Context: an optimization exercise on an open-source flow, tuned for a short achievable clock period and few clock cycles. The choices shown serve that exercise and are no tape-out recipe. At most, simulation tests tie the RTL to the original design; equivalence was not proved. Some runs may be left out. An edit can pass the tests and still lose a function that they never use. Function not checked in runs 2 and 3: the RTL went through the layout flow alone. Power is estimated from default activity; no workload was simulated.

[flow/design.v]
module ALU (SrcA, SrcB, ALUControl, ALUResult, zero, gte, lt);
    input [31:0] SrcA, SrcB;
    input [2:0] ALUControl;
    output reg [31:0] ALUResult;
    output  zero, gte, lt;
    always @(SrcA, SrcB, ALUControl) begin
        case (ALUControl)
            3'd0: ALUResult = SrcA+SrcB;
            3'd1: ALUResult = SrcA-SrcB;
            3'd2: ALUResult = SrcA & SrcB;
            3'd3: ALUResult = SrcA | SrcB;
            3'd4: ALUResult = SrcA ^ SrcB;
            3'd5: ALUResult = ($signed(SrcA) < $signed(SrcB)) ? 32'd1 : 32'd0;  
            3'd6: ALUResult= (SrcA < SrcB) ? 32'd1 : 32'd0;  
            default: ALUResult=32'd0;
        endcase
    end
    assign zero = (ALUResult == 0)? 1'b1 :1'b0; 
    assign gte = ($signed(SrcA) >= $signed(SrcB))? 1'b1 :1'b0;
    assign lt = ($signed(SrcA) < $signed(SrcB))? 1'b1 :1'b0;
endmodule
module PC_mux(PCSrc, PC4, PCImm, ALUres, PCNext);
    input [1:0] PCSrc;
    input [31:0] PC4, PCImm, ALUres;
    output reg [31:0] PCNext;
    always @(PCSrc, PC4, PCImm, ALUres) begin
        case (PCSrc)
            2'b00: PCNext = PC4;
            2'b01: PCNext = PCImm;
            2'b10: PCNext = ALUres;
            default: PCNext = 32'd0;
        endcase
    end
endmodule
module PC_register(clk,rst,PCNext,PC);
    input clk,rst;    
    input [31:0] PCNext;
    output reg [31:0] PC;
    always @(posedge clk or posedge rst) begin
        if(rst)
            PC<=32'd0;
        else
            PC <= PCNext;
    end  
endmodule
module Register_file(clk,rst, RegWrite, A1, A2, A3, WD3, RD1, RD2);
    input clk, rst;
    input RegWrite;
    input [4:0] A1;
    input [4:0] A2;
    input [4:0] A3;
    input [31:0] WD3;
    output [31:0] RD1;
    output [31:0] RD2;
    reg [31:0] registers [31:0];
    always @(posedge clk) begin
      if (RegWrite)
	    begin
	        registers[A3] <= WD3;
      end
    end
    assign RD1 = (A1 == 5'd0) ? 32'd0 : registers[A1];
    assign RD2 = (A2 == 5'd0) ? 32'd0 : registers[A2];
endmodule
module Result_mux (ResultSrc, ALUres, ReadData, PC4, ImmExt, Result);
    input [1:0]ResultSrc;
    input [31:0] ALUres, ReadData, PC4, ImmExt;
    output reg [31:0] Result;
    always @(ResultSrc, ALUres, ReadData, PC4, ImmExt) begin
        case (ResultSrc)
            2'b00: Result= ALUres;
            2'b01: Result= ReadData;
            2'b10: Result= PC4;
            2'b11: Result= ImmExt;
            default: Result=32'd0;
        endcase
    end
endmodule
module SrcB_mux(ALUSrc2, RD2, ImmExt, SrcB);
    input ALUSrc2;
    input [31:0] RD2, ImmExt;
    output reg [31:0] SrcB;
    always @(ALUSrc2, RD2, ImmExt) begin
        case (ALUSrc2)
            1'b0: SrcB= RD2;
            1'b1: SrcB= ImmExt;
            default: SrcB=32'd0;
        endcase
    end
endmodule
module adder_PC4(PC, PCPlus4);
    input [31:0] PC;
    output [31:0] PCPlus4;
    wire co;
    assign {co,PCPlus4} = PC + 32'd4;
endmodule
module adder_PCimm(PC, offset, PCTarget);
    input [31:0] PC;
    input [31:0] offset;
    output [31:0] PCTarget;
    wire co;
    assign {co,PCTarget} = PC + offset;
endmodule
module extension_unit (instruction, ImmSrc, ImmExt);
    input [31:0] instruction;
    input [2:0] ImmSrc;
    output [31:0] ImmExt;
    reg [31:0] ImmExt;
    always @(instruction, ImmSrc) begin
        case (ImmSrc)
            3'd0: ImmExt={{20{instruction[31]}},instruction[31:20]};  
            3'd1: ImmExt={{20{instruction[31]}},instruction[31:25],instruction[11:7]};  
            3'd2: ImmExt={{19{instruction[31]}},instruction[31],instruction[7],instruction[30:25],instruction[11:8],1'b0};  
       	    3'd3: ImmExt={{11{instruction[31]}},instruction[31],instruction[19:12],instruction[20],instruction[30:21],1'b0};  
	    3'd4: ImmExt={instruction[31:12],12'd0};  
            default: ImmExt =32'd0; 
        endcase
    end
endmodule
module controller (opcode, func3, func7, zero, bge, lt, 
                    PCSrc, ResultSrc, MemWrite, ALUControl, ALUSrc2, ImmSrc, RegWrite);
    input [6:0] opcode;
    input [2:0] func3;
    input [6:0] func7;
    input zero, bge, lt;
    output reg  MemWrite,RegWrite, ALUSrc2;
    output reg [1:0] PCSrc, ResultSrc;
    output reg [2:0] ALUControl, ImmSrc;
    wire [9:0] function_choose={func7,func3};
    always @(opcode, func3, func7, zero, bge, lt) begin
        {MemWrite, RegWrite} = 2'd0;
        {PCSrc, ResultSrc, ALUSrc2} = 5'd0;
        {ALUControl, ImmSrc} = 6'd0;
        case (opcode)
            	7'd51:begin
		RegWrite=1'b1;
		ALUSrc2=1'b0; 
		ResultSrc=2'b00;
		case (function_choose)
                	0:  ALUControl = 3'b000;    
                	256: ALUControl = 3'b001;   
			6: ALUControl = 3'b011;  
                	7: ALUControl = 3'b010;  
                	2: ALUControl = 3'b101;  
                	3: ALUControl= 3'b110;  
            	endcase 
		end
            	7'd19: begin
			ResultSrc=2'b00;		
			ImmSrc = 3'b000;
		    	RegWrite = 1'b1;
                    	ALUSrc2 = 1'b1;		
			case (func3)
                	3'b000: ALUControl = 3'b000;  
                	3'b100: ALUControl =3'b100;  
                	3'b110: ALUControl = 3'b011;  
                	3'b010: ALUControl = 3'b101;  
                	3'b011: ALUControl = 3'b110;  
            		endcase
		end
            	7'd3:begin
		case(func3)
			3'b010:begin
			ImmSrc = 3'b000;
                	ResultSrc=2'b01;
                	ALUSrc2=1'b1;
                	RegWrite=1'b1;
			end
			endcase
            	end           
            	7'd35:begin
		case(func3)
			3'b010:begin
                		MemWrite=1'b1;
                		ImmSrc=3'b001;
                		ALUSrc2=1'b1;
				ALUControl = 3'b000;
			end
			endcase
            	end           
		7'd99:begin
			ALUSrc2=1'b0;
			ImmSrc = 3'b010; 
			case (func3)
                	3'b000: begin ALUControl = 3'b001; PCSrc = (zero==1)? 2'b01 : 2'b00; end  
                	3'b001: begin ALUControl = 3'b001; PCSrc = (zero==1)? 2'b00 : 2'b01; end  
                	3'b100: PCSrc = (lt==1)?  2'b01: 2'b00;  
                	3'b101: PCSrc = (bge==1)? 2'b01: 2'b00;  
            		endcase
		end
            	7'd55:begin
                	ResultSrc=2'b11;
			ImmSrc= 3'b100;
                	RegWrite= 1'b1;
            	end   
            	7'd111:begin
               		PCSrc=2'b01;
                	ResultSrc=2'b10;
                	ImmSrc=3'b011;
                	RegWrite=1'b1;
            	end   
            	7'd103:begin
			ImmSrc= 3'b000;
			ALUControl = 3'b000;
                	PCSrc=2'b10;
                	ResultSrc=2'b10;
                	RegWrite=1'b1;
               		ALUSrc2=1'b1;
            	end  
        endcase
    end
endmodule
module Datapath(clk, rst, RegWrite, MemWrite, ResultSrc, PCSrc, ALUSrc2, ALUControl,ImmSrc, lt ,bge, zero, opcode, func3, func7,
                imem_addr, imem_rdata, dmem_addr, dmem_wdata, dmem_we, dmem_rdata);
    input clk, rst, RegWrite, MemWrite, ALUSrc2;
    input[1:0] ResultSrc, PCSrc;
    input[2:0] ALUControl, ImmSrc;
    output [6:0] opcode;
    output lt, bge, zero;
    output[2:0] func3;
    output[6:0] func7;
    output [31:0] imem_addr, dmem_addr, dmem_wdata;
    output dmem_we;
    input [31:0] imem_rdata, dmem_rdata;
    wire[31:0] ALUResult, PCPlus4, PCTarget, PCNext, PC, instr, Result, WD, RD1, RD2, ImmExt;
    wire[31:0] SrcB, ReadData;
    wire [4:0] A1, A2, A3;
    assign A1 = instr[19:15];
    assign A2 = instr[24:20];
    assign A3 = instr[11:7];
    assign WD = Result;
    assign opcode = instr[6:0];
    assign func3 = instr[14:12];
    assign func7 = instr[31:25];
    PC_mux PCMUX(PCSrc, PCPlus4, PCTarget, ALUResult, PCNext);
    PC_register PCreg(clk, rst, PCNext, PC);
    adder_PC4 PC4(PC, PCPlus4);
    adder_PCimm PCI(PC, ImmExt, PCTarget);
    SrcB_mux SrcB_data (ALUSrc2, RD2,ImmExt, SrcB);
    ALU ALU_UNIT(RD1, SrcB, ALUControl, ALUResult, zero, bge, lt);
    Result_mux RES_M(ResultSrc, ALUResult, ReadData, PCPlus4, ImmExt, Result);
    extension_unit EXTU(instr, ImmSrc, ImmExt);
    assign imem_addr = PC;
    assign instr = imem_rdata;
    Register_file Reg_F(clk,rst, RegWrite, A1, A2, A3, WD, RD1, RD2);
    assign dmem_addr = ALUResult;
    assign dmem_wdata = RD2;
    assign dmem_we = MemWrite;
    assign ReadData = dmem_rdata;
endmodule
module RISC_V(clk, rst, imem_addr, imem_rdata, dmem_addr, dmem_wdata, dmem_we, dmem_rdata);
    input clk, rst;
    output [31:0] imem_addr;
    input [31:0] imem_rdata;
    output [31:0] dmem_addr, dmem_wdata;
    output dmem_we;
    input [31:0] dmem_rdata;
    wire RegWrite, MemWrite;
    wire[1:0] ResultSrc, PCSrc;
    wire ALUSrc2;
    wire[2:0] ALUControl, ImmSrc;
    wire [6:0] opcode;
    wire lt, bge, zero;
    wire[2:0] func3;
    wire[6:0] func7;
    Datapath dp(clk, rst, RegWrite, MemWrite, ResultSrc, PCSrc, ALUSrc2, ALUControl,ImmSrc, lt ,bge, zero, opcode, func3, func7,
                imem_addr, imem_rdata, dmem_addr, dmem_wdata, dmem_we, dmem_rdata);
    controller cntr(opcode, func3, func7, zero, bge, lt, PCSrc, ResultSrc, MemWrite, ALUControl, ALUSrc2, ImmSrc, RegWrite);
endmodule
[flow/run.sh]
#!/bin/bash
# synth_recipe.tcl (not shown) runs the flow's synth.tcl, then flattens the netlist and writes it again
# the make line also repeats each setting of config.mk as NAME=value (left out here)
make -C /OpenROAD-flow-scripts/flow DESIGN_CONFIG=/design/flow/config.mk WORK_HOME=/design/flow/orfs CLKGATE_MAP_FILE= SYNTH_SCRIPT=/design/flow/synth_recipe.tcl finish
[flow/config.mk]
export PLATFORM = sky130hd
export DESIGN_NAME = RISC_V
export DESIGN_NICKNAME = RISC_V
export VERILOG_FILES = /design/flow/design.v
export SDC_FILE = /design/flow/constraint.sdc
export NUM_CORES = 4
export LEC_CHECK = 0
export CAP_MARGIN = 20
export CORE_MARGIN = 2
export CORE_UTILIZATION = 40
export SETUP_SLACK_MARGIN = 2.5
export SLEW_MARGIN = 20
[flow/constraint.sdc]
create_clock -name core_clock -period 8.8 [get_ports {clk}]
set_input_delay 1.7600 -clock core_clock [delete_from_list [all_inputs] [get_ports {clk}]]
set_output_delay 1.7600 -clock core_clock [all_outputs]
set_load 0.01 [all_outputs]
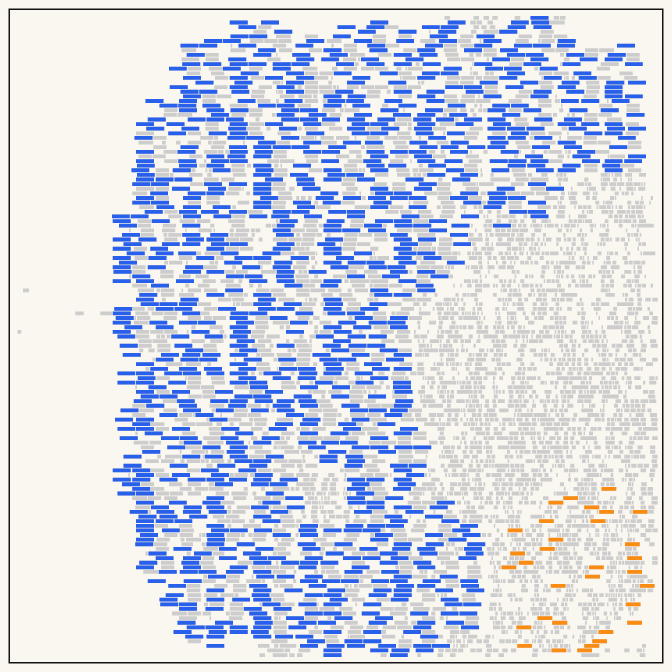
*Sequential cells coloured by netlist name, run 1*
| signal | colour | sequential cells |
|---|---|---|
| `dp.PCreg.PC` | orange | 32 |
| `dp.Reg_F.registers` | blue | 1024 |

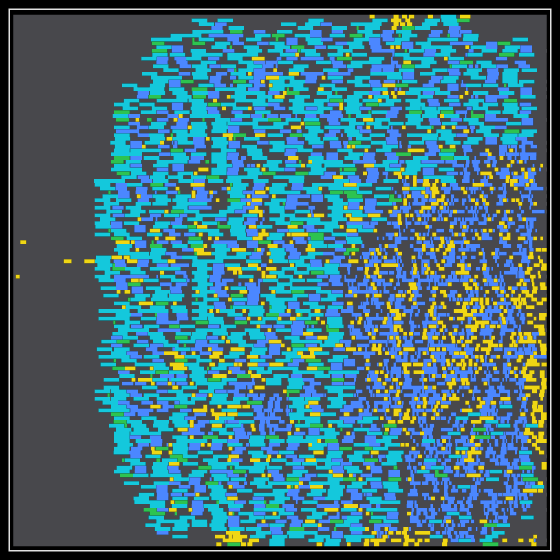
*Placement by cell class, run 1*
Fill, decap, tap and diode cells in grey.
| class | colour | cells | share of their area |
|---|---|---|---|
| combinational and other logic | blue | 2376 | 38% |
| sequential cells | cyan | 1056 | 44% |
| clock drivers and dummy loads | green | 198 | 4.9% |
| remaining buffers and delay cells | yellow | 975 | 13% |
post-route cell area: 0.07448 mm²
Rows: 139
post-layout util: 51.91%
fraction of area in registers: 42.36%

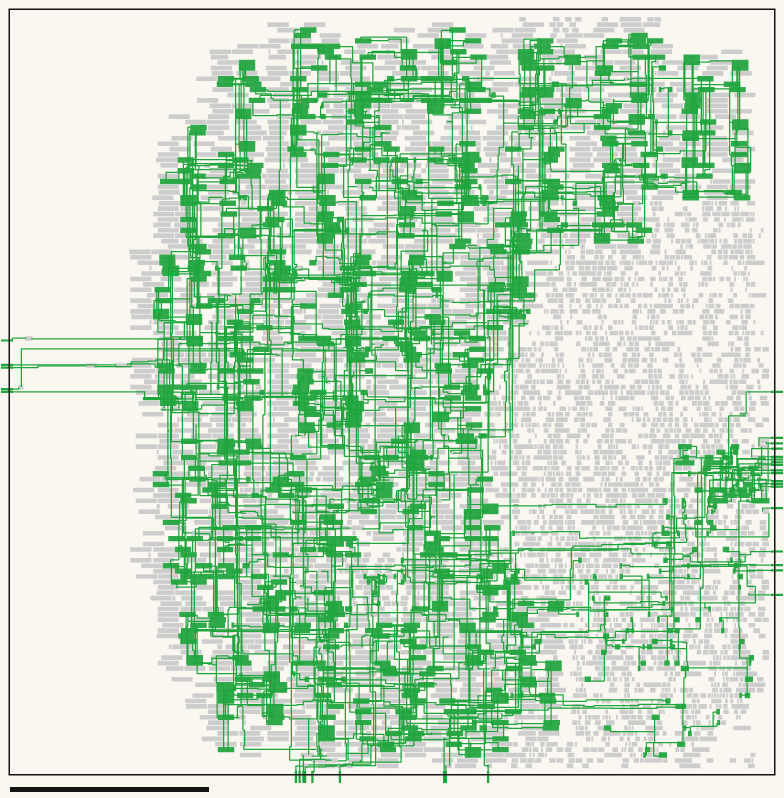
*Port wiring, run 1*
The bar under the picture is 100 µm long.
| port | colour | bits | direction | edge | end cells | buffers | wire |
|---|---|---|---|---|---|---|---|
| `imem_rdata` | green | 32 | input | 18 east, 9 south, 5 west | 892 | 271 | 38.6 mm |
I/O pin cnt: 163
IO Port Bufs: 162

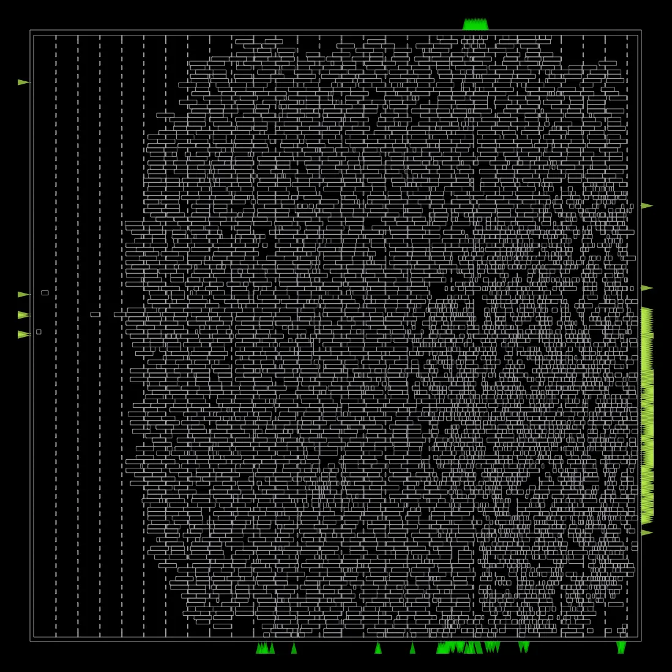
*Cell placement, run 1*
tapcells inserted: 1903
filler instances: 11710

==> out/qor.yml, run 1 <==
job:
  cap_violations: 0
power:
  p_sw_mw: 5.238
  combPwrFrac_pct: 32.6
  p_comb_mw: 5.32
  powerDensity_mw_per_mm2: 218.9
  p_clk_mw: 4.63
  pwr-share-clk_pct: 28.4
  power-top-group: "registers"
  p_sw_share_pct: 32.12
  power.internal_mw: 11.07
  pg_seq_mw: 6.35
  total_power_mw: 16.31
  peakVddDrop_uv: 182.5
  seq_power_share_pct: 39.0
  cellLeakagePower_nw: 26.23
placement:
  dp_cells: 6120
  dp_hpwl_um: 141200
  placed_area_mm2: 0.06685
  gp_congestion: 1.004
  place_ws_ps: -303.9
drt:
  drt-pass1-iter-count: 5
  drt_wl_total_um: 214000
  ant_nets: 0
  detail_route.wl_per_cell_um: 32.87
  drt-initial-drc-count: 5203
  drc: 0
  viasPerCell: 6.330
  num_vias: 41210
final_layout:
  drive_gt1_share_pct: 43.04
  largest_reg_flops: 1024
  fin_cells: 6510
  largestClassByArea: "registers"
  clockNetworkAreaShare_pct: 4.744
  syn2layout_area_growth_pct: 28.89
  inverters: 137
  clock_buffers: 120
  largest_register: "dp.Reg_F.registers"
  seq_area_mm2: 0.03155
  buf_share_pct: 12.90
  multi_input_area_mm2: 0.02688
  multi_input_area_share_pct: 36.08
  nFlopsAndLatches: 1056
  top_regs: "dp.Reg_F.registers (1024), dp.PCreg.PC (32)"
  buffers: 975
  layout_commonest_cell: "edfxtp_1"
  multi_input_cells: 2239
  antenna_cells: 2
  nets: 4721
  final_cell_mix: "1024 x edfxtp_1, 644 x buf_4, 640 x mux4_2"
worst_setup_path:
  cp_num_buf_inv: 9
  worstSetupEndpointType: "primary output"
  r2r-end: "dp.PCreg.PC[24]$_DFF_PP0_"
  r2r_cells: 37
  start_kind: "primary input"
  crit_type: "in -> out"
  worstSetupEndpoint: "dmem_addr[31]"
  crit_path_top_delay_cell: "mux4_2"
  r2r_start: "dp.Reg_F.registers[31][0]$_DFFE_PP_"
  critPathTopFamily: "compound AO/OA/AOI/OAI gates"
  r2r_setup_slack_ps: 1830
  crit_fanout: 6
  cp-startpoint: "imem_rdata[20]"
  path_depth: 25
  critPathMaxStageDelay_ps: 510
  worst-endpoint-required_ps: 7040
  cp.arrival_ps: 6620
global_routing:
  grt_pass1_wl_um: 298100
  grt_use_total_pct: 28.46
  antenna_found_initial: 4
  grt_max_degree: 56
  grt.overflow.total: 0
  first_global_vias: 40400
sta:
  finClkSkew_ps: 73.72
  finalSetupViolCount: 0
  hold_ws_ps: 733.7
  fin_crit_ps: 8380
  rsz0062_at_grt: "yes"
  maxSlewViolCount: 0
  worst_pin_slew_ps: 1171
  fmax_ghz: 0.1193
  finalWorstSetupSlack_ps: 419.9
  fin_tns_setup_ps: 0
  post-route-period-util_pct: 95.23
  slew_headroom_pct: 21.72
  hold_violations: 0
logic_synthesis:
  syn_avg_cell_area_um2: 15.69
  synthSimpleGateAreaFrac_pct: 6.201
  synth_ff_type: "edfxtp_1"
  synth_mux_area_share_pct: 25.84
  ys_ff_latch: 1056
  synth_edf_count: 1024
  synth_area_mm2: 0.05779
  synthXorXnorAreaFrac_pct: 0.9397
  synth_seq_area_share_pct: 54.60
  yosysWarnings: 8
  async_flop_share_pct: 3.030
  synth_fa_ha_area_share_pct: 3.070
  netlist_instances: 3684
  synth_compound_area_share_pct: 6.788
  synth_top_family_by_area: "multiplexers"
  synthDistinctLibCells: 79
cts:
  hold_buffers: 0
  cts_buffer_depth: 3
  post-cts-setup-buffers: 52
  cts.clk_slew.worst_paths_ps: 70
  clk_latency_ps: 760
  numCtsBuffers: 106
  cts_resized: 289
  cts_tree: "done"
  root_buffer: "clkbuf_16"
  cts_sinks: 1056
  htreeDepth: 3
floorplan:
  start_util_pct: 40.28
  die_h_um: 384.1
  core-area_mm2: 0.1435
  die_w_um: 384.1
  dieArea_mm2: 0.1475
hold_path:
  min_from: "dp.PCreg.PC[2]$_DFF_PP0_"
  min_to: "dp.PCreg.PC[2]$_DFF_PP0_"
  whs_path_depth: 1
  hold_class: "reg -> reg"
status:
  status: "complete, no violations"
Testbench counts for the RTL of run 1, summed over its fixed seeds: cycles 156,553.
[run 1: cell usage after synthesis (all sizes together) (7+ instances only)]
master   number  area [µm²]
o21bai       19       142.6
a221oi        8       70.07
o211ai       53       397.9
nand4        17       106.4
nor3         30       155.1
nor2        213       799.5
a211o        16       140.1
nor4         19       125.1
a2111oi       9       97.60
o21a         19       142.6
o31ai         9       67.56
nand2b       56       350.3
a21o         52       390.4
o221ai       10       87.58
and2          7       43.79
mux4        640       14410
xnor2        34       297.8
nand3        81       405.4
dfrtp        32       800.8
or3          18       112.6
a31oi        34       212.7
a211oi       32       240.2
inv         137       514.2
or2          14       87.58
a32oi        10       87.58
buf          65       265.3
nand2       235       882.1
ha          137        1714
xor2         28       245.2
nor2b        14       87.58
a21oi       150       750.7
edfxtp     1024       30750
clkbuf      187       701.9
a22oi        10       75.07
o21ai       100       500.5
and3         19       118.9
nor3b        11       82.58
mux2i        46       460.4
[run 1: per-layer routing]
metal / vias up / routed length (µm) / track usage (%)
li1: 16810 / - / -
met1: 21470 / 79760 / 37.79
met2: 2438 / 102700 / 47.11
met3: 488 / 21620 / 4.683
met4: 2 / 9928 / 10.75
met5: - / 8 / 0
==> run 2: a larger rewrite; changed files in full <==
==> flow/design.v <==
module RISC_V(clk, rst, imem_addr, imem_rdata, dmem_addr, dmem_wdata, dmem_we, dmem_rdata);
    input clk, rst;
    output [31:0] imem_addr;
    input [31:0] imem_rdata;
    output [31:0] dmem_addr, dmem_wdata;
    output dmem_we;
    input [31:0] dmem_rdata;
    localparam NBTB = 2;
    reg [31:0] pc_f;
    reg        d_valid;
    reg [31:0] d_ir, d_pc;
    reg        d_pred;
    reg [31:0] d_pred_ir;
    reg        e_valid;
    reg [4:0]  e_rd;
    reg        e_we, e_load, e_store, e_branch, e_jalr, e_pred;
    reg [2:0]  e_f3;
    reg [5:0]  e_sel;             
    reg        e_sub, e_unsigned;
    reg [31:0] e_a, e_b, e_r2, e_imm, e_alt, e_link;
    reg        m_valid;
    reg [4:0]  m_rd;
    reg        m_we, m_load, m_store;
    reg [31:0] m_val, m_wdata;
    reg [31:0] rf [1:31];
    reg [NBTB-1:0]      btb_v;
    reg [32*NBTB-1:0]   btb_tag, btb_tgt, btb_ir;
    reg [NBTB-1:0]      btb_ptr;      
    reg [NBTB-1:0]      d_pred_hit;
    reg [NBTB-1:0] f_hitv;
    reg [31:0] f_hit_tgt, f_hit_ir;
    integer k;
    always @* begin
        f_hit_tgt = 32'd0;
        f_hit_ir = 32'd0;
        for (k = 0; k < NBTB; k = k + 1) begin
            f_hitv[k] = btb_v[k] && (btb_tag[32*k +: 32] == pc_f);
            f_hit_tgt = f_hit_tgt | ({32{f_hitv[k]}} & btb_tgt[32*k +: 32]);
            f_hit_ir = f_hit_ir | ({32{f_hitv[k]}} & btb_ir[32*k +: 32]);
        end
    end
    wire f_hit = |f_hitv;
    assign imem_addr = pc_f;
    wire [6:0] op  = d_ir[6:0];
    wire [4:0] rd  = d_ir[11:7];
    wire [2:0] f3  = d_ir[14:12];
    wire [4:0] rs1 = d_ir[19:15];
    wire [4:0] rs2 = d_ir[24:20];
    wire       f7b = d_ir[30];
    wire is_r     = (op == 7'b0110011);
    wire is_i     = (op == 7'b0010011);
    wire is_load  = (op == 7'b0000011);
    wire is_store = (op == 7'b0100011);
    wire is_br    = (op == 7'b1100011);
    wire is_lui   = (op == 7'b0110111);
    wire is_jal   = (op == 7'b1101111);
    wire is_jalr  = (op == 7'b1100111);
    wire [31:0] imm_i = {{20{d_ir[31]}}, d_ir[31:20]};
    wire [31:0] imm_s = {{20{d_ir[31]}}, d_ir[31:25], d_ir[11:7]};
    wire [31:0] imm_b = {{20{d_ir[31]}}, d_ir[7], d_ir[30:25], d_ir[11:8], 1'b0};
    wire [31:0] imm_j = {{12{d_ir[31]}}, d_ir[19:12], d_ir[20], d_ir[30:21], 1'b0};
    wire [31:0] imm_u = {d_ir[31:12], 12'd0};
    wire use1 = is_r | is_i | is_load | is_store | is_br | is_jalr;
    wire use2 = is_r | is_store | is_br;
    wire writes = (is_r | is_i | is_load | is_lui | is_jal | is_jalr) && (rd != 5'd0);
    reg [5:0] sel;
    reg       sub, uns;
    always @* begin
        sel = 6'b000001;
        sub = 1'b0;
        uns = 1'b0;
        if (is_r) begin
            case (f3)
                3'b000: begin sel = 6'b000001; sub = f7b; end
                3'b010: begin sel = 6'b010000; sub = 1'b1; end
                3'b011: begin sel = 6'b010000; sub = 1'b1; uns = 1'b1; end
                3'b110: sel = 6'b000100;
                3'b111: sel = 6'b000010;
                3'b100: sel = 6'b001000;
                default: sel = 6'b000001;
            endcase
        end else if (is_i) begin
            case (f3)
                3'b010: begin sel = 6'b010000; sub = 1'b1; end
                3'b011: begin sel = 6'b010000; sub = 1'b1; uns = 1'b1; end
                3'b110: sel = 6'b000100;
                3'b111: sel = 6'b000010;
                3'b100: sel = 6'b001000;
                default: sel = 6'b000001;
            endcase
        end else if (is_jal | is_jalr) begin
            sel = 6'b100000;
        end
    end
    wire [31:0] e_res;
    wire [31:0] m_res = m_load ? dmem_rdata : m_val;
    wire fe1 = e_valid & e_we & (e_rd == rs1);
    wire fe2 = e_valid & e_we & (e_rd == rs2);
    wire fm1 = m_valid & m_we & (m_rd == rs1);
    wire fm2 = m_valid & m_we & (m_rd == rs2);
    wire [31:0] rf1 = (rs1 == 5'd0) ? 32'd0 : rf[rs1];
    wire [31:0] rf2 = (rs2 == 5'd0) ? 32'd0 : rf[rs2];
    wire [31:0] v1 = fe1 ? e_res : fm1 ? m_res : rf1;
    wire [31:0] v2 = fe2 ? e_res : fm2 ? m_res : rf2;
    wire [31:0] d_immv = is_store ? imm_s : is_lui ? imm_u : imm_i;
    wire stall = d_valid & e_valid & e_load & e_we &
                 ((use1 & (e_rd == rs1)) | (use2 & (e_rd == rs2)));
    wire [31:0] d_bimm = is_jal ? imm_j : imm_b;
    wire [31:0] d_tgt = d_pc + d_bimm;
    wire [31:0] d_pc4 = d_pc + 32'd4;
    wire want_taken = is_jal | (is_br & d_ir[31]);
    wire pred_ok = d_pred & (d_pred_ir == d_ir);
    wire e_redirect;
    wire d_redirect = d_valid & ~stall & ~e_redirect &
                      (want_taken ? ~pred_ok : d_pred);
    wire [31:0] d_redir_pc = want_taken ? d_tgt : d_pc4;
    wire btb_ins = d_redirect & want_taken;
    wire [31:0] bx = e_sub ? ~e_b : e_b;
    wire [32:0] sum33 = {1'b0, e_a} + {1'b0, bx} + {32'd0, e_sub};
    wire [31:0] sum = sum33[31:0];
    wire ltu = ~sum33[32];
    wire lts = (e_a[31] ^ e_b[31]) ? e_a[31] : sum[31];
    wire slt = e_unsigned ? ltu : lts;
    assign e_res = ({32{e_sel[0]}} & sum) |
                   ({32{e_sel[1]}} & (e_a & e_b)) |
                   ({32{e_sel[2]}} & (e_a | e_b)) |
                   ({32{e_sel[3]}} & (e_a ^ e_b)) |
                   ({31'd0, e_sel[4] & slt}) |
                   ({32{e_sel[5]}} & e_link);
    wire beq_c = (e_a == e_r2);
    wire blt_c = ($signed(e_a) < $signed(e_r2));
    reg  taken;
    always @* begin
        case (e_f3)
            3'b000: taken = beq_c;
            3'b001: taken = ~beq_c;
            3'b100: taken = blt_c;
            3'b101: taken = ~blt_c;
            default: taken = 1'b0;
        endcase
    end
    wire [31:0] jalr_tgt = e_a + e_imm;
    wire e_br_miss = e_valid & e_branch & (taken ^ e_pred);
    wire e_jr = e_valid & e_jalr;
    assign e_redirect = e_br_miss | e_jr;
    wire [31:0] pc_next = e_jr ? jalr_tgt :
                          e_br_miss ? e_alt :
                          d_redirect ? d_redir_pc :
                          stall ? pc_f :
                          f_hit ? f_hit_tgt : pc_f + 32'd4;
    always @(posedge clk or posedge rst) begin
        if (rst) begin
            pc_f <= 32'd0;
            d_valid <= 1'b0;
            e_valid <= 1'b0;
            m_valid <= 1'b0;
            m_store <= 1'b0;
        end else begin
            pc_f <= pc_next;
            if (e_redirect | d_redirect)
                d_valid <= 1'b0;
            else if (!stall)
                d_valid <= 1'b1;
            e_valid <= d_valid & ~stall & ~e_redirect;
            m_valid <= e_valid;
            m_store <= e_valid & e_store;
        end
    end
    always @(posedge clk) begin
        if (!stall) begin
            d_ir <= imem_rdata;
            d_pc <= pc_f;
            d_pred <= f_hit;
            d_pred_ir <= f_hit_ir;
            d_pred_hit <= f_hitv;
        end
    end
    always @(posedge clk) begin
        e_rd <= rd;
        e_we <= writes;
        e_load <= is_load;
        e_store <= is_store;
        e_branch <= is_br;
        e_jalr <= is_jalr;
        e_pred <= want_taken;
        e_f3 <= f3;
        e_sel <= sel;
        e_sub <= sub;
        e_unsigned <= uns;
        e_a <= is_lui ? 32'd0 : v1;
        e_b <= (is_r | is_br) ? v2 : d_immv;
        e_r2 <= v2;
        e_imm <= imm_i;
        e_alt <= d_ir[31] ? d_pc4 : d_tgt;
        e_link <= d_pc4;
    end
    always @(posedge clk) begin
        m_rd <= e_rd;
        m_we <= e_we;
        m_load <= e_load;
        m_val <= e_res;
        m_wdata <= e_r2;
    end
    always @(posedge clk) begin
        if (m_valid && m_we)
            rf[m_rd] <= m_res;
    end
    wire [NBTB-1:0] btb_wsel = d_pred ? d_pred_hit : btb_ptr;
    always @(posedge clk or posedge rst) begin
        if (rst) begin
            btb_ptr <= {{(NBTB-1){1'b0}}, 1'b1};
            btb_v <= {NBTB{1'b0}};
        end else if (btb_ins) begin
            btb_v <= btb_v | btb_wsel;
            if (!d_pred) btb_ptr <= {btb_ptr[NBTB-2:0], btb_ptr[NBTB-1]};
        end
    end
    always @(posedge clk) begin
        for (k = 0; k < NBTB; k = k + 1) begin
            if (btb_ins && btb_wsel[k]) begin
                btb_tag[32*k +: 32] <= d_pc;
                btb_tgt[32*k +: 32] <= d_tgt;
                btb_ir[32*k +: 32] <= d_ir;
            end
        end
    end
    assign dmem_addr = m_val;
    assign dmem_wdata = m_wdata;
    assign dmem_we = m_store;
endmodule
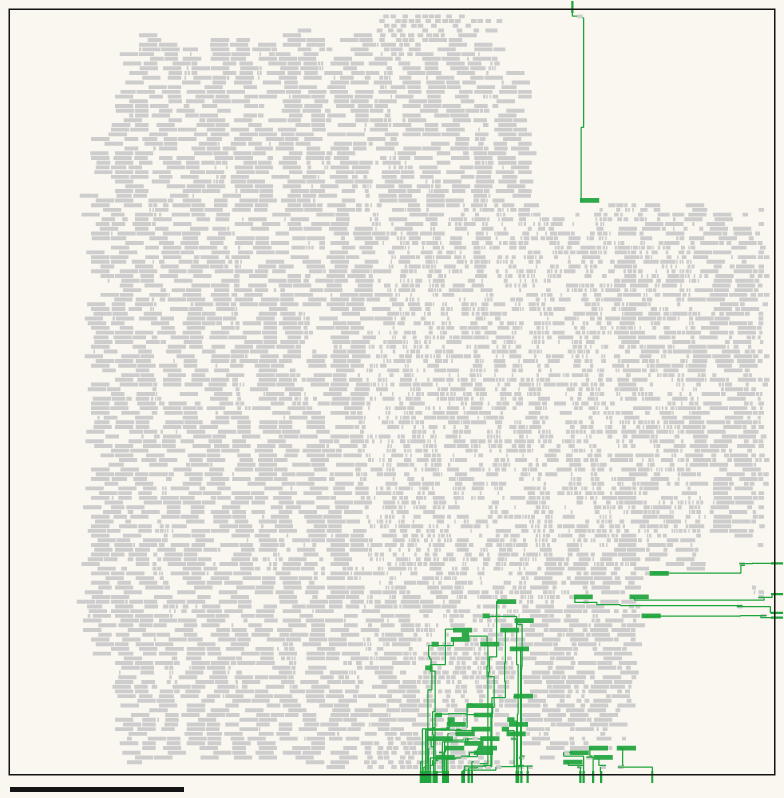
*Port wiring, run 2*
The bar under the picture is 100 µm long.
| port | colour | bits | direction | edge | end cells | buffers | wire |
|---|---|---|---|---|---|---|---|
| `imem_rdata` | green | 32 | input | 27 south, 4 east, 1 north | 42 | 32 | 1960 µm |

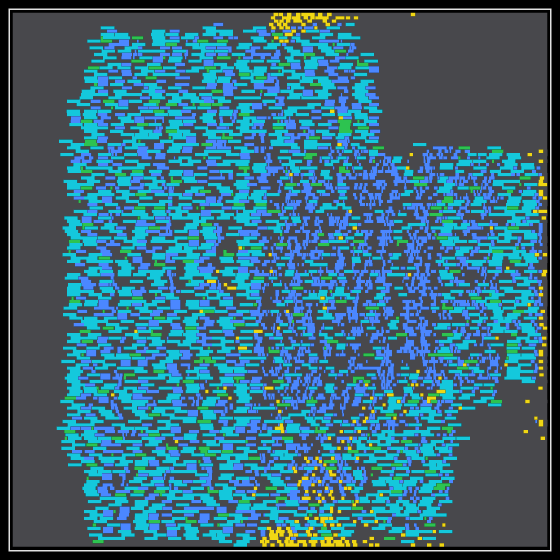
*Placement by cell class, run 2*
Fill, decap, tap and diode cells in grey.
| class | colour | cells | share of their area |
|---|---|---|---|
| sequential cells | cyan | 1595 | 54% |
| combinational and other logic | blue | 3139 | 36% |
| remaining buffers and delay cells | yellow | 280 | 3.2% |
| clock drivers and dummy loads | green | 305 | 6.5% |
Rows: 160
post-route cell area: 0.08631 mm²
core area: 0.1896 mm²
fraction of area in registers: 52.13%
post-layout util: 45.53%

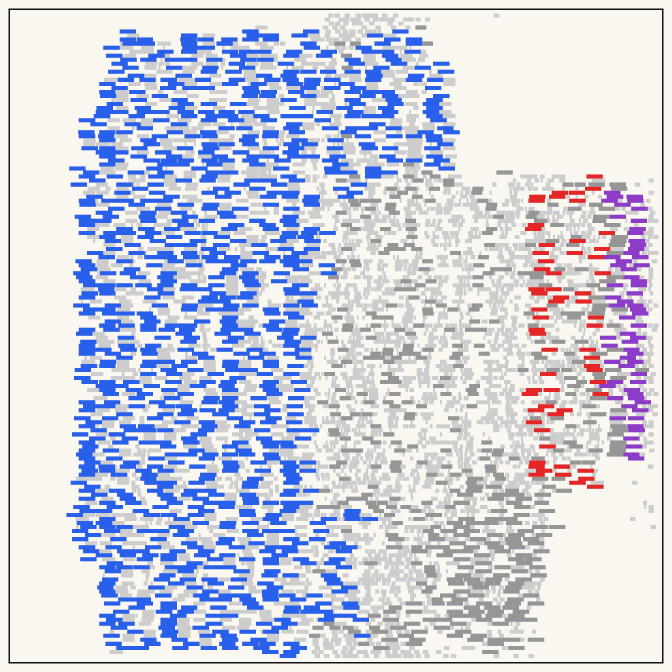
*Sequential cells coloured by netlist name, run 2*
| signal | colour | sequential cells |
|---|---|---|
| `btb_tag` | purple | 64 |
| `rf` | blue | 992 |
| `btb_tgt` | red | 62 |
not coloured: 477

==> run 2 against run 1 <==
Effect of this change:
- still clean
- total power rose by 26%
- sequential power rose by 55%
- first-iteration DRC count rose by 14%
- routed wire length rose by 15%
- via count rose by 16%
- critical path depth fell by 12
- clock skew fell by 41 ps
- critical endpoint is now btb_tag[46]$_DFFE_PP_
==> out/qor.yml, run 2 <==
logic_synthesis:
  synth_top_area_share_pct: 50.54
  synthTopCellsByArea: "edfxtp_1 51%, mux4_2 16%, dfxtp_1 7.2%"
  ys_top_cells_by_count: "1281 x edfxtp_1, 543 x mux4_2, 324 x nor2_1"
  synth_edf_count: 1281
  async_flop_share_pct: 2.508
  syn_avg_cell_area_um2: 15.01
  synth_area_mm2: 0.07611
  ys_ff_latch: 1595
  netlist_instances: 5071
  synth_seq_area_share_pct: 59.06
  synth_ff_type: "edfxtp_1"
  synthDistinctLibCells: 89
final_layout:
  antenna_cells: 1
  largest_register: "rf"
  largestClassByArea: "registers"
  seq_area_mm2: 0.04499
  clock_buffers: 202
  nFlopsAndLatches: 1595
  layout_commonest_cell: "edfxtp_1"
  clockNetworkAreaShare_pct: 6.219
  drive_gt1_share_pct: 19.57
  inverters: 198
  final_cell_mix: "1281 x edfxtp_1, 543 x mux4_2, 289 x nor2_1"
  multi_input_area_mm2: 0.02944
  buf_share_pct: 3.036
  multi_input_cells: 2941
  top_regs: "rf (992), btb_ir (64), btb_tag (64)"
  fillers: 16350
  nets: 5440
  buffers: 280
worst_setup_path:
  cp.arrival_ps: 6520
  worstSetupEndpointType: "register"
  r2r_setup_slack_ps: 2730
  worst-endpoint-required_ps: 9250
  crit_fanout: 64
  r2r_cells: 13
  worstSetupEndpoint: "btb_tag[46]$_DFFE_PP_"
  crit_type: "reg -> reg"
  start_kind: "register"
  r2r-end: "btb_tag[46]$_DFFE_PP_"
  cp-startpoint: "e_a[31]$_SDFF_PN0_"
  crit_path_top_delay_cell: "nor2_4"
drt:
  drt-met1-wl_um: 95550
  wl_met2_um: 116300
  viasPerCell: 6.120
  drt_wl_total_um: 245400
  drt-pass1-iter-count: 6
  wl_met3_um: 18910
  detail_route.wl_per_cell_um: 31.34
  num_vias: 47930
  maxUsedRoutingLayer: "met4"
  ant_nets: 0
  drt-initial-drc-count: 5921
sta:
  finClkSkew_ps: 32.36
  fin_tns_setup_ps: 0
  post-route-period-util_pct: 68.95
  worst_pin_slew_ps: 1122
  fmax_ghz: 0.1648
  hold_violations: 0
  fin_crit_ps: 6068
  finalWorstSetupSlack_ps: 2732
  hold_ws_ps: 342.9
  rsz0062_at_grt: "no"
  maxSlewViolCount: 0
  finalSetupViolCount: 0
cts:
  cts_buffer_depth: 3
  cts.clk_slew.worst_paths_ps: 60
  numCtsBuffers: 165
  clk_latency_ps: 840
  hold_buffers: 0
  cts_sinks: 1595
  htreeDepth: 4
  root_buffer: "clkbuf_16"
  post-cts-setup-buffers: 0
global_routing:
  grt_use_total_pct: 25.13
  first_global_vias: 47330
  met3_usage_pct: 4.111
  groute.layer.met2.usage_pct: 40.33
  grt_busiest_layer: "met2"
  antenna_found_initial: 3
  grt_pass1_wl_um: 347400
  use_met1_pct: 32.69
  grt_max_degree: 127
hold_path:
  whs_path_depth: 0
  hold_class: "reg -> reg"
  min_from: "e_r2[13]$_DFF_P_"
floorplan:
  nWellTaps: 2511
  boundaryPins: 163
  dieArea_mm2: 0.1938
  start_util_pct: 40.15
  die_h_um: 440.2
  die_w_um: 440.2
job:
  cap_violations: 0
power:
  cellLeakagePower_nw: 29.91
  powerDensity_mw_per_mm2: 238.8
  peakVddDrop_uv: 221.4
placement:
  gp_congestion: 0.9384
  place_ws_ps: 2701
  dp_hpwl_um: 148000
  port_buffers: 162
status:
  status: "complete, no violations"
run 2: critical path: cells and delay by family, from the launching register on:
kind	cells	cell delay (ps)
AOI/OAI and AO/OA	5	1990
adders and majority gates	1	380
buffers and inverters	2	640
DFF	1	460
muxes	1	120
and+or+nand+nor	4	1970
run 2: cells by family (layout without fill, tap and decap cells):
| kind of cell | Yosys count | after routing | synth area share [%] |
|---|---|---|---|
| xor gates and xnor gates | 276 | 276 | 3.176 |
| AOI/OAI and AO/OA | 907 | 907 | 7.987 |
| buffers and inverters | 535 | 783 | 2.704 |
| DFF | 1595 | 1595 | 59.06 |
| other | 0 | 1 | 0 |
| and+or+nand+nor | 811 | 811 | 4.935 |
| muxes | 754 | 754 | 18.93 |
| adders and majority gates | 193 | 193 | 3.202 |
run 2: metrics by stage:
step | cell area, µm² | instances | total power, mW
final | 86310 | 7831 | 20.61
after floorplan | 76110 | 5071 | 11.97
after global routing | 86310 | 7830 | 21.34
after CTS | 86310 | 7830 | 20.67
after detailed placement | 80940 | 7525 | 13.70
after global placement | 80940 | 7525 | 13.65
run 2: power breakdown:
group          internal (mW)  total (mW)  switching (mW)
Sequential              9.17        9.85           0.680
Clock                   3.94        7.00            3.06
Combinational           1.41        3.76            2.35
==> run 3: a larger rewrite; changed files in full <==
removed: flow/run.sh
==> flow/design.v <==
module RISC_V(clk, rst, imem_addr, imem_rdata, dmem_addr, dmem_wdata, dmem_we, dmem_rdata);
    input clk, rst;
    output [31:0] imem_addr;
    input [31:0] imem_rdata;
    output [31:0] dmem_addr, dmem_wdata;
    output dmem_we;
    input [31:0] dmem_rdata;
    reg [31:0] pc_f;
    reg        e_valid;
    reg [4:0]  e_rd;
    reg        e_we, e_load, e_store, e_branch, e_jalr, e_pred;
    reg [2:0]  e_f3;
    reg [5:0]  e_sel;             
    reg        e_sub, e_unsigned;
    reg [31:0] e_a, e_b, e_r2, e_imm, e_alt, e_link;
    reg        m_valid;
    reg [4:0]  m_rd;
    reg        m_we, m_load, m_store;
    reg [31:0] m_val, m_wdata;
    reg [31:0] rf [1:31];
    wire [31:0] ir = imem_rdata;
    assign imem_addr = pc_f;
    wire [6:0] op  = ir[6:0];
    wire [4:0] rd  = ir[11:7];
    wire [2:0] f3  = ir[14:12];
    wire [4:0] rs1 = ir[19:15];
    wire [4:0] rs2 = ir[24:20];
    wire       f7b = ir[30];
    wire is_r     = (op == 7'b0110011);
    wire is_i     = (op == 7'b0010011);
    wire is_load  = (op == 7'b0000011);
    wire is_store = (op == 7'b0100011);
    wire is_br    = (op == 7'b1100011);
    wire is_lui   = (op == 7'b0110111);
    wire is_jal   = (op == 7'b1101111);
    wire is_jalr  = (op == 7'b1100111);
    wire [31:0] imm_i = {{20{ir[31]}}, ir[31:20]};
    wire [31:0] imm_s = {{20{ir[31]}}, ir[31:25], ir[11:7]};
    wire [31:0] imm_b = {{20{ir[31]}}, ir[7], ir[30:25], ir[11:8], 1'b0};
    wire [31:0] imm_j = {{12{ir[31]}}, ir[19:12], ir[20], ir[30:21], 1'b0};
    wire [31:0] imm_u = {ir[31:12], 12'd0};
    wire use1 = is_r | is_i | is_load | is_store | is_br | is_jalr;
    wire use2 = is_r | is_store | is_br;
    wire writes = (is_r | is_i | is_load | is_lui | is_jal | is_jalr) && (rd != 5'd0);
    reg [5:0] sel;
    reg       sub, uns;
    always @* begin
        sel = 6'b000001;
        sub = 1'b0;
        uns = 1'b0;
        if (is_r | is_i) begin
            case (f3)
                3'b000: begin sel = 6'b000001; sub = is_r & f7b; end
                3'b010: begin sel = 6'b010000; sub = 1'b1; end
                3'b011: begin sel = 6'b010000; sub = 1'b1; uns = 1'b1; end
                3'b110: sel = 6'b000100;
                3'b111: sel = 6'b000010;
                3'b100: sel = 6'b001000;
                default: sel = 6'b000001;
            endcase
        end else if (is_jal | is_jalr) begin
            sel = 6'b100000;
        end
    end
    wire [31:0] e_res;
    wire [31:0] m_res = m_load ? dmem_rdata : m_val;
    wire fe1 = e_valid & e_we & (e_rd == rs1);
    wire fe2 = e_valid & e_we & (e_rd == rs2);
    wire fm1 = m_valid & m_we & (m_rd == rs1);
    wire fm2 = m_valid & m_we & (m_rd == rs2);
    wire [31:0] rf1 = (rs1 == 5'd0) ? 32'd0 : rf[rs1];
    wire [31:0] rf2 = (rs2 == 5'd0) ? 32'd0 : rf[rs2];
    wire [31:0] v1 = fe1 ? e_res : fm1 ? m_res : rf1;
    wire [31:0] v2 = fe2 ? e_res : fm2 ? m_res : rf2;
    wire [31:0] f_immv = is_store ? imm_s : is_lui ? imm_u : imm_i;
    wire stall = e_valid & e_load & e_we &
                 ((use1 & (e_rd == rs1)) | (use2 & (e_rd == rs2)));
    wire pred_taken = is_jal | (is_br & ir[31]);
    wire [12:0] b_lo = {1'b0, pc_f[11:0]} + {1'b0, ir[7], ir[30:25], ir[11:8], 1'b0};
    wire [20:0] b_hi_p1 = pc_f[31:12] + 20'd1;
    wire [20:0] b_hi_m1 = pc_f[31:12] - 20'd1;
    wire [19:0] b_hi = (b_lo[12] == ir[31]) ? pc_f[31:12] :
                       b_lo[12] ? b_hi_p1[19:0] : b_hi_m1[19:0];
    wire [31:0] tgt_b = {b_hi, b_lo[11:0]};
    wire [20:0] j_lo = {1'b0, pc_f[19:0]} + {1'b0, ir[19:12], ir[20], ir[30:21], 1'b0};
    wire [11:0] j_hi_p1 = pc_f[31:20] + 12'd1;
    wire [11:0] j_hi_m1 = pc_f[31:20] - 12'd1;
    wire [11:0] j_hi = (j_lo[20] == ir[31]) ? pc_f[31:20] :
                       j_lo[20] ? j_hi_p1 : j_hi_m1;
    wire [31:0] tgt_j = {j_hi, j_lo[19:0]};
    wire [31:0] f_pc4 = pc_f + 32'd4;
    wire [31:0] bx = e_sub ? ~e_b : e_b;
    wire [32:0] sum33 = {1'b0, e_a} + {1'b0, bx} + {32'd0, e_sub};
    wire [31:0] sum = sum33[31:0];
    wire ltu = ~sum33[32];
    wire lts = (e_a[31] ^ e_b[31]) ? e_a[31] : sum[31];
    wire slt = e_unsigned ? ltu : lts;
    assign e_res = ({32{e_sel[0]}} & sum) |
                   ({32{e_sel[1]}} & (e_a & e_b)) |
                   ({32{e_sel[2]}} & (e_a | e_b)) |
                   ({32{e_sel[3]}} & (e_a ^ e_b)) |
                   ({31'd0, e_sel[4] & slt}) |
                   ({32{e_sel[5]}} & e_link);
    wire beq_c = (e_a == e_r2);
    wire blt_c = ($signed(e_a) < $signed(e_r2));
    reg  taken;
    always @* begin
        case (e_f3)
            3'b000: taken = beq_c;
            3'b001: taken = ~beq_c;
            3'b100: taken = blt_c;
            3'b101: taken = ~blt_c;
            default: taken = 1'b0;
        endcase
    end
    wire [31:0] jalr_tgt = e_a + e_imm;
    wire e_br_miss = e_valid & e_branch & (taken ^ e_pred);
    wire e_jr = e_valid & e_jalr;
    reg        m_jr;
    reg [31:0] m_tgt;
    wire [31:0] pc_next = m_jr ? m_tgt :
                          e_br_miss ? e_alt :
                          stall ? pc_f :
                          is_jal ? tgt_j :
                          (is_br & ir[31]) ? tgt_b : f_pc4;
    always @(posedge clk or posedge rst) begin
        if (rst) begin
            pc_f <= 32'd0;
            e_valid <= 1'b0;
            m_valid <= 1'b0;
            m_store <= 1'b0;
            m_jr <= 1'b0;
        end else begin
            pc_f <= pc_next;
            e_valid <= ~stall & ~e_br_miss & ~e_jr & ~m_jr;
            m_jr <= e_jr;
            m_valid <= e_valid;
            m_store <= e_valid & e_store;
        end
    end
    always @(posedge clk) begin
        e_rd <= rd;
        e_we <= writes;
        e_load <= is_load;
        e_store <= is_store;
        e_branch <= is_br;
        e_jalr <= is_jalr;
        e_pred <= pred_taken;
        e_f3 <= f3;
        e_sel <= sel;
        e_sub <= sub;
        e_unsigned <= uns;
        e_a <= is_lui ? 32'd0 : v1;
        e_b <= (is_r | is_br) ? v2 : f_immv;
        e_r2 <= v2;
        e_imm <= imm_i;
        e_alt <= ir[31] ? f_pc4 : tgt_b;
        e_link <= f_pc4;
    end
    always @(posedge clk) begin
        m_rd <= e_rd;
        m_we <= e_we;
        m_load <= e_load;
        m_val <= e_res;
        m_wdata <= e_r2;
        m_tgt <= jalr_tgt;
    end
    always @(posedge clk) begin
        if (m_valid && m_we)
            rf[m_rd] <= m_res;
    end
    assign dmem_addr = m_val;
    assign dmem_wdata = m_wdata;
    assign dmem_we = m_store;
endmodule
==> flow/flow/run.sh <==
#!/bin/bash
set -euo pipefail
bash standard.sh SETUP_SLACK_MARGIN=6 ADDER_MAP_FILE= ABC_CLOCK_PERIOD_IN_PS=2500 finish > standard_make.log 2>&1
==> flow/standard.sh <==
#!/bin/bash
# synth_recipe.tcl (not shown) runs the flow's synth.tcl, then flattens the netlist and writes it again
# the make line also repeats each setting of config.mk as NAME=value (left out here)
make -C /OpenROAD-flow-scripts/flow DESIGN_CONFIG=/design/flow/config.mk WORK_HOME=/design/flow/orfs CLKGATE_MAP_FILE= SYNTH_SCRIPT=/design/flow/synth_recipe.tcl "${@:-finish}"
==> flow/config.mk <==
export PLATFORM = sky130hd
export DESIGN_NAME = RISC_V
export DESIGN_NICKNAME = RISC_V
export VERILOG_FILES = /design/flow/design.v
export SDC_FILE = /design/flow/constraint.sdc
export NUM_CORES = 4
export LEC_CHECK = 0
export CAP_MARGIN = 20
export CORE_MARGIN = 2
export CORE_UTILIZATION = 40
export SLEW_MARGIN = 20
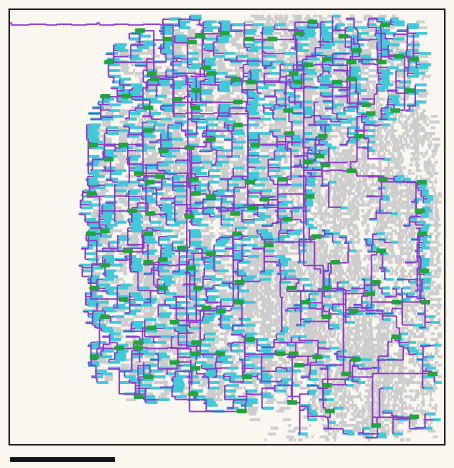
*Routed clock nets over the placement, run 3*
The bar under the picture is 100 µm long.
[clock wires] purple | length: 16800 µm
[clock drivers] green | count: 142
[flip-flops] cyan | count: 1324
flops lie: all over the die
routed clock nets: 143

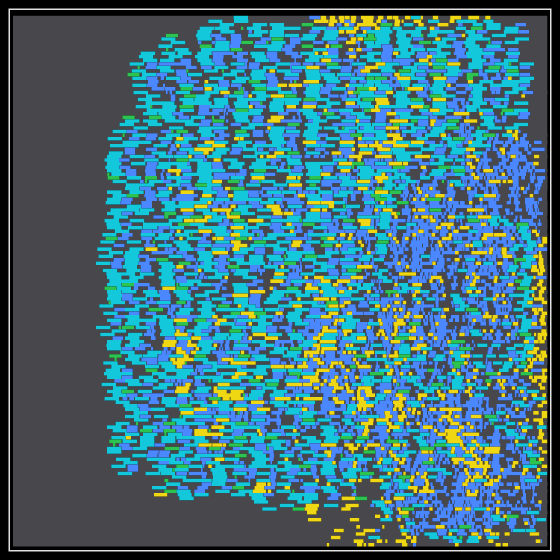
*Placement by cell class, run 3*
Fill, decap, tap and diode cells in grey.
| class | colour | cells | share of their area |
|---|---|---|---|
| combinational and other logic | blue | 3227 | 38% |
| clock drivers and dummy loads | green | 258 | 5.3% |
| sequential cells | cyan | 1324 | 42% |
| remaining buffers and delay cells | yellow | 965 | 14% |
post-layout util: 54.67%
fraction of area in registers: 40.88%
core area: 0.1654 mm²
Rows: 149

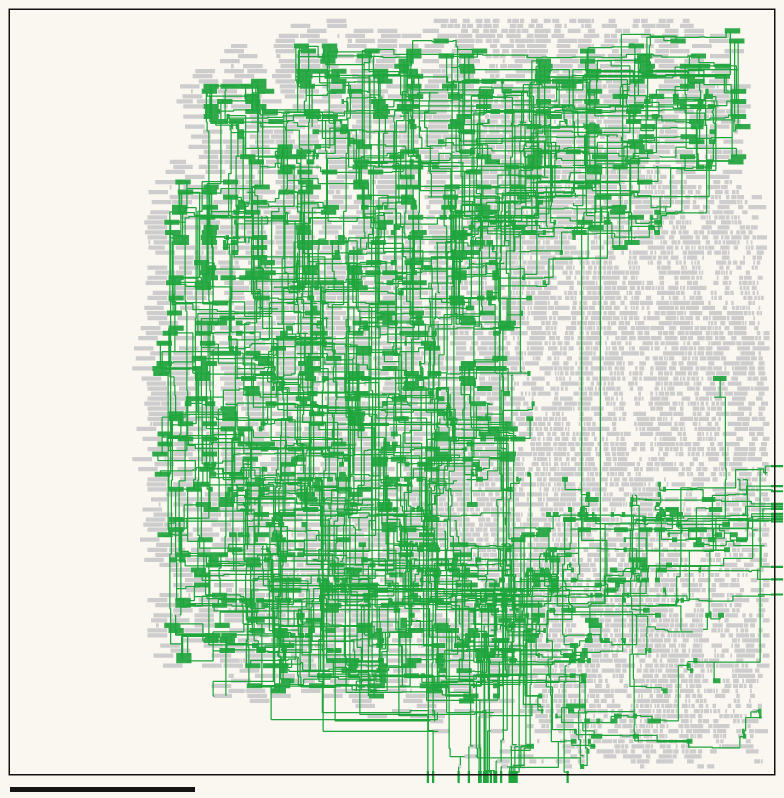
*Port wiring, run 3*
The bar under the picture is 100 µm long.
| port | colour | bits | direction | edge | end cells | buffers | wire |
|---|---|---|---|---|---|---|---|
| `imem_rdata` | green | 32 | input | 19 south, 13 east | 1160 | 271 | 56.6 mm |

==> run 3 against run 2 <==
Effect of this change:
- clock-buffer cell count up 1
- largest power group unchanged
- sequential cell count shrank 271
- combinational power grew 66%
- non-clock buffer count rose by 685
- register-to-register slack improved by 2400 ps
- synthesized area is 12% lower
- sequential share of layout area decreased by 11 points
- clock power decreased by 14%
==> out/qor.yml, run 3 <==
power:
  p_sw_mw: 6.746
  pwr-share-clk_pct: 29.4
  p_clk_mw: 6.01
  total_power_mw: 20.45
  pg_seq_mw: 8.18
  peakVddDrop_uv: 219.4
  p_comb_mw: 6.26
  powerDensity_mw_per_mm2: 226.2
  power-top-group: "registers"
  power.internal_mw: 13.70
  seq_power_share_pct: 40.0
  p_sw_share_pct: 32.99
  combPwrFrac_pct: 30.6
  cellLeakagePower_nw: 31.43
sta:
  post-route-period-util_pct: 42.76
  finalWorstSetupSlack_ps: 5037
  fin_crit_ps: 3763
  rsz0062_at_grt: "yes"
  fmax_ghz: 0.2657
  finalSetupViolCount: 0
  worst_pin_slew_ps: 1173
  hold_ws_ps: 353.9
  fin_tns_setup_ps: 0
  slew_headroom_pct: 21.11
  hold_violations: 0
  finClkSkew_ps: 43.13
  maxSlewViolCount: 0
global_routing:
  grt.overflow.total: 0
  grt_pass1_wl_um: 386700
  grt_use_total_pct: 32.46
  met3_usage_pct: 7.854
  use_met1_pct: 41.47
  groute.layer.met2.usage_pct: 48.50
  first_global_vias: 49750
  grt_busiest_layer: "met2"
  grt_max_degree: 48
  antenna_found_initial: 9
logic_synthesis:
  netlist_instances: 4953
  synthSimpleGateAreaFrac_pct: 6.751
  yosysWarnings: 1
  synth_top_area_share_pct: 44.63
  async_flop_share_pct: 2.719
  synth_area_leader_cell: "edfxtp_1"
  syn_avg_cell_area_um2: 13.47
  synth_ff_type: "edfxtp_1"
  ys_ff_latch: 1324
  synth_seq_area_share_pct: 54.86
  synthTopCellsByArea: "edfxtp_1 45%, mux4_2 17%, dfxtp_1 8.9%"
  synthDistinctLibCells: 103
  synth_fa_ha_area_share_pct: 0.9261
  synth_most_common_cell: "edfxtp_1"
  ys_top_cells_by_count: "992 x edfxtp_1, 490 x mux4_2, 342 x nor2_1"
  synth_mux_area_share_pct: 20.52
  synthXorXnorAreaFrac_pct: 3.871
  synth_compound_area_share_pct: 9.763
  synth_edf_count: 992
  synth_top_family_by_area: "multiplexers"
  synth_area_mm2: 0.06674
cts:
  hold_buffers: 0
  htreeDepth: 4
  numCtsBuffers: 142
  cts_sinks: 1324
  clk_latency_ps: 830
  post-cts-setup-buffers: 426
  cts.clk_slew.worst_paths_ps: 60
  cts_buffer_depth: 3
  cts_tree: "done"
  root_buffer: "clkbuf_16"
  cts_resized: 1713
hold_path:
  min_from: "e_load$_DFF_P_"
  hold_class: "reg -> reg"
drt:
  drt-initial-drc-count: 8602
  detail_route.wl_per_cell_um: 35.92
  viasPerCell: 6.655
  ant_nets: 0
  drt_wl_total_um: 286200
  drt-pass1-iter-count: 8
  num_vias: 53030
  drc: 0
final_layout:
  final_cell_mix: "992 x edfxtp_1, 490 x mux4_2, 410 x buf_4"
  drive_gt1_share_pct: 44.37
  largest_register: "rf"
  nets: 5726
  largest_reg_flops: 992
  syn2layout_area_growth_pct: 35.45
  design_area_mm2: 0.09040
  layout_commonest_cell: "edfxtp_1"
  fillers: 12840
  fin_cells: 7969
worst_setup_path:
  start_kind: "primary input"
  cp-startpoint: "imem_rdata[7]"
  r2r_start: "e_sub$_SDFF_PN0_"
  cp_num_buf_inv: 3
  critPathMaxStageDelay_ps: 490
  worst-endpoint-required_ps: 9510
  path_cells: "clkdlybuf4s15_1 > inv_2 > a221oi_4 > nor2_2 > buf_6 > or4_4 > o41ai_4 > o2111ai_2 > xor2_1 > o21ai_1 > a211o_1 > a22o_1"
  critPathTopFamily: "compound AO/OA/AOI/OAI gates"
  worstSetupEndpointType: "register"
  crit_path_top_delay_cell: "or4_4"
  crit_fanout: 4
  cp.arrival_ps: 4470
  crit_type: "in -> reg"
status:
  status: "complete, no violations"
floorplan:
  die_w_um: 412.5
  dieArea_mm2: 0.1701
  die_h_um: 412.5
  boundaryPins: 163
  start_util_pct: 40.36
placement:
  gp_congestion: 0.9301
  placed_area_mm2: 0.07116
  dp_cells: 6993
  dp_hpwl_um: 145700
  place_ws_ps: 2683
  port_buffers: 162
job:
  cap_violations: 0
==> run 3: routing by layer <==
layer,wire length (µm),vias to the layer above
met5,54,-
met4,25460,8
met3,36090,1059
met2,125200,4405
met1,99390,26750
li1,-,20810
==> run 3: final timing paths <==
| kind | cells past startpoint | slack (ps) | to |
|---|---|---|---|
| setup reg to reg | 16 | 5180 | e_b[0]$_DFF_P_ |
| hold reg to reg | 0 | 350 | m_load$_DFF_P_ |
| hold / removal | 0 | 350 | m_load$_DFF_P_ |
| min in group asynchronous | 2 | 1250 | pc_f[30]$_DFFE_PP0P_ |
| setup / recovery | 12 | 5040 | pc_f[31]$_DFFE_PP0P_ |
| max in group asynchronous | 3 | 6980 | pc_f[3]$_DFFE_PP0P_ |
==> run 3: cell type report <==
class                           instances  area (µm²)  share of cell area, %
Antenna cell                            6       15.01                0.01661
Clock buffer                          203        4090                  4.525
Clock inverter                         55       579.3                 0.6408
Inverter                              121       624.3                 0.6907
Multi-Input combinational cell       3087       32790                  36.27
Sequential cell                      1324       36950                  40.88
Tap cell                             2189        2739                  3.030
Timing Repair Buffer                  965       12470                  13.79
Timing Repair inverter                 19       145.1                 0.1606
==> run 4: a larger rewrite; changed files in full <==
==> flow/design.v <==
module ALU (a, b, sub, uns, sel, link, res);
    input  [31:0] a, b, link;
    input         sub, uns;
    input  [5:0]  sel;            
    output [31:0] res;
    wire [31:0] bx = sub ? ~b : b;
    wire [32:0] sum33 = {1'b0, a} + {1'b0, bx} + {32'd0, sub};
    wire [31:0] sum = sum33[31:0];
    wire ltu = ~sum33[32];
    wire lts = (a[31] ^ b[31]) ? a[31] : sum[31];
    wire slt = uns ? ltu : lts;
    assign res = ({32{sel[0]}} & sum) |
                 ({32{sel[1]}} & (a & b)) |
                 ({32{sel[2]}} & (a | b)) |
                 ({32{sel[3]}} & (a ^ b)) |
                 ({31'd0, sel[4] & slt}) |
                 ({32{sel[5]}} & link);
endmodule
module PC_mux (a, b, f3, pred, miss);
    input  [31:0] a, b;
    input  [2:0]  f3;
    input         pred;
    output        miss;
    wire beq_c = (a == b);
    wire blt_c = ($signed(a) < $signed(b));
    reg  taken;
    always @* begin
        case (f3)
            3'b000: taken = beq_c;
            3'b001: taken = ~beq_c;
            3'b100: taken = blt_c;
            3'b101: taken = ~blt_c;
            default: taken = 1'b0;
        endcase
    end
    assign miss = taken ^ pred;
endmodule
module Register_file (rs, regs, rd);
    input  [4:0]       rs;
    input  [32*31-1:0] regs;      
    output reg [31:0]  rd;
    integer k;
    always @* begin
        rd = 32'd0;
        for (k = 1; k < 32; k = k + 1)
            rd = rd | ({32{rs == k}} & regs[32*(k-1) +: 32]);
    end
endmodule
module adder_PC4 (a, b, s);
    input  [31:0] a, b;
    output [31:0] s;
    assign s = a + b;
endmodule
module adder_PCimm (pc, ir, tgt_b, tgt_j);
    input  [31:0] pc, ir;
    output [31:0] tgt_b, tgt_j;
    wire [12:0] b_lo = {1'b0, pc[11:0]} + {1'b0, ir[7], ir[30:25], ir[11:8], 1'b0};
    wire [19:0] hi_p1 = pc[31:12] + 20'd1;
    wire [19:0] hi_m1 = pc[31:12] - 20'd1;
    wire [19:0] b_hi = (b_lo[12] == ir[31]) ? pc[31:12] :
                       b_lo[12] ? hi_p1 : hi_m1;
    assign tgt_b = {b_hi, b_lo[11:0]};
    wire [12:0] j_lo = {1'b0, pc[11:0]} + {1'b0, ir[20], ir[30:21], 1'b0};
    wire [8:0]  j_m0 = {1'b0, pc[19:12]} + {1'b0, ir[19:12]};
    wire [8:0]  j_m1 = {1'b0, pc[19:12]} + {1'b0, ir[19:12]} + 9'd1;
    wire [8:0]  j_mid = j_lo[12] ? j_m1 : j_m0;
    wire [11:0] jhi_p1 = pc[31:20] + 12'd1;
    wire [11:0] jhi_m1 = pc[31:20] - 12'd1;
    wire [11:0] j_hi = (j_mid[8] == ir[31]) ? pc[31:20] :
                       j_mid[8] ? jhi_p1 : jhi_m1;
    assign tgt_j = {j_hi, j_mid[7:0], j_lo[11:0]};
endmodule
module RISC_V(clk, rst, imem_addr, imem_rdata, dmem_addr, dmem_wdata, dmem_we, dmem_rdata);
    input clk, rst;
    output [31:0] imem_addr;
    input [31:0] imem_rdata;
    output [31:0] dmem_addr, dmem_wdata;
    output dmem_we;
    input [31:0] dmem_rdata;
    reg [31:0] pc_f;
    reg        e_valid;
    reg [4:0]  e_rd;
    reg        e_we, e_load, e_store, e_branch, e_jalr, e_pred;
    reg [2:0]  e_f3;
    reg [5:0]  e_sel;             
    reg        e_sub, e_unsigned;
    reg [31:0] e_a, e_b, e_r2, e_imm, e_alt, e_link;
    reg        m_valid;
    reg [4:0]  m_rd;
    reg        m_we, m_load, m_store;
    reg [31:0] m_val, m_wdata;
    reg [31:0] rf [1:31];
    wire [31:0] ir = imem_rdata;
    assign imem_addr = pc_f;
    wire [6:0] op  = ir[6:0];
    wire [4:0] rd  = ir[11:7];
    wire [2:0] f3  = ir[14:12];
    wire [4:0] rs1 = ir[19:15];
    wire [4:0] rs2 = ir[24:20];
    wire       f7b = ir[30];
    wire is_r     = (op == 7'b0110011);
    wire is_i     = (op == 7'b0010011);
    wire is_load  = (op == 7'b0000011);
    wire is_store = (op == 7'b0100011);
    wire is_br    = (op == 7'b1100011);
    wire is_lui   = (op == 7'b0110111);
    wire is_jal   = (op == 7'b1101111);
    wire is_jalr  = (op == 7'b1100111);
    wire [31:0] imm_i = {{20{ir[31]}}, ir[31:20]};
    wire [31:0] imm_s = {{20{ir[31]}}, ir[31:25], ir[11:7]};
    wire [31:0] imm_b = {{20{ir[31]}}, ir[7], ir[30:25], ir[11:8], 1'b0};
    wire [31:0] imm_j = {{12{ir[31]}}, ir[19:12], ir[20], ir[30:21], 1'b0};
    wire [31:0] imm_u = {ir[31:12], 12'd0};
    wire use1 = is_r | is_i | is_load | is_store | is_br | is_jalr;
    wire use2 = is_r | is_store | is_br;
    wire writes = (is_r | is_i | is_load | is_lui | is_jal | is_jalr) && (rd != 5'd0);
    reg [5:0] sel;
    reg       sub, uns;
    always @* begin
        sel = 6'b000001;
        sub = 1'b0;
        uns = 1'b0;
        if (is_r | is_i) begin
            case (f3)
                3'b000: begin sel = 6'b000001; sub = is_r & f7b; end
                3'b010: begin sel = 6'b010000; sub = 1'b1; end
                3'b011: begin sel = 6'b010000; sub = 1'b1; uns = 1'b1; end
                3'b110: sel = 6'b000100;
                3'b111: sel = 6'b000010;
                3'b100: sel = 6'b001000;
                default: sel = 6'b000001;
            endcase
        end else if (is_jal | is_jalr) begin
            sel = 6'b100000;
        end
    end
    wire [31:0] e_res;
    wire [31:0] m_res = m_load ? dmem_rdata : m_val;
    wire fe1 = e_valid & e_we & (e_rd == rs1) & ~is_lui;
    wire fe2 = e_valid & e_we & (e_rd == rs2);
    wire fm1 = m_valid & m_we & (m_rd == rs1) & ~is_lui;
    wire fm2 = m_valid & m_we & (m_rd == rs2);
    wire [32*31-1:0] rf_flat;
    genvar gi;
    generate for (gi = 1; gi < 32; gi = gi + 1) begin : rff
        assign rf_flat[32*(gi-1) +: 32] = rf[gi];
    end endgenerate
    wire [31:0] rf1, rf2;
    Register_file RF1 (.rs(rs1), .regs(rf_flat), .rd(rf1));
    Register_file RF2 (.rs(rs2), .regs(rf_flat), .rd(rf2));
    wire s1e = fe1;
    wire s1m = ~fe1 & fm1;
    wire s1r = ~fe1 & ~fm1 & ~is_lui;
    wire s2e = fe2;
    wire s2m = ~fe2 & fm2;
    wire s2r = ~fe2 & ~fm2;
    wire [31:0] v1 = ({32{s1e}} & e_res) | ({32{s1m}} & m_res) | ({32{s1r}} & rf1);
    wire [31:0] v2 = ({32{s2e}} & e_res) | ({32{s2m}} & m_res) | ({32{s2r}} & rf2);
    wire [31:0] f_immv = is_store ? imm_s : is_lui ? imm_u : imm_i;
    wire stall = e_valid & e_load & e_we &
                 ((use1 & (e_rd == rs1)) | (use2 & (e_rd == rs2)));
    wire pred_taken = is_jal | (is_br & ir[31]);
    wire [31:0] tgt_b, tgt_j;
    adder_PCimm TGT (.pc(pc_f), .ir(ir), .tgt_b(tgt_b), .tgt_j(tgt_j));
    wire [31:0] f_pc4 = pc_f + 32'd4;
    ALU ALU_E (.a(e_a), .b(e_b), .sub(e_sub), .uns(e_unsigned), .sel(e_sel),
               .link(e_link), .res(e_res));
    wire br_miss;
    PC_mux BR (.a(e_a), .b(e_r2), .f3(e_f3), .pred(e_pred), .miss(br_miss));
    wire [31:0] jalr_tgt;
    adder_PC4 JT (.a(e_a), .b(e_imm), .s(jalr_tgt));
    wire e_br_miss = e_valid & e_branch & br_miss;
    wire e_jr = e_valid & e_jalr;
    reg        m_jr;
    reg [31:0] m_tgt;
    wire sel_other = m_jr | e_br_miss | stall;
    wire sel_j  = ~sel_other & is_jal;
    wire sel_b  = ~sel_other & is_br & ir[31];
    wire sel_4  = ~sel_other & ~is_jal & ~(is_br & ir[31]);
    wire [31:0] pc_other = m_jr ? m_tgt : e_br_miss ? e_alt : pc_f;
    wire [31:0] pc_next = ({32{sel_j}} & tgt_j) | ({32{sel_b}} & tgt_b) |
                          ({32{sel_4}} & f_pc4) | ({32{sel_other}} & pc_other);
    always @(posedge clk or posedge rst) begin
        if (rst) begin
            pc_f <= 32'd0;
            e_valid <= 1'b0;
            m_valid <= 1'b0;
            m_store <= 1'b0;
            m_jr <= 1'b0;
        end else begin
            pc_f <= pc_next;
            e_valid <= ~stall & ~e_br_miss & ~e_jr & ~m_jr;
            m_jr <= e_jr;
            m_valid <= e_valid;
            m_store <= e_valid & e_store;
        end
    end
    always @(posedge clk) begin
        e_rd <= rd;
        e_we <= writes;
        e_load <= is_load;
        e_store <= is_store;
        e_branch <= is_br;
        e_jalr <= is_jalr;
        e_pred <= pred_taken;
        e_f3 <= f3;
        e_sel <= sel;
        e_sub <= sub;
        e_unsigned <= uns;
        e_a <= v1;
        e_b <= (is_r | is_br) ? v2 : f_immv;
        e_r2 <= v2;
        e_imm <= imm_i;
        e_alt <= ir[31] ? f_pc4 : tgt_b;
        e_link <= f_pc4;
    end
    always @(posedge clk) begin
        m_rd <= e_rd;
        m_we <= e_we;
        m_load <= e_load;
        m_val <= e_res;
        m_wdata <= e_r2;
        m_tgt <= jalr_tgt;
    end
    always @(posedge clk) begin
        if (m_valid && m_we)
            rf[m_rd] <= m_res;
    end
    assign dmem_addr = m_val;
    assign dmem_wdata = m_wdata;
    assign dmem_we = m_store;
endmodule
==> flow/config.mk <==
export PLATFORM = sky130hd
export DESIGN_NAME = RISC_V
export DESIGN_NICKNAME = RISC_V
export VERILOG_FILES = /design/flow/design.v
export SDC_FILE = /design/flow/constraint.sdc
export NUM_CORES = 4
export LEC_CHECK = 0
export CAP_MARGIN = 20
export CORE_MARGIN = 2
export CORE_UTILIZATION = 40
export SLEW_MARGIN = 20
export SYNTH_HIERARCHICAL = 1
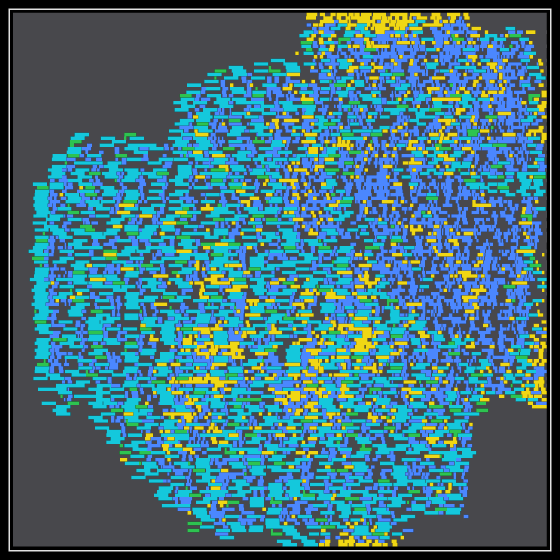
*Placement by cell class, run 4*
Fill, decap, tap and diode cells in grey.
| class | colour | cells | share of their area |
|---|---|---|---|
| combinational and other logic | blue | 4159 | 39% |
| remaining buffers and delay cells | yellow | 1010 | 14% |
| sequential cells | cyan | 1325 | 42% |
| clock drivers and dummy loads | green | 275 | 5.4% |

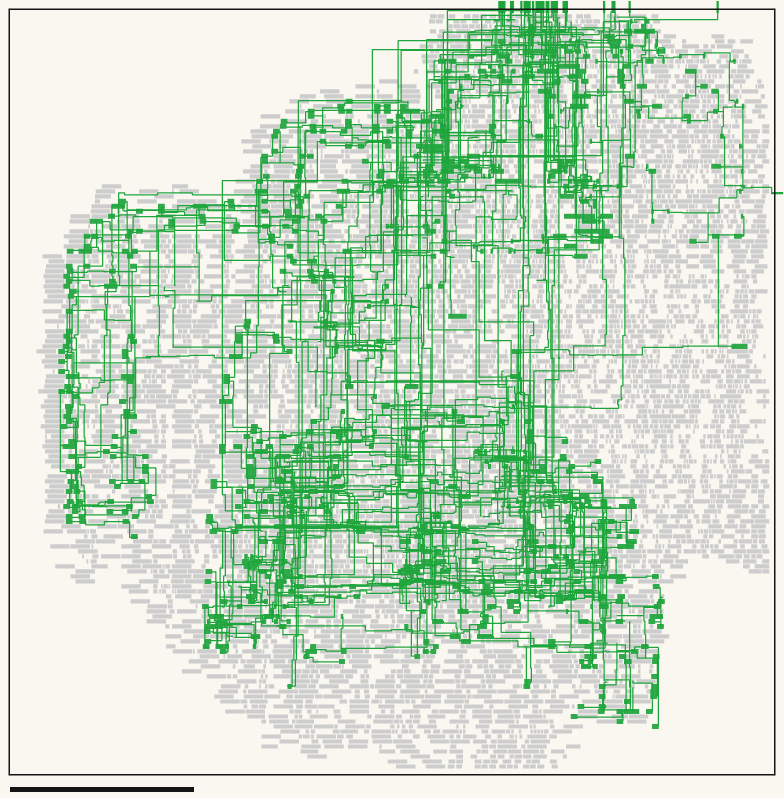
*Port wiring, run 4*
The bar under the picture is 100 µm long.
| port | colour | bits | direction | edge | end cells | buffers | wire |
|---|---|---|---|---|---|---|---|
| `imem_rdata` | green | 32 | input | 31 north, 1 east | 828 | 226 | 40.5 mm |

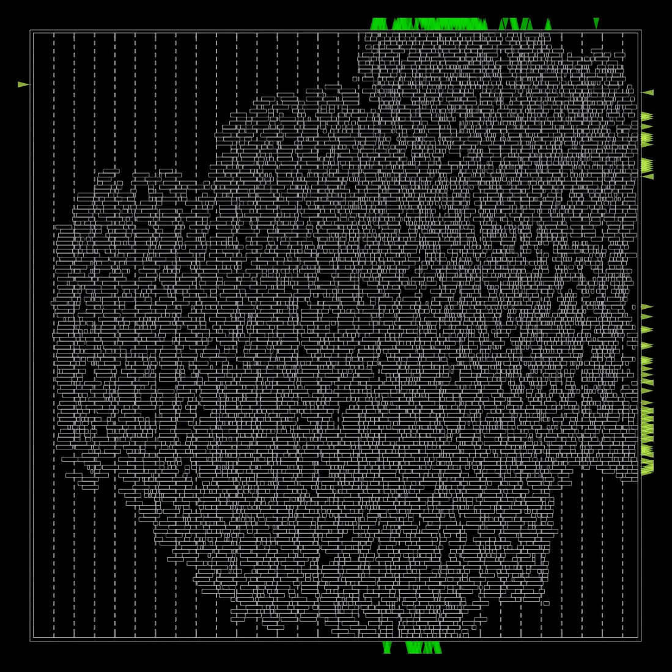
*Cell placement, run 4*
filler instances: 13690
tapcells inserted: 2218
Layout Cells excl Fill: 9011

==> run 4 against run 3 <==
Effect of this change:
- still clean on timing, DRC and antenna
- cell area up 1.4%
- register-to-register slack lost 180 ps
- routed wire length increased by 18%
- sequential cell count increased by 1
- synthesized cell count rose by 19%
- clock-buffer cell count decreased by 13
- setup slack worse by 190 ps
- first-iteration DRC count is 38% higher
- largest cell class unchanged
- largest power group unchanged
==> out/qor.yml, run 4 <==
worst_setup_path:
  r2r_cells: 15
  crit_fanout: 11
  start_kind: "primary input"
  cp-startpoint: "imem_rdata[20]"
  r2r_setup_slack_ps: 5000
  r2r-end: "pc_f[28]$_DFF_PP0_"
  worstSetupEndpoint: "e_b[19]$_DFF_P_"
  critPathMaxStageDelay_ps: 710
  r2r_start: "e_r2[25]$_DFF_P_"
  crit_path_top_delay_cell: "nand4_1"
  path_cells: "clkbuf_16 > buf_16 > buf_12 > nand2_8 > buf_12 > nor3_4 > buf_4 > a22o_1 > nor4b_4 > nand4_1 > a21oi_2 > o21ai_1"
  crit_type: "in -> reg"
  worstSetupEndpointType: "register"
  worst-endpoint-required_ps: 9500
power:
  cellLeakagePower_nw: 32.63
  total_power_mw: 20.18
  p_comb_mw: 5.88
  powerDensity_mw_per_mm2: 220.1
  seq_power_share_pct: 39.7
  pwr-share-clk_pct: 31.1
  pg_seq_mw: 8.02
  power.internal_mw: 13.45
  peakVddDrop_uv: 203.0
  power-top-group: "registers"
  p_clk_mw: 6.28
  combPwrFrac_pct: 29.1
  p_sw_mw: 6.724
status:
  status: "complete, no violations"
sta:
  finalWorstSetupSlack_ps: 4845
  fin_tns_setup_ps: 0
  finClkSkew_ps: 49.12
  fmax_ghz: 0.2529
  rsz0062_at_grt: "yes"
  post-route-period-util_pct: 44.94
  finalSetupViolCount: 0
  hold_ws_ps: 384.1
  hold_violations: 0
  worst_pin_slew_ps: 1020
logic_synthesis:
  synth_area_mm2: 0.06773
  synthDistinctLibCells: 132
  yosysWarnings: 9
  ys_ff_latch: 1325
  synth_seq_area_share_pct: 54.09
  synth_edf_count: 992
  synth_area_leader_cell: "edfxtp_1"
  ys_top_cells_by_count: "992 x edfxtp_1, 411 x a22oi_1, 381 x mux2i_1"
  synth_ff_type: "edfxtp_1"
  netlist_instances: 5912
  synthTopCellsByArea: "edfxtp_1 44%, dfxtp_1 8.8%, mux2i_1 5.6%"
cts:
  cts_buffer_depth: 3
  cts_sinks: 1325
  numCtsBuffers: 149
  htreeDepth: 4
  cts.clk_slew.worst_paths_ps: 70
  cts_tree: "done"
  root_buffer: "clkbuf_16"
  clk_latency_ps: 840
  cts_resized: 1712
  post-cts-setup-buffers: 448
global_routing:
  antenna_found_initial: 35
  grt_pass1_wl_um: 451600
  grt_busiest_layer: "met2"
  grt.overflow.total: 0
  met3_usage_pct: 15.93
  grt_use_total_pct: 36.93
  use_met1_pct: 43.20
  groute.layer.met2.usage_pct: 52.94
final_layout:
  largest_register: "rf"
  syn2layout_area_growth_pct: 35.34
  utilization_pct: 54.33
  nets: 6711
  largest_reg_flops: 992
  design_area_mm2: 0.09167
  layout_commonest_cell: "edfxtp_1"
floorplan:
  dieArea_mm2: 0.1726
  rows: 151
  die_w_um: 415.5
  start_util_pct: 40.15
  boundaryPins: 163
job:
  cap_violations: 0
drt:
  ant_nets: 0
  drt-pass1-iter-count: 17
  drt-initial-drc-count: 11850
  drt_wl_total_um: 338200
  wl_met3_um: 50890
  maxUsedRoutingLayer: "met5"
  viasPerCell: 7.069
  wl_met2_um: 140200
  num_vias: 63700
  drt-met1-wl_um: 112600
  drc: 0
placement:
  place_ws_ps: 3100
  placed_area_mm2: 0.07262
  gp_congestion: 0.9779
  dp_hpwl_um: 185800
  dp_cells: 8012
hold_path:
  whs_path_depth: 0
  min_to: "m_load$_DFF_P_"
  hold_class: "reg -> reg"
Testbench counts for the RTL of run 4, summed over its fixed seeds: cycles 166,949.
[run 4: cell count changes after synthesis, sizes merged, moves of 42 or more]
cell	previous run	this run
mux4	490	2
a22oi	38	411
mux2i	213	381
o22ai	93	199
nand3	62	149
nand4	19	100
a221o	5	82
a32oi	8	82
a21oi	315	247
a22o	5	70
nand2	262	326
and3	22	85
or3	21	66
o21ai	175	133
[run 4: kinds of logic after synthesis]
family	share of synthesized area (%)
flip-flops	54.09
adder cells (fa/ha/maj)	0.9957
XOR/XNOR	4.047
multiplexers	7.144
buffers and inverters	3.809
AO/OA/AOI/OAI	18.28
AND/OR/NAND/NOR	11.64
[run 4: final cells by class]
type | instances | area (µm²)
repair inverters | 13 | 95.09
repair buffers | 1010 | 12240
clock buffers | 190 | 4006
inverters | 107 | 478.0
multi-input cells | 4039 | 34290
fillers | 13690 | 77050
clock inverters | 85 | 829.5
well taps | 2218 | 2775
flip-flops and latches | 1325 | 36900
diodes | 24 | 60.06
[run 4: worst max-delay path, delay by kind of cell]
family | cells | cell delay, ps
buf+inv | 5 | 830
simple gates | 4 | 1290
compound gates | 3 | 720
--- run 5 (changed files replaced; the others as in run 4) ---
==> flow/design.v <==
module ALU (a, b, sub, uns, sel, link, res);
    input  [31:0] a, b, link;
    input         sub, uns;
    input  [5:0]  sel;            
    output [31:0] res;
    wire [31:0] bx = sub ? ~b : b;
    wire [32:0] sum33 = {1'b0, a} + {1'b0, bx} + {32'd0, sub};
    wire [31:0] sum = sum33[31:0];
    wire ltu = ~sum33[32];
    wire lts = (a[31] ^ b[31]) ? a[31] : sum[31];
    wire slt = uns ? ltu : lts;
    assign res = ({32{sel[0]}} & sum) |
                 ({32{sel[1]}} & (a & b)) |
                 ({32{sel[2]}} & (a | b)) |
                 ({32{sel[3]}} & (a ^ b)) |
                 ({31'd0, sel[4] & slt}) |
                 ({32{sel[5]}} & link);
endmodule
module PC_mux (a, b, c_eq1, c_eq0, c_lt1, c_lt0, c_al, miss);
    input  [31:0] a, b;
    input         c_eq1, c_eq0, c_lt1, c_lt0, c_al;
    output        miss;
    wire eq = (a == b);
    wire lt = ($signed(a) < $signed(b));
    assign miss = (c_eq1 & eq) | (c_eq0 & ~eq) | (c_lt1 & lt) | (c_lt0 & ~lt) | c_al;
endmodule
module PC_register (e_jr, e_miss, stall, pred_b, pred_j,
                    jalr_tgt, e_alt, pc, tgt_b, tgt_j, pc4, pc_next);
    input         e_jr, e_miss, stall, pred_b, pred_j;
    input  [7:0] jalr_tgt, e_alt, pc, tgt_b, tgt_j, pc4;
    output [7:0] pc_next;
    wire sel_f  = ~e_jr & ~e_miss & ~stall;
    wire sel_st = ~e_jr & ~e_miss & stall;
    wire sel_b  = sel_f & pred_b;
    wire sel_j  = sel_f & pred_j;
    wire sel_4  = sel_f & ~pred_b & ~pred_j;
    assign pc_next = ({8{e_jr}} & jalr_tgt) | ({8{e_miss}} & e_alt) |
                     ({8{sel_st}} & pc) | ({8{sel_b}} & tgt_b) |
                     ({8{sel_j}} & tgt_j) | ({8{sel_4}} & pc4);
endmodule
module Register_file (rs, regs, rd);
    input  [4:0] rs; input [32*31-1:0] regs; output reg [31:0] rd;
    wire [32*32-1:0] all = {regs, 32'd0};
    reg [31:0] g [0:3];
    integer k, j;
    always @* begin
        for (k = 0; k < 4; k = k + 1) begin
            g[k] = 32'd0;
            for (j = 0; j < 8; j = j + 1)
                g[k] = g[k] | ({32{rs[2:0] == j}} & all[32*(8*k+j) +: 32]);
        end
        rd = ({32{rs[4:3] == 2'd0}} & g[0]) | ({32{rs[4:3] == 2'd1}} & g[1]) |
             ({32{rs[4:3] == 2'd2}} & g[2]) | ({32{rs[4:3] == 2'd3}} & g[3]);
    end
endmodule
module SrcB_mux (se, sm, sr, si, e_res, m_res, rf, imm, v);
    input         se, sm, sr, si;
    input  [7:0] e_res, m_res, rf, imm;
    output [7:0] v;
    assign v = ({8{se}} & e_res) | ({8{sm}} & m_res) |
               ({8{sr}} & rf) | ({8{si}} & imm);
endmodule
module adder_PC4 (a, b, s);
    input  [31:0] a, b;
    output [31:0] s;
    assign s = a + b;
endmodule
module adder_PCimm (pc, hi_m1, ir, tgt);
    input  [31:0] pc, ir;
    input  [23:0] hi_m1;
    output [31:0] tgt;
    wire [8:0] lo = {1'b0, pc[7:0]} + {1'b0, ir[27:25], ir[11:8], 1'b0};
    assign tgt = {lo[8] ? pc[31:8] : hi_m1, lo[7:0]};
endmodule
module adder_PCj (pc, hi_p1, hi_m1, ir, tgt);
    input  [31:0] pc, ir;
    input  [23:0] hi_p1, hi_m1;
    output [31:0] tgt;
    wire [8:0] lo = {1'b0, pc[7:0]} + {1'b0, ir[27:21], 1'b0};
    assign tgt = {(lo[8] == ir[31]) ? pc[31:8] : lo[8] ? hi_p1 : hi_m1, lo[7:0]};
endmodule
module RISC_V(clk, rst, imem_addr, imem_rdata, dmem_addr, dmem_wdata, dmem_we, dmem_rdata);
    input clk, rst;
    output [31:0] imem_addr;
    input [31:0] imem_rdata;
    output [31:0] dmem_addr, dmem_wdata;
    output dmem_we;
    input [31:0] dmem_rdata;
    reg [31:0] pc_f;
    reg        e_valid;
    reg [4:0]  e_rd;
    reg        e_we, e_load, e_store, e_pred;
    reg        c_eq1, c_eq0, c_lt1, c_lt0, c_al, e_jr;
    reg [5:0]  e_sel;             
    reg        e_sub, e_unsigned;
    reg [31:0] e_a, e_b, e_r2, e_imm, e_bimm, e_pc, e_link;
    reg        m_valid;
    reg [4:0]  m_rd;
    reg        m_we, m_load, m_store;
    reg [31:0] m_val, m_wdata;
    reg [31:0] rf [1:31];
    wire [31:0] ir = imem_rdata;
    assign imem_addr = pc_f;
    wire [6:0] op  = ir[6:0];
    wire [4:0] rd  = ir[11:7];
    wire [2:0] f3  = ir[14:12];
    wire [4:0] rs1 = ir[19:15];
    wire [4:0] rs2 = ir[24:20];
    wire       f7b = ir[30];
    wire is_r     = (op == 7'b0110011);
    wire is_i     = (op == 7'b0010011);
    wire is_load  = (op == 7'b0000011);
    wire is_store = (op == 7'b0100011);
    wire is_br    = (op == 7'b1100011);
    wire is_lui   = (op == 7'b0110111);
    wire is_jal   = (op == 7'b1101111);
    wire is_jalr  = (op == 7'b1100111);
    wire [31:0] imm_i = {{20{ir[31]}}, ir[31:20]};
    wire [31:0] imm_s = {{20{ir[31]}}, ir[31:25], ir[11:7]};
    wire [31:0] imm_b = {{20{ir[31]}}, ir[7], ir[30:25], ir[11:8], 1'b0};
    wire [31:0] imm_j = {{12{ir[31]}}, ir[19:12], ir[20], ir[30:21], 1'b0};
    wire [31:0] imm_u = {ir[31:12], 12'd0};
    wire use1 = is_r | is_i | is_load | is_store | is_br | is_jalr;
    wire use2 = is_r | is_store | is_br;
    wire writes = (is_r | is_i | is_load | is_lui | is_jal | is_jalr) && (rd != 5'd0);
    reg [5:0] sel;
    reg       sub, uns;
    always @* begin
        sel = 6'b000001;
        sub = 1'b0;
        uns = 1'b0;
        if (is_r | is_i) begin
            case (f3)
                3'b000: begin sel = 6'b000001; sub = is_r & f7b; end
                3'b010: begin sel = 6'b010000; sub = 1'b1; end
                3'b011: begin sel = 6'b010000; sub = 1'b1; uns = 1'b1; end
                3'b110: sel = 6'b000100;
                3'b111: sel = 6'b000010;
                3'b100: sel = 6'b001000;
                default: sel = 6'b000001;
            endcase
        end else if (is_jal | is_jalr) begin
            sel = 6'b100000;
        end
    end
    wire [31:0] e_res;
    wire [31:0] m_res = m_load ? dmem_rdata : m_val;
    wire fe1 = e_valid & e_we & (e_rd == rs1) & ~is_lui;
    wire fe2 = e_valid & e_we & (e_rd == rs2);
    wire fm1 = m_valid & m_we & (m_rd == rs1) & ~is_lui;
    wire fm2 = m_valid & m_we & (m_rd == rs2);
    wire [32*31-1:0] rf_flat;
    genvar gi;
    generate for (gi = 1; gi < 32; gi = gi + 1) begin : rff
        assign rf_flat[32*(gi-1) +: 32] = rf[gi];
    end endgenerate
    wire [31:0] rf1, rf2;
    Register_file RF1 (.rs(rs1), .regs(rf_flat), .rd(rf1));
    Register_file RF2 (.rs(rs2), .regs(rf_flat), .rd(rf2));
    wire bimm = ~(is_r | is_br);
    wire s1e = fe1;
    wire s1m = ~fe1 & fm1;
    wire s1r = ~fe1 & ~fm1 & ~is_lui;
    wire s2e = fe2;
    wire s2m = ~fe2 & fm2;
    wire s2r = ~fe2 & ~fm2;
    wire [31:0] f_immv = is_store ? imm_s : is_lui ? imm_u : imm_i;
    wire [31:0] v1, v2, vb;
    genvar si;
    generate for (si = 0; si < 4; si = si + 1) begin : ops
        SrcB_mux OPA (.se(s1e), .sm(s1m), .sr(s1r), .si(1'b0), .e_res(e_res[8*si +: 8]),
                      .m_res(m_res[8*si +: 8]), .rf(rf1[8*si +: 8]), .imm(8'd0), .v(v1[8*si +: 8]));
        SrcB_mux OPB (.se(s2e & ~bimm), .sm(s2m & ~bimm), .sr(s2r & ~bimm), .si(bimm),
                      .e_res(e_res[8*si +: 8]), .m_res(m_res[8*si +: 8]), .rf(rf2[8*si +: 8]),
                      .imm(f_immv[8*si +: 8]), .v(vb[8*si +: 8]));
        SrcB_mux OPR (.se(s2e), .sm(s2m), .sr(s2r), .si(1'b0), .e_res(e_res[8*si +: 8]),
                      .m_res(m_res[8*si +: 8]), .rf(rf2[8*si +: 8]), .imm(8'd0), .v(v2[8*si +: 8]));
    end endgenerate
    wire stall = e_valid & e_load & e_we &
                 ((use1 & (e_rd == rs1)) | (use2 & (e_rd == rs2)));
    wire short_b = (ir[7] == ir[31]) & (ir[30:28] == {3{ir[31]}});
    wire short_j = (ir[19:12] == {8{ir[31]}}) & (ir[20] == ir[31]) &
                   (ir[30:28] == {3{ir[31]}});
    wire pred_b = is_br & ir[31] & short_b;
    wire pred_j = is_jal;
    wire pred_taken = pred_b | pred_j;
    wire [23:0] hi_p1 = pc_f[31:8] + 24'd1;
    wire [23:0] hi_m1 = pc_f[31:8] - 24'd1;
    wire [31:0] tgt_b, tgt_j;
    adder_PCimm TGB (.pc(pc_f), .hi_m1(hi_m1), .ir(ir), .tgt(tgt_b));
    adder_PCj   TGJ (.pc(pc_f), .hi_p1(hi_p1), .hi_m1(hi_m1), .ir(ir), .tgt(tgt_j));
    wire [31:0] f_pc4 = pc_f + 32'd4;
    wire bq  = is_br & (f3 == 3'b000);
    wire bn  = is_br & (f3 == 3'b001);
    wire bl  = is_br & (f3 == 3'b100);
    wire bg  = is_br & (f3 == 3'b101);
    wire bx  = is_br & ~bq & ~bn & ~bl & ~bg;
    wire f_eq1 = (bq & ~pred_taken) | (bn & pred_taken);
    wire f_eq0 = (bq & pred_taken) | (bn & ~pred_taken);
    wire f_lt1 = (bl & ~pred_taken) | (bg & pred_taken);
    wire f_lt0 = (bl & pred_taken) | (bg & ~pred_taken);
    wire f_al  = (is_jal & ~short_j) | (bx & pred_taken);
    ALU ALU_E (.a(e_a), .b(e_b), .sub(e_sub), .uns(e_unsigned), .sel(e_sel),
               .link(e_link), .res(e_res));
    wire e_miss;
    PC_mux BR (.a(e_a), .b(e_r2), .c_eq1(c_eq1), .c_eq0(c_eq0), .c_lt1(c_lt1),
               .c_lt0(c_lt0), .c_al(c_al), .miss(e_miss));
    wire [31:0] jalr_tgt, e_tgt;
    adder_PC4 JT (.a(e_a), .b(e_imm), .s(jalr_tgt));
    adder_PC4 BT (.a(e_pc), .b(e_bimm), .s(e_tgt));
    wire [31:0] e_alt = e_pred ? e_link : e_tgt;
    wire [31:0] pc_next;
    generate for (si = 0; si < 4; si = si + 1) begin : pcn
        PC_register PCN (.e_jr(e_jr), .e_miss(e_miss), .stall(stall), .pred_b(pred_b),
                         .pred_j(pred_j), .jalr_tgt(jalr_tgt[8*si +: 8]), .e_alt(e_alt[8*si +: 8]),
                         .pc(pc_f[8*si +: 8]), .tgt_b(tgt_b[8*si +: 8]), .tgt_j(tgt_j[8*si +: 8]),
                         .pc4(f_pc4[8*si +: 8]), .pc_next(pc_next[8*si +: 8]));
    end endgenerate
    wire f_go = ~stall & ~e_miss & ~e_jr;
    always @(posedge clk or posedge rst) begin
        if (rst) begin
            pc_f <= 32'd0;
            e_valid <= 1'b0;
            m_valid <= 1'b0;
            m_store <= 1'b0;
            c_eq1 <= 1'b0;
            c_eq0 <= 1'b0;
            c_lt1 <= 1'b0;
            c_lt0 <= 1'b0;
            c_al <= 1'b0;
            e_jr <= 1'b0;
        end else begin
            pc_f <= pc_next;
            e_valid <= f_go;
            c_eq1 <= f_go & f_eq1;
            c_eq0 <= f_go & f_eq0;
            c_lt1 <= f_go & f_lt1;
            c_lt0 <= f_go & f_lt0;
            c_al <= f_go & f_al;
            e_jr <= f_go & is_jalr;
            m_valid <= e_valid;
            m_store <= e_valid & e_store;
        end
    end
    always @(posedge clk) begin
        e_rd <= rd;
        e_we <= writes;
        e_load <= is_load;
        e_store <= is_store;
        e_pred <= pred_b | (is_jal & short_j);
        e_sel <= sel;
        e_sub <= sub;
        e_unsigned <= uns;
        e_a <= v1;
        e_b <= vb;
        e_r2 <= v2;
        e_imm <= imm_i;
        e_bimm <= is_jal ? imm_j : imm_b;
        e_pc <= pc_f;
        e_link <= f_pc4;
    end
    always @(posedge clk) begin
        m_rd <= e_rd;
        m_we <= e_we;
        m_load <= e_load;
        m_val <= e_res;
        m_wdata <= e_r2;
    end
    always @(posedge clk) begin
        if (m_valid && m_we)
            rf[m_rd] <= m_res;
    end
    assign dmem_addr = m_val;
    assign dmem_wdata = m_wdata;
    assign dmem_we = m_store;
endmodule
==> flow/config.mk <==
export PLATFORM = sky130hd
export DESIGN_NAME = RISC_V
export DESIGN_NICKNAME = RISC_V
export VERILOG_FILES = /design/flow/design.v
export SDC_FILE = /design/flow/constraint.sdc
export NUM_CORES = 4
export LEC_CHECK = 0
export CAP_MARGIN = 20
export CORE_MARGIN = 2
export CORE_UTILIZATION = 30
export SLEW_MARGIN = 20
export SYNTH_HIERARCHICAL = 1
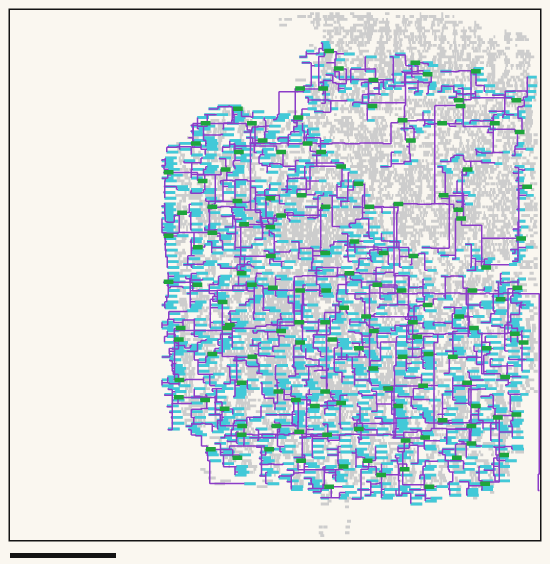
*Routed clock nets over the placement, run 5*
The bar under the picture is 100 µm long.
[clock drivers] green | count: 141
[clock wires] purple | length: 17100 µm
[flip-flops] cyan | count: 1304
routed clock nets: 142

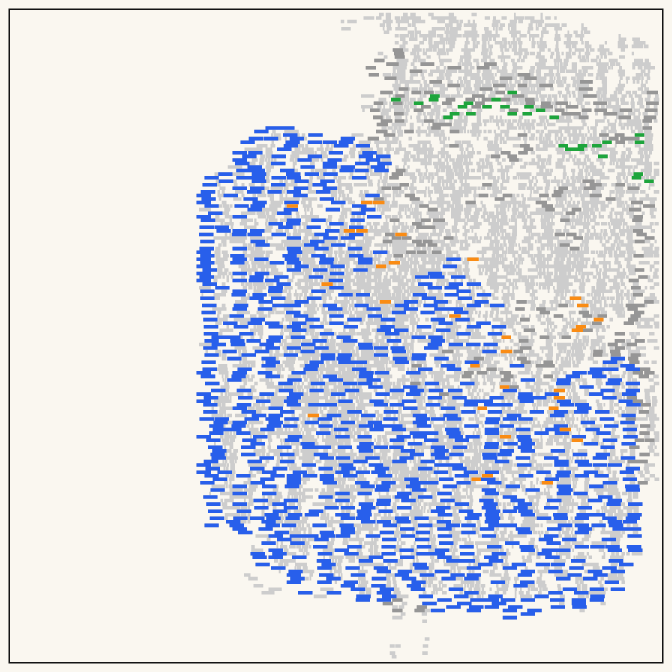
*Sequential cells coloured by netlist name, run 5*
| signal | colour | sequential cells |
|---|---|---|
| `e_a` | orange | 32 |
| `e_pc` | green | 30 |
| `rf` | blue | 992 |
not coloured: 250
fraction of area in registers: 38.51%
FF/Latch Area: 0.03652 mm²
post-layout util: 38.67%
Seq group: 8.16 mW

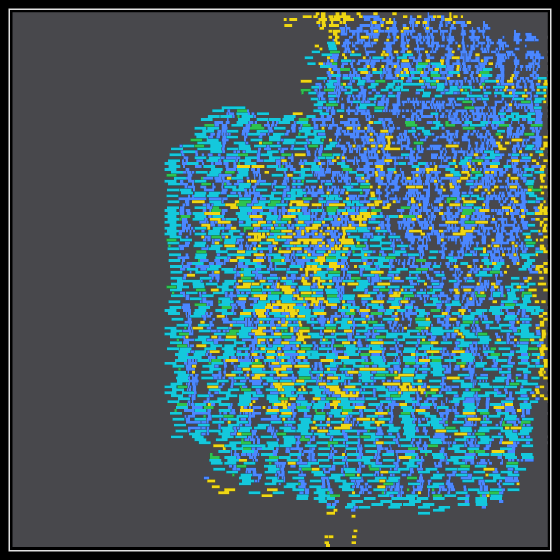
*Placement by cell class, run 5*
Fill, decap, tap and diode cells in grey.
| class | colour | cells | share of their area |
|---|---|---|---|
| clock drivers and dummy loads | green | 261 | 5.2% |
| combinational and other logic | blue | 5127 | 42% |
| sequential cells | cyan | 1304 | 40% |
| remaining buffers and delay cells | yellow | 874 | 13% |
Rows: 182
core area: 0.2453 mm²
post-route cell area: 0.09484 mm²

==> run 5 against run 4 <==
Effect of this change:
- sequential share of layout area down 1.7 points
- die area increased by 45%
- total power increased by 8.4%
- core utilization decreased by 16 points
- setup slack better by 230 ps
- register-to-register slack better by 80 ps
- clock skew down 1.5 ps
- clock power is 2% lower
- critical endpoint is now e_a[31]$_DFF_P_
- largest cell class is now multi-input gates
- highest routed layer unchanged
==> out/qor.yml, run 5 <==
worst_setup_path:
  cp-startpoint: "e_sub$_SDFF_PN0_"
  cp_num_buf_inv: 1
  crit_fanout: 8
  r2r_start: "e_sub$_SDFF_PN0_"
  path_depth: 13
  worst-endpoint-required_ps: 9500
  critPathTopFamily: "compound AO/OA/AOI/OAI gates"
  worstSetupEndpoint: "e_a[31]$_DFF_P_"
  start_kind: "register"
  r2r_cells: 13
  r2r_setup_slack_ps: 5080
  r2r-end: "e_a[31]$_DFF_P_"
  worstSetupEndpointType: "register"
  path_cells: "buf_6 > or2_4 > a21oi_4 > nor4_4 > o221a_1 > a2111o_1 > and2_4 > a211o_1 > o21ai_2 > xnor2_1 > a221o_2 > a22oi_2 > nand2_1"
  crit_path_top_delay_cell: "a2111o_1"
  cp.arrival_ps: 4420
  critPathMaxStageDelay_ps: 430
sta:
  finalSetupViolCount: 0
  fmax_ghz: 0.2685
  maxSlewViolCount: 0
  hold_violations: 0
  finClkSkew_ps: 47.58
  rsz0062_at_grt: "yes"
  fin_crit_ps: 3724
  hold_ws_ps: 378.5
  slew_headroom_pct: 26.81
  post-route-period-util_pct: 42.32
  worst_pin_slew_ps: 1098
drt:
  detail_route.wl_per_cell_um: 33.66
  drt-initial-drc-count: 13160
  num_vias: 71010
  maxUsedRoutingLayer: "met5"
  drt-met1-wl_um: 121100
  wl_met3_um: 56120
  wl_met2_um: 150700
  drt-pass1-iter-count: 12
  drc: 0
  ant_nets: 0
  viasPerCell: 6.571
power:
  cellLeakagePower_nw: 33.30
  p_comb_mw: 7.55
  peakVddDrop_uv: 225.6
  power.internal_mw: 13.97
  combPwrFrac_pct: 34.6
  powerDensity_mw_per_mm2: 230.5
  p_clk_mw: 6.15
  p_sw_mw: 7.896
  seq_power_share_pct: 37.3
  power-top-group: "registers"
  p_sw_share_pct: 36.11
  pwr-share-clk_pct: 28.1
final_layout:
  largest_register: "rf"
  drive_gt1_share_pct: 26.86
  layout_commonest_cell: "edfxtp_1"
  nets: 7514
  syn2layout_area_growth_pct: 28.59
  final_cell_mix: "992 x edfxtp_1, 538 x a21oi_1, 493 x nand2_1"
  largest_reg_flops: 992
hold_path:
  min_from: "e_r2[20]$_DFF_P_"
  min_to: "m_wdata[20]$_DFF_P_"
placement:
  port_buffers: 162
  gp_congestion: 0.9300
  dp_hpwl_um: 189500
global_routing:
  grt_use_total_pct: 27.64
  first_global_vias: 66150
  grt.overflow.total: 0
  antenna_found_initial: 27
  grt_max_degree: 79
  grt_pass1_wl_um: 499500
  met3_usage_pct: 11.48
  grt_busiest_layer: "met2"
  groute.layer.met2.usage_pct: 40.10
cts:
  htreeDepth: 4
  cts.clk_slew.worst_paths_ps: 70
  clk_latency_ps: 860
  cts_sinks: 1304
  numCtsBuffers: 141
  post-cts-setup-buffers: 374
  cts_buffer_depth: 3
  hold_buffers: 0
  root_buffer: "clkbuf_16"
floorplan:
  boundaryPins: 163
  die_h_um: 499.8
  start_util_pct: 30.07
  die_w_um: 499.8
  dieArea_mm2: 0.2498
logic_synthesis:
  synth_edf_count: 992
  synthDistinctLibCells: 114
  synth_area_mm2: 0.07375
  synth_area_leader_cell: "edfxtp_1"
  synth_seq_area_share_pct: 49.14
  synth_top_area_share_pct: 40.39
  synth_most_common_cell: "edfxtp_1"
  netlist_instances: 6993
  yosysWarnings: 9
  synthTopCellsByArea: "edfxtp_1 40%, dfxtp_1 7.4%, a22oi_1 5.0%"
  ys_top_cells_by_count: "992 x edfxtp_1, 566 x a21oi_1, 504 x nand2_1"
  syn_avg_cell_area_um2: 10.55
job:
  cap_violations: 0
status:
  status: "complete, no violations"
Testbench counts for the RTL of run 5, summed over its fixed seeds: cycles 165,922.
[run 5: cell types whose count changed after synthesis, moves of 95 or more]
cell and delta:
nand2_1 +181, mux2_2 +122, a21o_1 +137, a221oi_1 +95
a21oi_1 +321, mux2i_1 -305, nor3_1 +97
[run 5: cell type report]
cell class,instances,area [µm²]
diodes,21,52.55
repair buffers,874,11620
clock inverters,86,939.7
inverters,158,630.6
fillers,23100,150400
flip-flops and latches,1304,36520
clock buffers,175,3737
multi-input cells,4969,37310
well taps,3220,4029
[run 5: stage by stage]
stage,setup WS [ps],power [mW],instance area [µm²],cells
2_1_floorplan,5333,11.96,75400,7067
3_3_place_gp,3070,13.99,78570,9941
3_5_place_dp,3109,14.12,78630,9943
4_1_cts,5210,21.36,93100,10690
5_1_grt,5062,22.43,94800,10790
6_report,5076,21.86,94840,10810
[run 5: logic make-up after synthesis]
group / Yosys count / share of synthesized area, %
AOI/OAI and AO/OA: 2484 / 24.20
xor gates and xnor gates: 359 / 4.309
adders and majority gates: 74 / 1.028
buffers and inverters: 819 / 5.442
DFF: 1304 / 49.14
muxes: 287 / 4.253
other: 1 / 0.005085
and+or+nand+nor: 1665 / 11.63
## Run 6: what changed since run 5
--- a/flow/design.v
+++ b/flow/design.v
@@ -89,7 +89,7 @@
     reg [31:0] pc_f;
     reg        e_valid;
     reg [4:0]  e_rd;
-    reg        e_we, e_load, e_store, e_pred;
+    reg        e_we, e_load, e_store, e_pred, e_stfwd;
     reg        c_eq1, c_eq0, c_lt1, c_lt0, c_al, e_jr;
     reg [5:0]  e_sel;             
     reg        e_sub, e_unsigned;
@@ -176,8 +176,9 @@
         SrcB_mux OPR (.se(s2e), .sm(s2m), .sr(s2r), .si(1'b0), .e_res(e_res[8*si +: 8]),
                       .m_res(m_res[8*si +: 8]), .rf(rf2[8*si +: 8]), .imm(8'd0), .v(v2[8*si +: 8]));
     end endgenerate
-    wire stall = e_valid & e_load & e_we &
-                 ((use1 & (e_rd == rs1)) | (use2 & (e_rd == rs2)));
+    wire ld_e = e_valid & e_load & e_we;
+    wire stall = ld_e & ((use1 & (e_rd == rs1)) | (use2 & ~is_store & (e_rd == rs2)));
+    wire st_fwd = ld_e & is_store & (e_rd == rs2);
     wire short_b = (ir[7] == ir[31]) & (ir[30:28] == {3{ir[31]}});
     wire short_j = (ir[19:12] == {8{ir[31]}}) & (ir[20] == ir[31]) &
                    (ir[30:28] == {3{ir[31]}});
@@ -248,6 +249,7 @@
         e_load <= is_load;
         e_store <= is_store;
         e_pred <= pred_b | (is_jal & short_j);
+        e_stfwd <= st_fwd;
         e_sel <= sel;
         e_sub <= sub;
         e_unsigned <= uns;
@@ -264,7 +266,7 @@
         m_we <= e_we;
         m_load <= e_load;
         m_val <= e_res;
-        m_wdata <= e_r2;
+        m_wdata <= e_stfwd ? dmem_rdata : e_r2;
     end
     always @(posedge clk) begin
         if (m_valid && m_we)
--- a/flow/config.mk
+++ b/flow/config.mk
@@ -7,6 +7,5 @@
 export LEC_CHECK = 0
 export CAP_MARGIN = 20
 export CORE_MARGIN = 2
-export CORE_UTILIZATION = 30
+export CORE_UTILIZATION = 40
 export SLEW_MARGIN = 20
-export SYNTH_HIERARCHICAL = 1
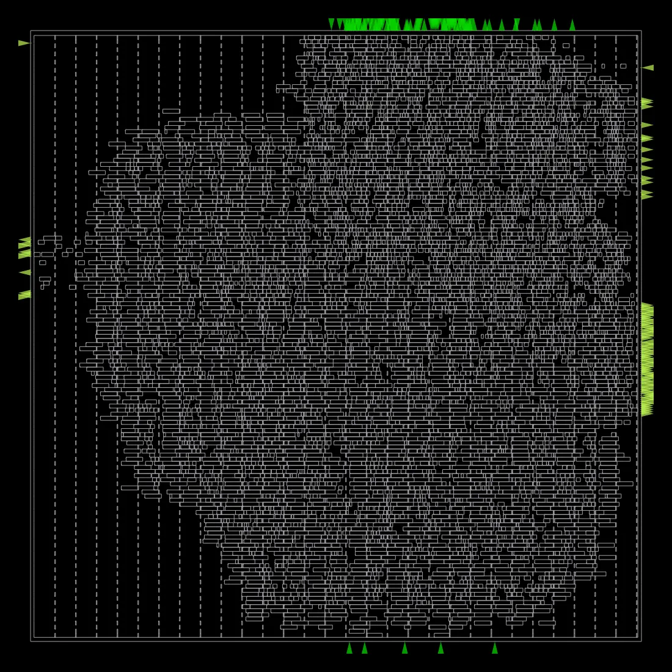
*Cell placement, run 6*
post-layout util: 54.87%
fraction of area in registers: 41.51%
num sequential: 1305
core area: 0.1604 mm²

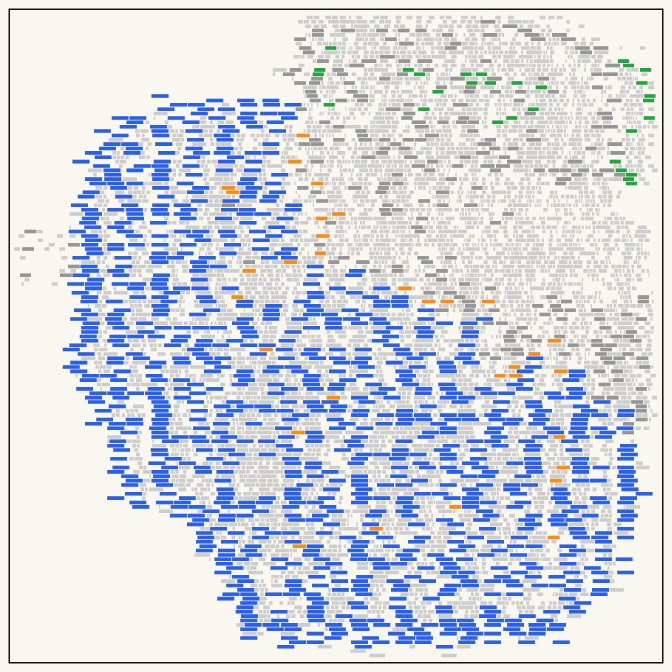
*Sequential cells coloured by netlist name, run 6*
| signal | colour | sequential cells |
|---|---|---|
| `e_pc` | green | 30 |
| `rf` | blue | 992 |
| `e_a` | orange | 32 |
FF/Latch Area: 0.03653 mm²
Seq group: 8.07 mW

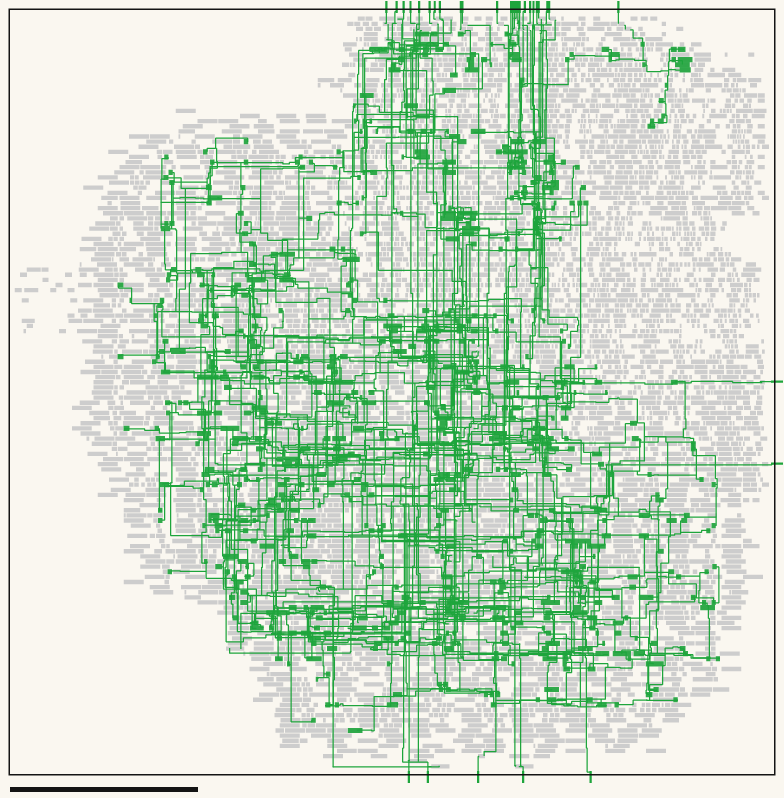
*Port wiring, run 6*
The bar under the picture is 100 µm long.
| port | colour | bits | direction | edge | end cells | buffers | wire |
|---|---|---|---|---|---|---|---|
| `imem_rdata` | green | 32 | input | 25 north, 5 south, 2 east | 796 | 118 | 35.0 mm |

==> run 6 against run 5 <==
Effect of this change:
- routed wire length shrank 11%
- cell count shrank 20%
- largest power group unchanged
- sequential share of layout area grew 3.0 points
- global-route usage grew 10 points
==> out/qor.yml, run 6 <==
worst_setup_path:
  crit_path_top_delay_cell: "maj3_2"
  path_depth: 13
  path_cells: "buf_12 > a31oi_4 > o31ai_4 > maj3_2 > maj3_2 > maj3_2 > a21o_1 > o21a_4 > nor4b_4 > o21ai_1 > a22o_1 > a221oi_2 > o211ai_1"
  critPathMaxStageDelay_ps: 370
  cp.arrival_ps: 4600
  crit_top_cell: "maj3_2"
  worst-endpoint-required_ps: 9500
  critPathTopFamily: "compound AO/OA/AOI/OAI gates"
  crit_type: "in -> reg"
  cp_num_buf_inv: 1
  worstSetupEndpointType: "register"
  r2r_setup_slack_ps: 4970
  r2r_cells: 11
  crit_fanout: 5
  start_kind: "primary input"
final_layout:
  layout_commonest_cell: "edfxtp_1"
  largest_register: "rf"
  fin_cells: 8626
  largest_reg_flops: 992
  nets: 6398
  final_cell_mix: "992 x edfxtp_1, 434 x buf_4, 357 x a22oi_1"
  syn2layout_area_growth_pct: 36.26
  drive_gt1_share_pct: 34.61
  design_area_mm2: 0.08800
sta:
  hold_ws_ps: 342.1
  finalWorstSetupSlack_ps: 4899
  finClkSkew_ps: 49.77
  slew_headroom_pct: 21.02
  finalSetupViolCount: 0
  maxSlewViolCount: 0
  worst_pin_slew_ps: 1185
  fin_tns_setup_ps: 0
  rsz0062_at_grt: "yes"
  fin_crit_ps: 3901
  post-route-period-util_pct: 44.33
  fmax_ghz: 0.2563
  hold_violations: 0
power:
  p_clk_mw: 6.41
  total_power_mw: 20.24
  powerDensity_mw_per_mm2: 230.0
  power-top-group: "registers"
  power.internal_mw: 13.57
  combPwrFrac_pct: 28.4
  peakVddDrop_uv: 165.1
  seq_power_share_pct: 39.9
  cellLeakagePower_nw: 30.06
  p_sw_mw: 6.677
  pwr-share-clk_pct: 31.7
  p_sw_share_pct: 32.98
  p_comb_mw: 5.76
drt:
  viasPerCell: 7.109
  ant_nets: 0
  num_vias: 61320
  wl_met2_um: 130600
  detail_route.wl_per_cell_um: 37.53
  drt-initial-drc-count: 10830
  drt-met1-wl_um: 108100
  drt-pass1-iter-count: 14
  drt_wl_total_um: 323700
  drc: 0
  maxUsedRoutingLayer: "met5"
  wl_met3_um: 52300
hold_path:
  whs_path_depth: 0
  hold_class: "reg -> reg"
placement:
  dp_cells: 7653
  placed_area_mm2: 0.06935
  gp_congestion: 0.9497
  dp_hpwl_um: 162000
  place_ws_ps: 2605
  port_buffers: 162
cts:
  htreeDepth: 4
  cts.clk_slew.worst_paths_ps: 60
  numCtsBuffers: 145
  clk_latency_ps: 830
  cts_tree: "done"
  root_buffer: "clkbuf_16"
  hold_buffers: 0
  cts_buffer_depth: 3
  cts_sinks: 1305
logic_synthesis:
  ys_ff_latch: 1305
  synth_top_area_share_pct: 46.12
  synth_most_common_cell: "edfxtp_1"
  yosysWarnings: 3
  synth_top_family_by_area: "compound AO/OA/AOI/OAI gates"
  synth_edf_count: 992
  synth_ff_type: "edfxtp_1"
  synth_compound_area_share_pct: 22.37
  synthTopCellsByArea: "edfxtp_1 46%, dfxtp_1 8.4%, a22oi_1 5.6%"
  synth_area_mm2: 0.06458
  ys_top_cells_by_count: "992 x edfxtp_1, 478 x a22oi_1, 405 x clkbuf_1"
  synthSimpleGateAreaFrac_pct: 9.576
  synth_fa_ha_area_share_pct: 0.9241
  synthDistinctLibCells: 95
  async_flop_share_pct: 3.142
  synth_seq_area_share_pct: 56.14
  synthXorXnorAreaFrac_pct: 3.919
  syn_avg_cell_area_um2: 11.30
  synth_mux_area_share_pct: 3.247
  netlist_instances: 5715
  synth_area_leader_cell: "edfxtp_1"
global_routing:
  grt.overflow.total: 0
  antenna_found_initial: 11
  grt_use_total_pct: 37.86
  first_global_vias: 57560
  groute.layer.met2.usage_pct: 52.70
  grt_max_degree: 63
  grt_busiest_layer: "met2"
  met3_usage_pct: 15.21
  grt_pass1_wl_um: 441000
  use_met1_pct: 45.99
floorplan:
  dieArea_mm2: 0.1647
  rows: 147
  die_h_um: 405.8
  die_w_um: 405.8
  boundaryPins: 163
  start_util_pct: 40.27
status:
  status: "complete, no violations"
job:
  cap_violations: 0
Testbench counts for the RTL of run 6, summed over its fixed seeds: cycles 165,573.
run 6: repair_timing:
item,4_1_cts,5_1_grt
setup buffers,443,147
pin swaps,397,334
hold endpoints to repair,0,0
setup endpoints to repair,932,497
gates cloned,95,7
resized for setup,1517,428
run 6: layout make-up:
| cell class | instances | area, µm² |
|---|---|---|
| multi-input cells | 3789 | 31120 |
| clock buffers | 193 | 4053 |
| repair buffers | 970 | 12080 |
| diodes | 11 | 27.53 |
| clock inverters | 77 | 938.4 |
| fillers | 12930 | 72380 |
| inverters | 113 | 493.0 |
| well taps | 2160 | 2703 |
| flip-flops and latches | 1305 | 36530 |
| repair inverters | 8 | 52.55 |
run 6: worst paths after layout:
kind / start / to
min: e_load$_DFF_P_ / m_load$_DFF_P_
max in group asynchronous: rst / pc_f[2]$_DFF_PP0_
min reg2reg: e_load$_DFF_P_ / m_load$_DFF_P_
min in group asynchronous: rst / pc_f[24]$_DFF_PP0_
max: imem_rdata[9] / pc_f[31]$_DFF_PP0_
max reg2reg: e_r2[18]$_DFF_P_ / pc_f[20]$_DFF_PP0_
## Run 7: what changed since run 6
--- a/flow/config.mk
+++ b/flow/config.mk
@@ -7,5 +7,6 @@
 export LEC_CHECK = 0
 export CAP_MARGIN = 20
 export CORE_MARGIN = 2
-export CORE_UTILIZATION = 40
+export CORE_UTILIZATION = 30
 export SLEW_MARGIN = 20
+export SYNTH_HIERARCHICAL = 1
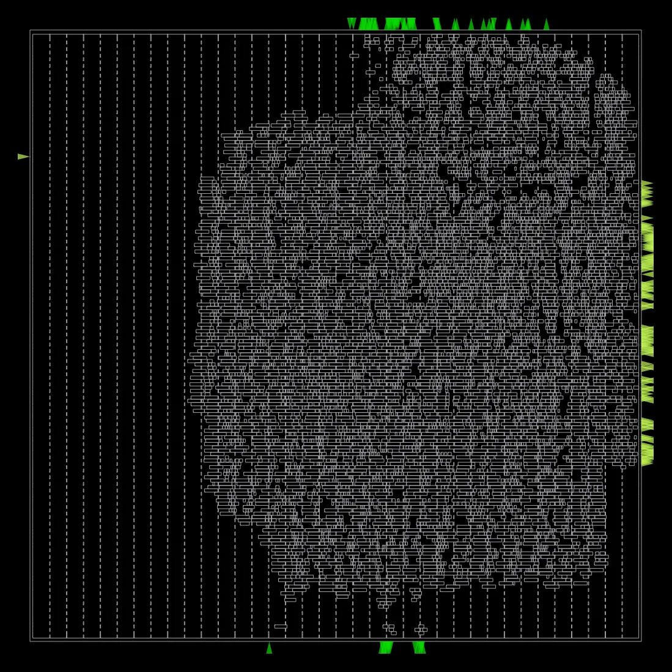
*Cell placement, run 7*
fraction of area in registers: 38.62%
tapcells inserted: 3220
filler instances: 23320

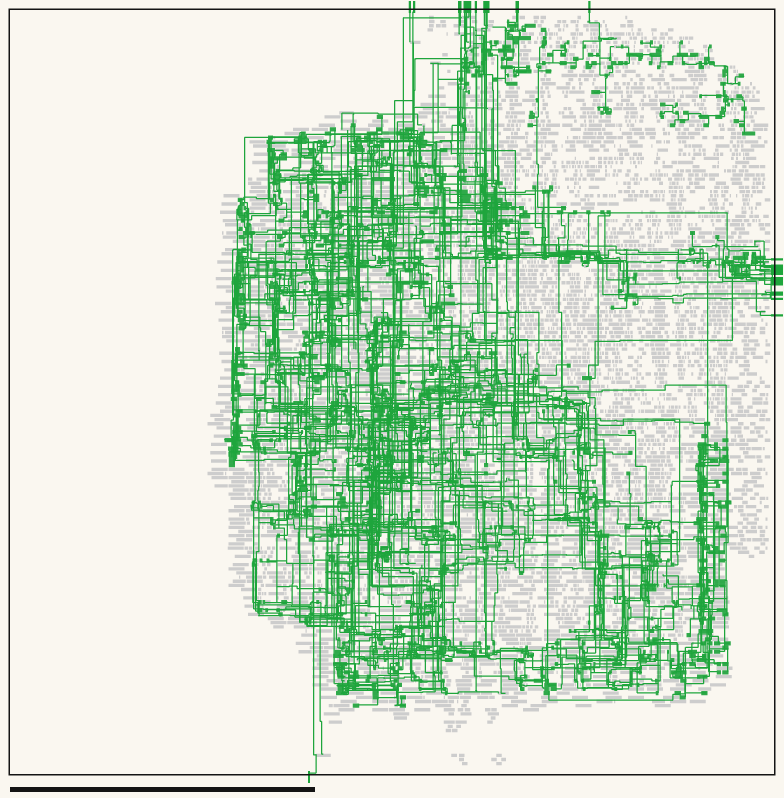
*Port wiring, run 7*
The bar under the picture is 200 µm long.
| port | colour | bits | direction | edge | end cells | buffers | wire |
|---|---|---|---|---|---|---|---|
| `imem_rdata` | green | 32 | input | 17 north, 14 east, 1 south | 1483 | 178 | 57.9 mm |

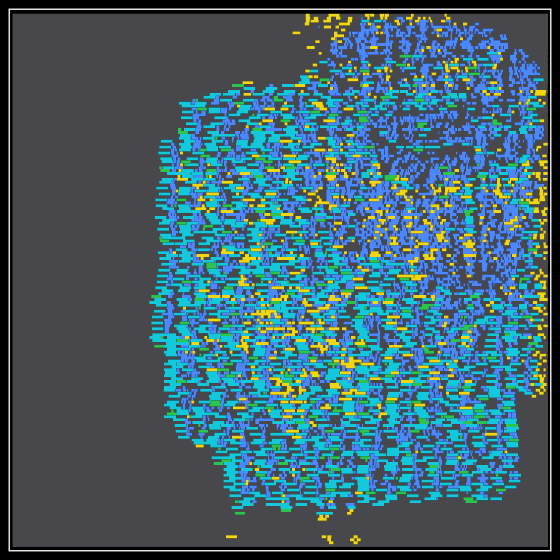
*Placement by cell class, run 7*
Fill, decap, tap and diode cells in grey.
| class | colour | cells | share of their area |
|---|---|---|---|
| remaining buffers and delay cells | yellow | 842 | 12% |
| clock drivers and dummy loads | green | 257 | 5.2% |
| combinational and other logic | blue | 5162 | 42% |
| sequential cells | cyan | 1305 | 40% |

==> run 7 against run 6 <==
Effect of this change:
- still clean
- setup slack improved by 130 ps
- synthesized cell count rose by 23%
- sequential cell count unchanged
- maximum frequency grew 3.5%
- highest routed layer unchanged
==> out/qor.yml, run 7 <==
worst_setup_path:
  worst-endpoint-required_ps: 9470
  r2r_start: "e_a[26]$_DFF_P_"
  start_kind: "primary input"
  r2r_setup_slack_ps: 5090
  r2r_cells: 14
  cp-startpoint: "imem_rdata[29]"
  r2r-end: "pc_f[19]$_DFF_PP0_"
logic_synthesis:
  synth_edf_count: 992
  async_flop_share_pct: 3.142
  yosysWarnings: 9
  synth_area_leader_cell: "edfxtp_1"
  synth_most_common_cell: "edfxtp_1"
  synth_area_mm2: 0.07419
  ys_ff_latch: 1305
  synth_compound_area_share_pct: 24.11
  synth_fa_ha_area_share_pct: 1.022
  synth_top_family_by_area: "compound AO/OA/AOI/OAI gates"
  synthXorXnorAreaFrac_pct: 4.296
  synth_mux_area_share_pct: 4.660
  ys_top_cells_by_count: "992 x edfxtp_1, 571 x a21oi_1, 504 x nand2_1"
  synth_seq_area_share_pct: 48.88
  netlist_instances: 7027
final_layout:
  fin_cells: 10800
  final_cell_mix: "992 x edfxtp_1, 538 x a21oi_1, 491 x nand2_1"
  layout_commonest_cell: "edfxtp_1"
  syn2layout_area_growth_pct: 27.62
  seq_area_mm2: 0.03656
  largest_reg_flops: 992
  design_area_mm2: 0.09468
  utilization_pct: 38.50
cts:
  post-cts-setup-buffers: 334
  hold_buffers: 0
  numCtsBuffers: 140
  root_buffer: "clkbuf_16"
  cts_sinks: 1305
  clk_latency_ps: 860
  cts_resized: 1325
sta:
  maxSlewViolCount: 0
  finClkSkew_ps: 62.06
  fin_tns_setup_ps: 0
  finalSetupViolCount: 0
  hold_violations: 0
  slew_headroom_pct: 24.15
  hold_ws_ps: 358.1
placement:
  gp_congestion: 0.9646
  dp_cells: 9982
  placed_area_mm2: 0.07902
drt:
  maxUsedRoutingLayer: "met5"
  wl_met2_um: 155300
  drt-met1-wl_um: 123800
  drt-pass1-iter-count: 15
  ant_nets: 0
  detail_route.wl_per_cell_um: 34.72
  viasPerCell: 6.632
hold_path:
  whs_path_depth: 0
power:
  pg_seq_mw: 8.20
  power.internal_mw: 14.07
  p_sw_share_pct: 36.22
  p_sw_mw: 7.992
  powerDensity_mw_per_mm2: 233.0
  seq_power_share_pct: 37.2
  p_clk_mw: 6.23
  peakVddDrop_uv: 240.5
  pwr-share-clk_pct: 28.2
global_routing:
  grt_max_degree: 91
  grt_pass1_wl_um: 504300
  use_met1_pct: 32.72
floorplan:
  die_w_um: 501.3
  boundaryPins: 163
  start_util_pct: 30.17
  core-area_mm2: 0.2459
job:
  cap_violations: 0
status:
  status: "complete, no violations"
## run 7: critical path, stage by stage
cell,delay (ps)
clkdlybuf4s50_1,670
and4_1,450
nand4_1,250
clkinvlp_4,400
nor4b_4,260
buf_4,210
a222oi_1,290
nand4_1,140
## run 7: final cells by class
cell class              instances  share of cell area, %
well taps                    3220                  4.255
multi-input cells            4998                  39.88
clock inverters                72                 0.8735
repair buffers                842                  11.51
repair inverters                1               0.009251
inverters                     163                 0.7070
clock buffers                 185                  4.118
diodes                         12                0.03172
flip-flops and latches       1305                  38.62
## run 7: how the worst max path moves through the flow
| stage | end | slack [ps] | cells past startpoint |
|---|---|---|---|
| 6_report | pc_f[19]$_DFF_PP0_ | 5030 | 8 |
| 5_1_grt | e_a[12]$_DFF_P_ | 5070 | 16 |
| 4_1_cts | pc_f[11]$_DFF_PP0_ | 5140 | 12 |
| 3_5_place_dp | pc_f[8]$_DFF_PP0_ | 3180 | 9 |
| 3_3_place_gp | pc_f[17]$_DFF_PP0_ | 3160 | 8 |
| 2_1_floorplan | pc_f[5]$_DFF_PP0_ | 5280 | 9 |

==> layout pictures side by side <==
Routed clock nets over the placement.
picture 1
The bar under the picture is 100 µm long.
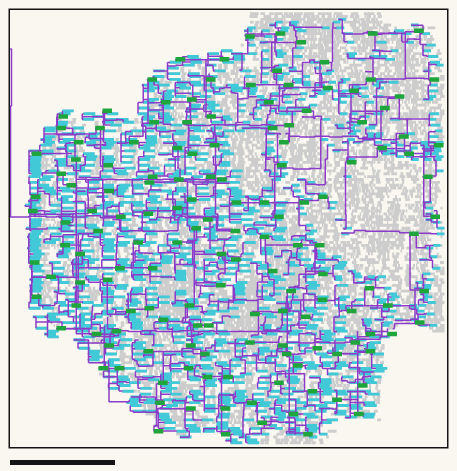
picture 2
The bar under the picture is 100 µm long.
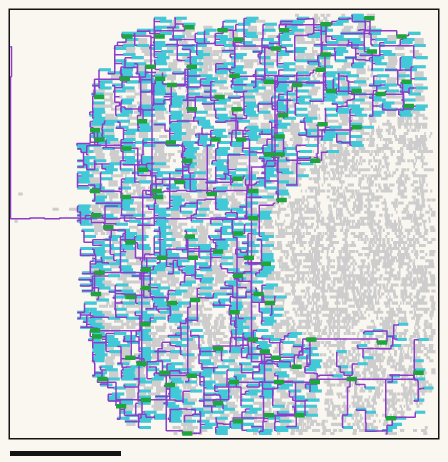
picture 3
The bar under the picture is 200 µm long.
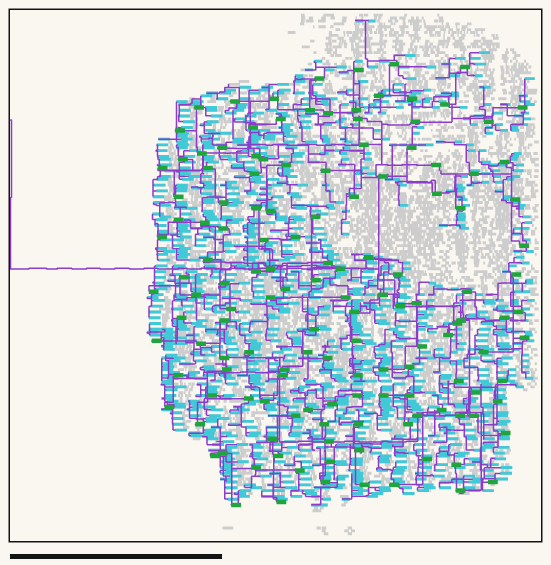
picture 4
The bar under the picture is 100 µm long.
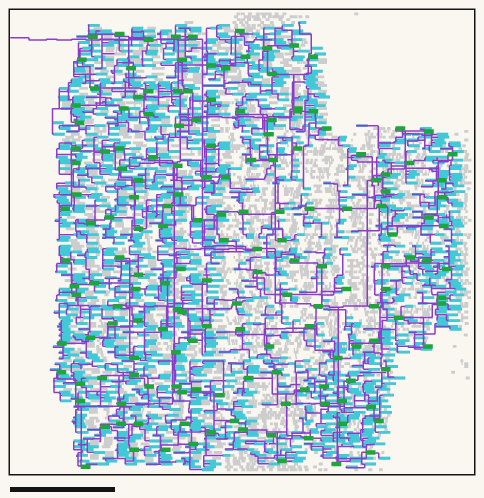
- run 2 = picture 4
- run 7 = picture 3
- run 4 = picture 1
- run 1 = picture 2


==> notes/layouts.md <==
Pictures saved along the way, in no particular order.

Cell placement.
shot_01.png
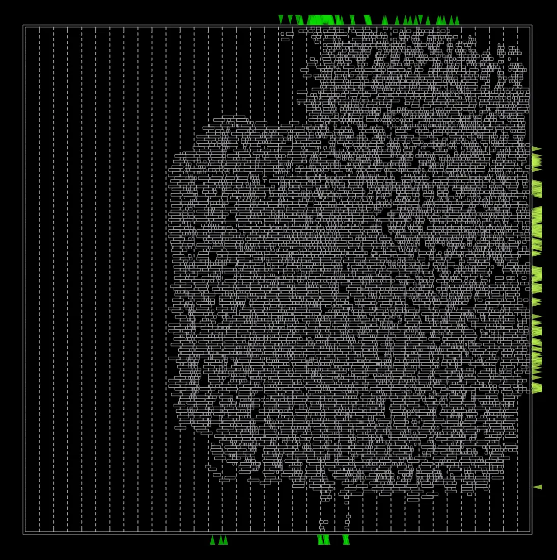
shot_02.png
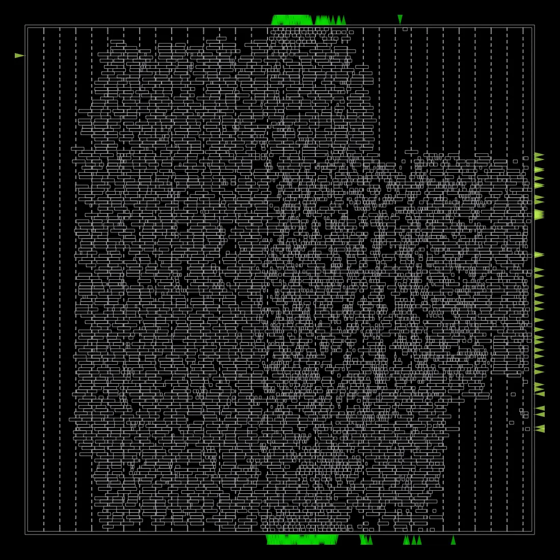
shot_03.png
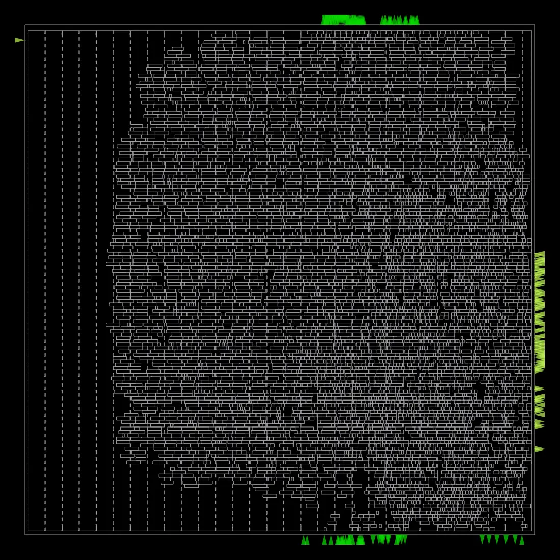
The one with the highest utilization is shot_03.png.
shot_03.png -> run 3
shot_02.png -> run 2
shot_01.png -> run 5

==> static timing again, ports no longer ideal <==
The results above use ideal ports. As a check the final layouts listed here were re-extracted and re-timed, cells and wires unchanged.
Step 1 assumes that a clkbuf_16 drives the clock port and a buf_2 every other input.
Step 2 times the ports against the registers' clock, not the clock port: input delays grow and output delays shrink by t, the midpoint of the rising clock arrivals with the driver on.
Three values: ideal ports, drivers, drivers and shift; two values: the first two.
run	shift t [ns]	setup slack, ns	hold slack, ns	worst setup path after step 2	slew at the worst register clock pin (ns)
run 1	0.800	0.420 / 0.148 / -0.396	0.734 / 0.734 / 0.734	input to register	0.07 / 0.07
run 2	0.917	2.732 / 2.732 / 2.732	0.343 / 0.343 / 0.343	register to register	0.07 / 0.07
run 3	0.898	5.037 / 4.914 / 4.016	0.354 / 0.354 / 0.354	input to register	0.07 / 0.07
run 4	0.911	4.845 / 4.670 / 3.759	0.384 / 0.384 / 0.384	input to register	0.07 / 0.07
run 5	0.925	5.076 / 4.948 / 4.023	0.379 / 0.379 / 0.379	input to register	0.07 / 0.07
run 6	0.894	4.899 / 4.736 / 3.842	0.342 / 0.342 / 0.342	input to register	0.07 / 0.07
run 7	0.913	5.029 / 4.951 / 4.038	0.358 / 0.358 / 0.358	input to register	0.07 / 0.07
With both steps, setup timing fails in run 1, where it was met with ideal ports. The setup slack of run 4, which loses most, moves by -0.175 ns with the drivers and by -1.086 ns with both steps.
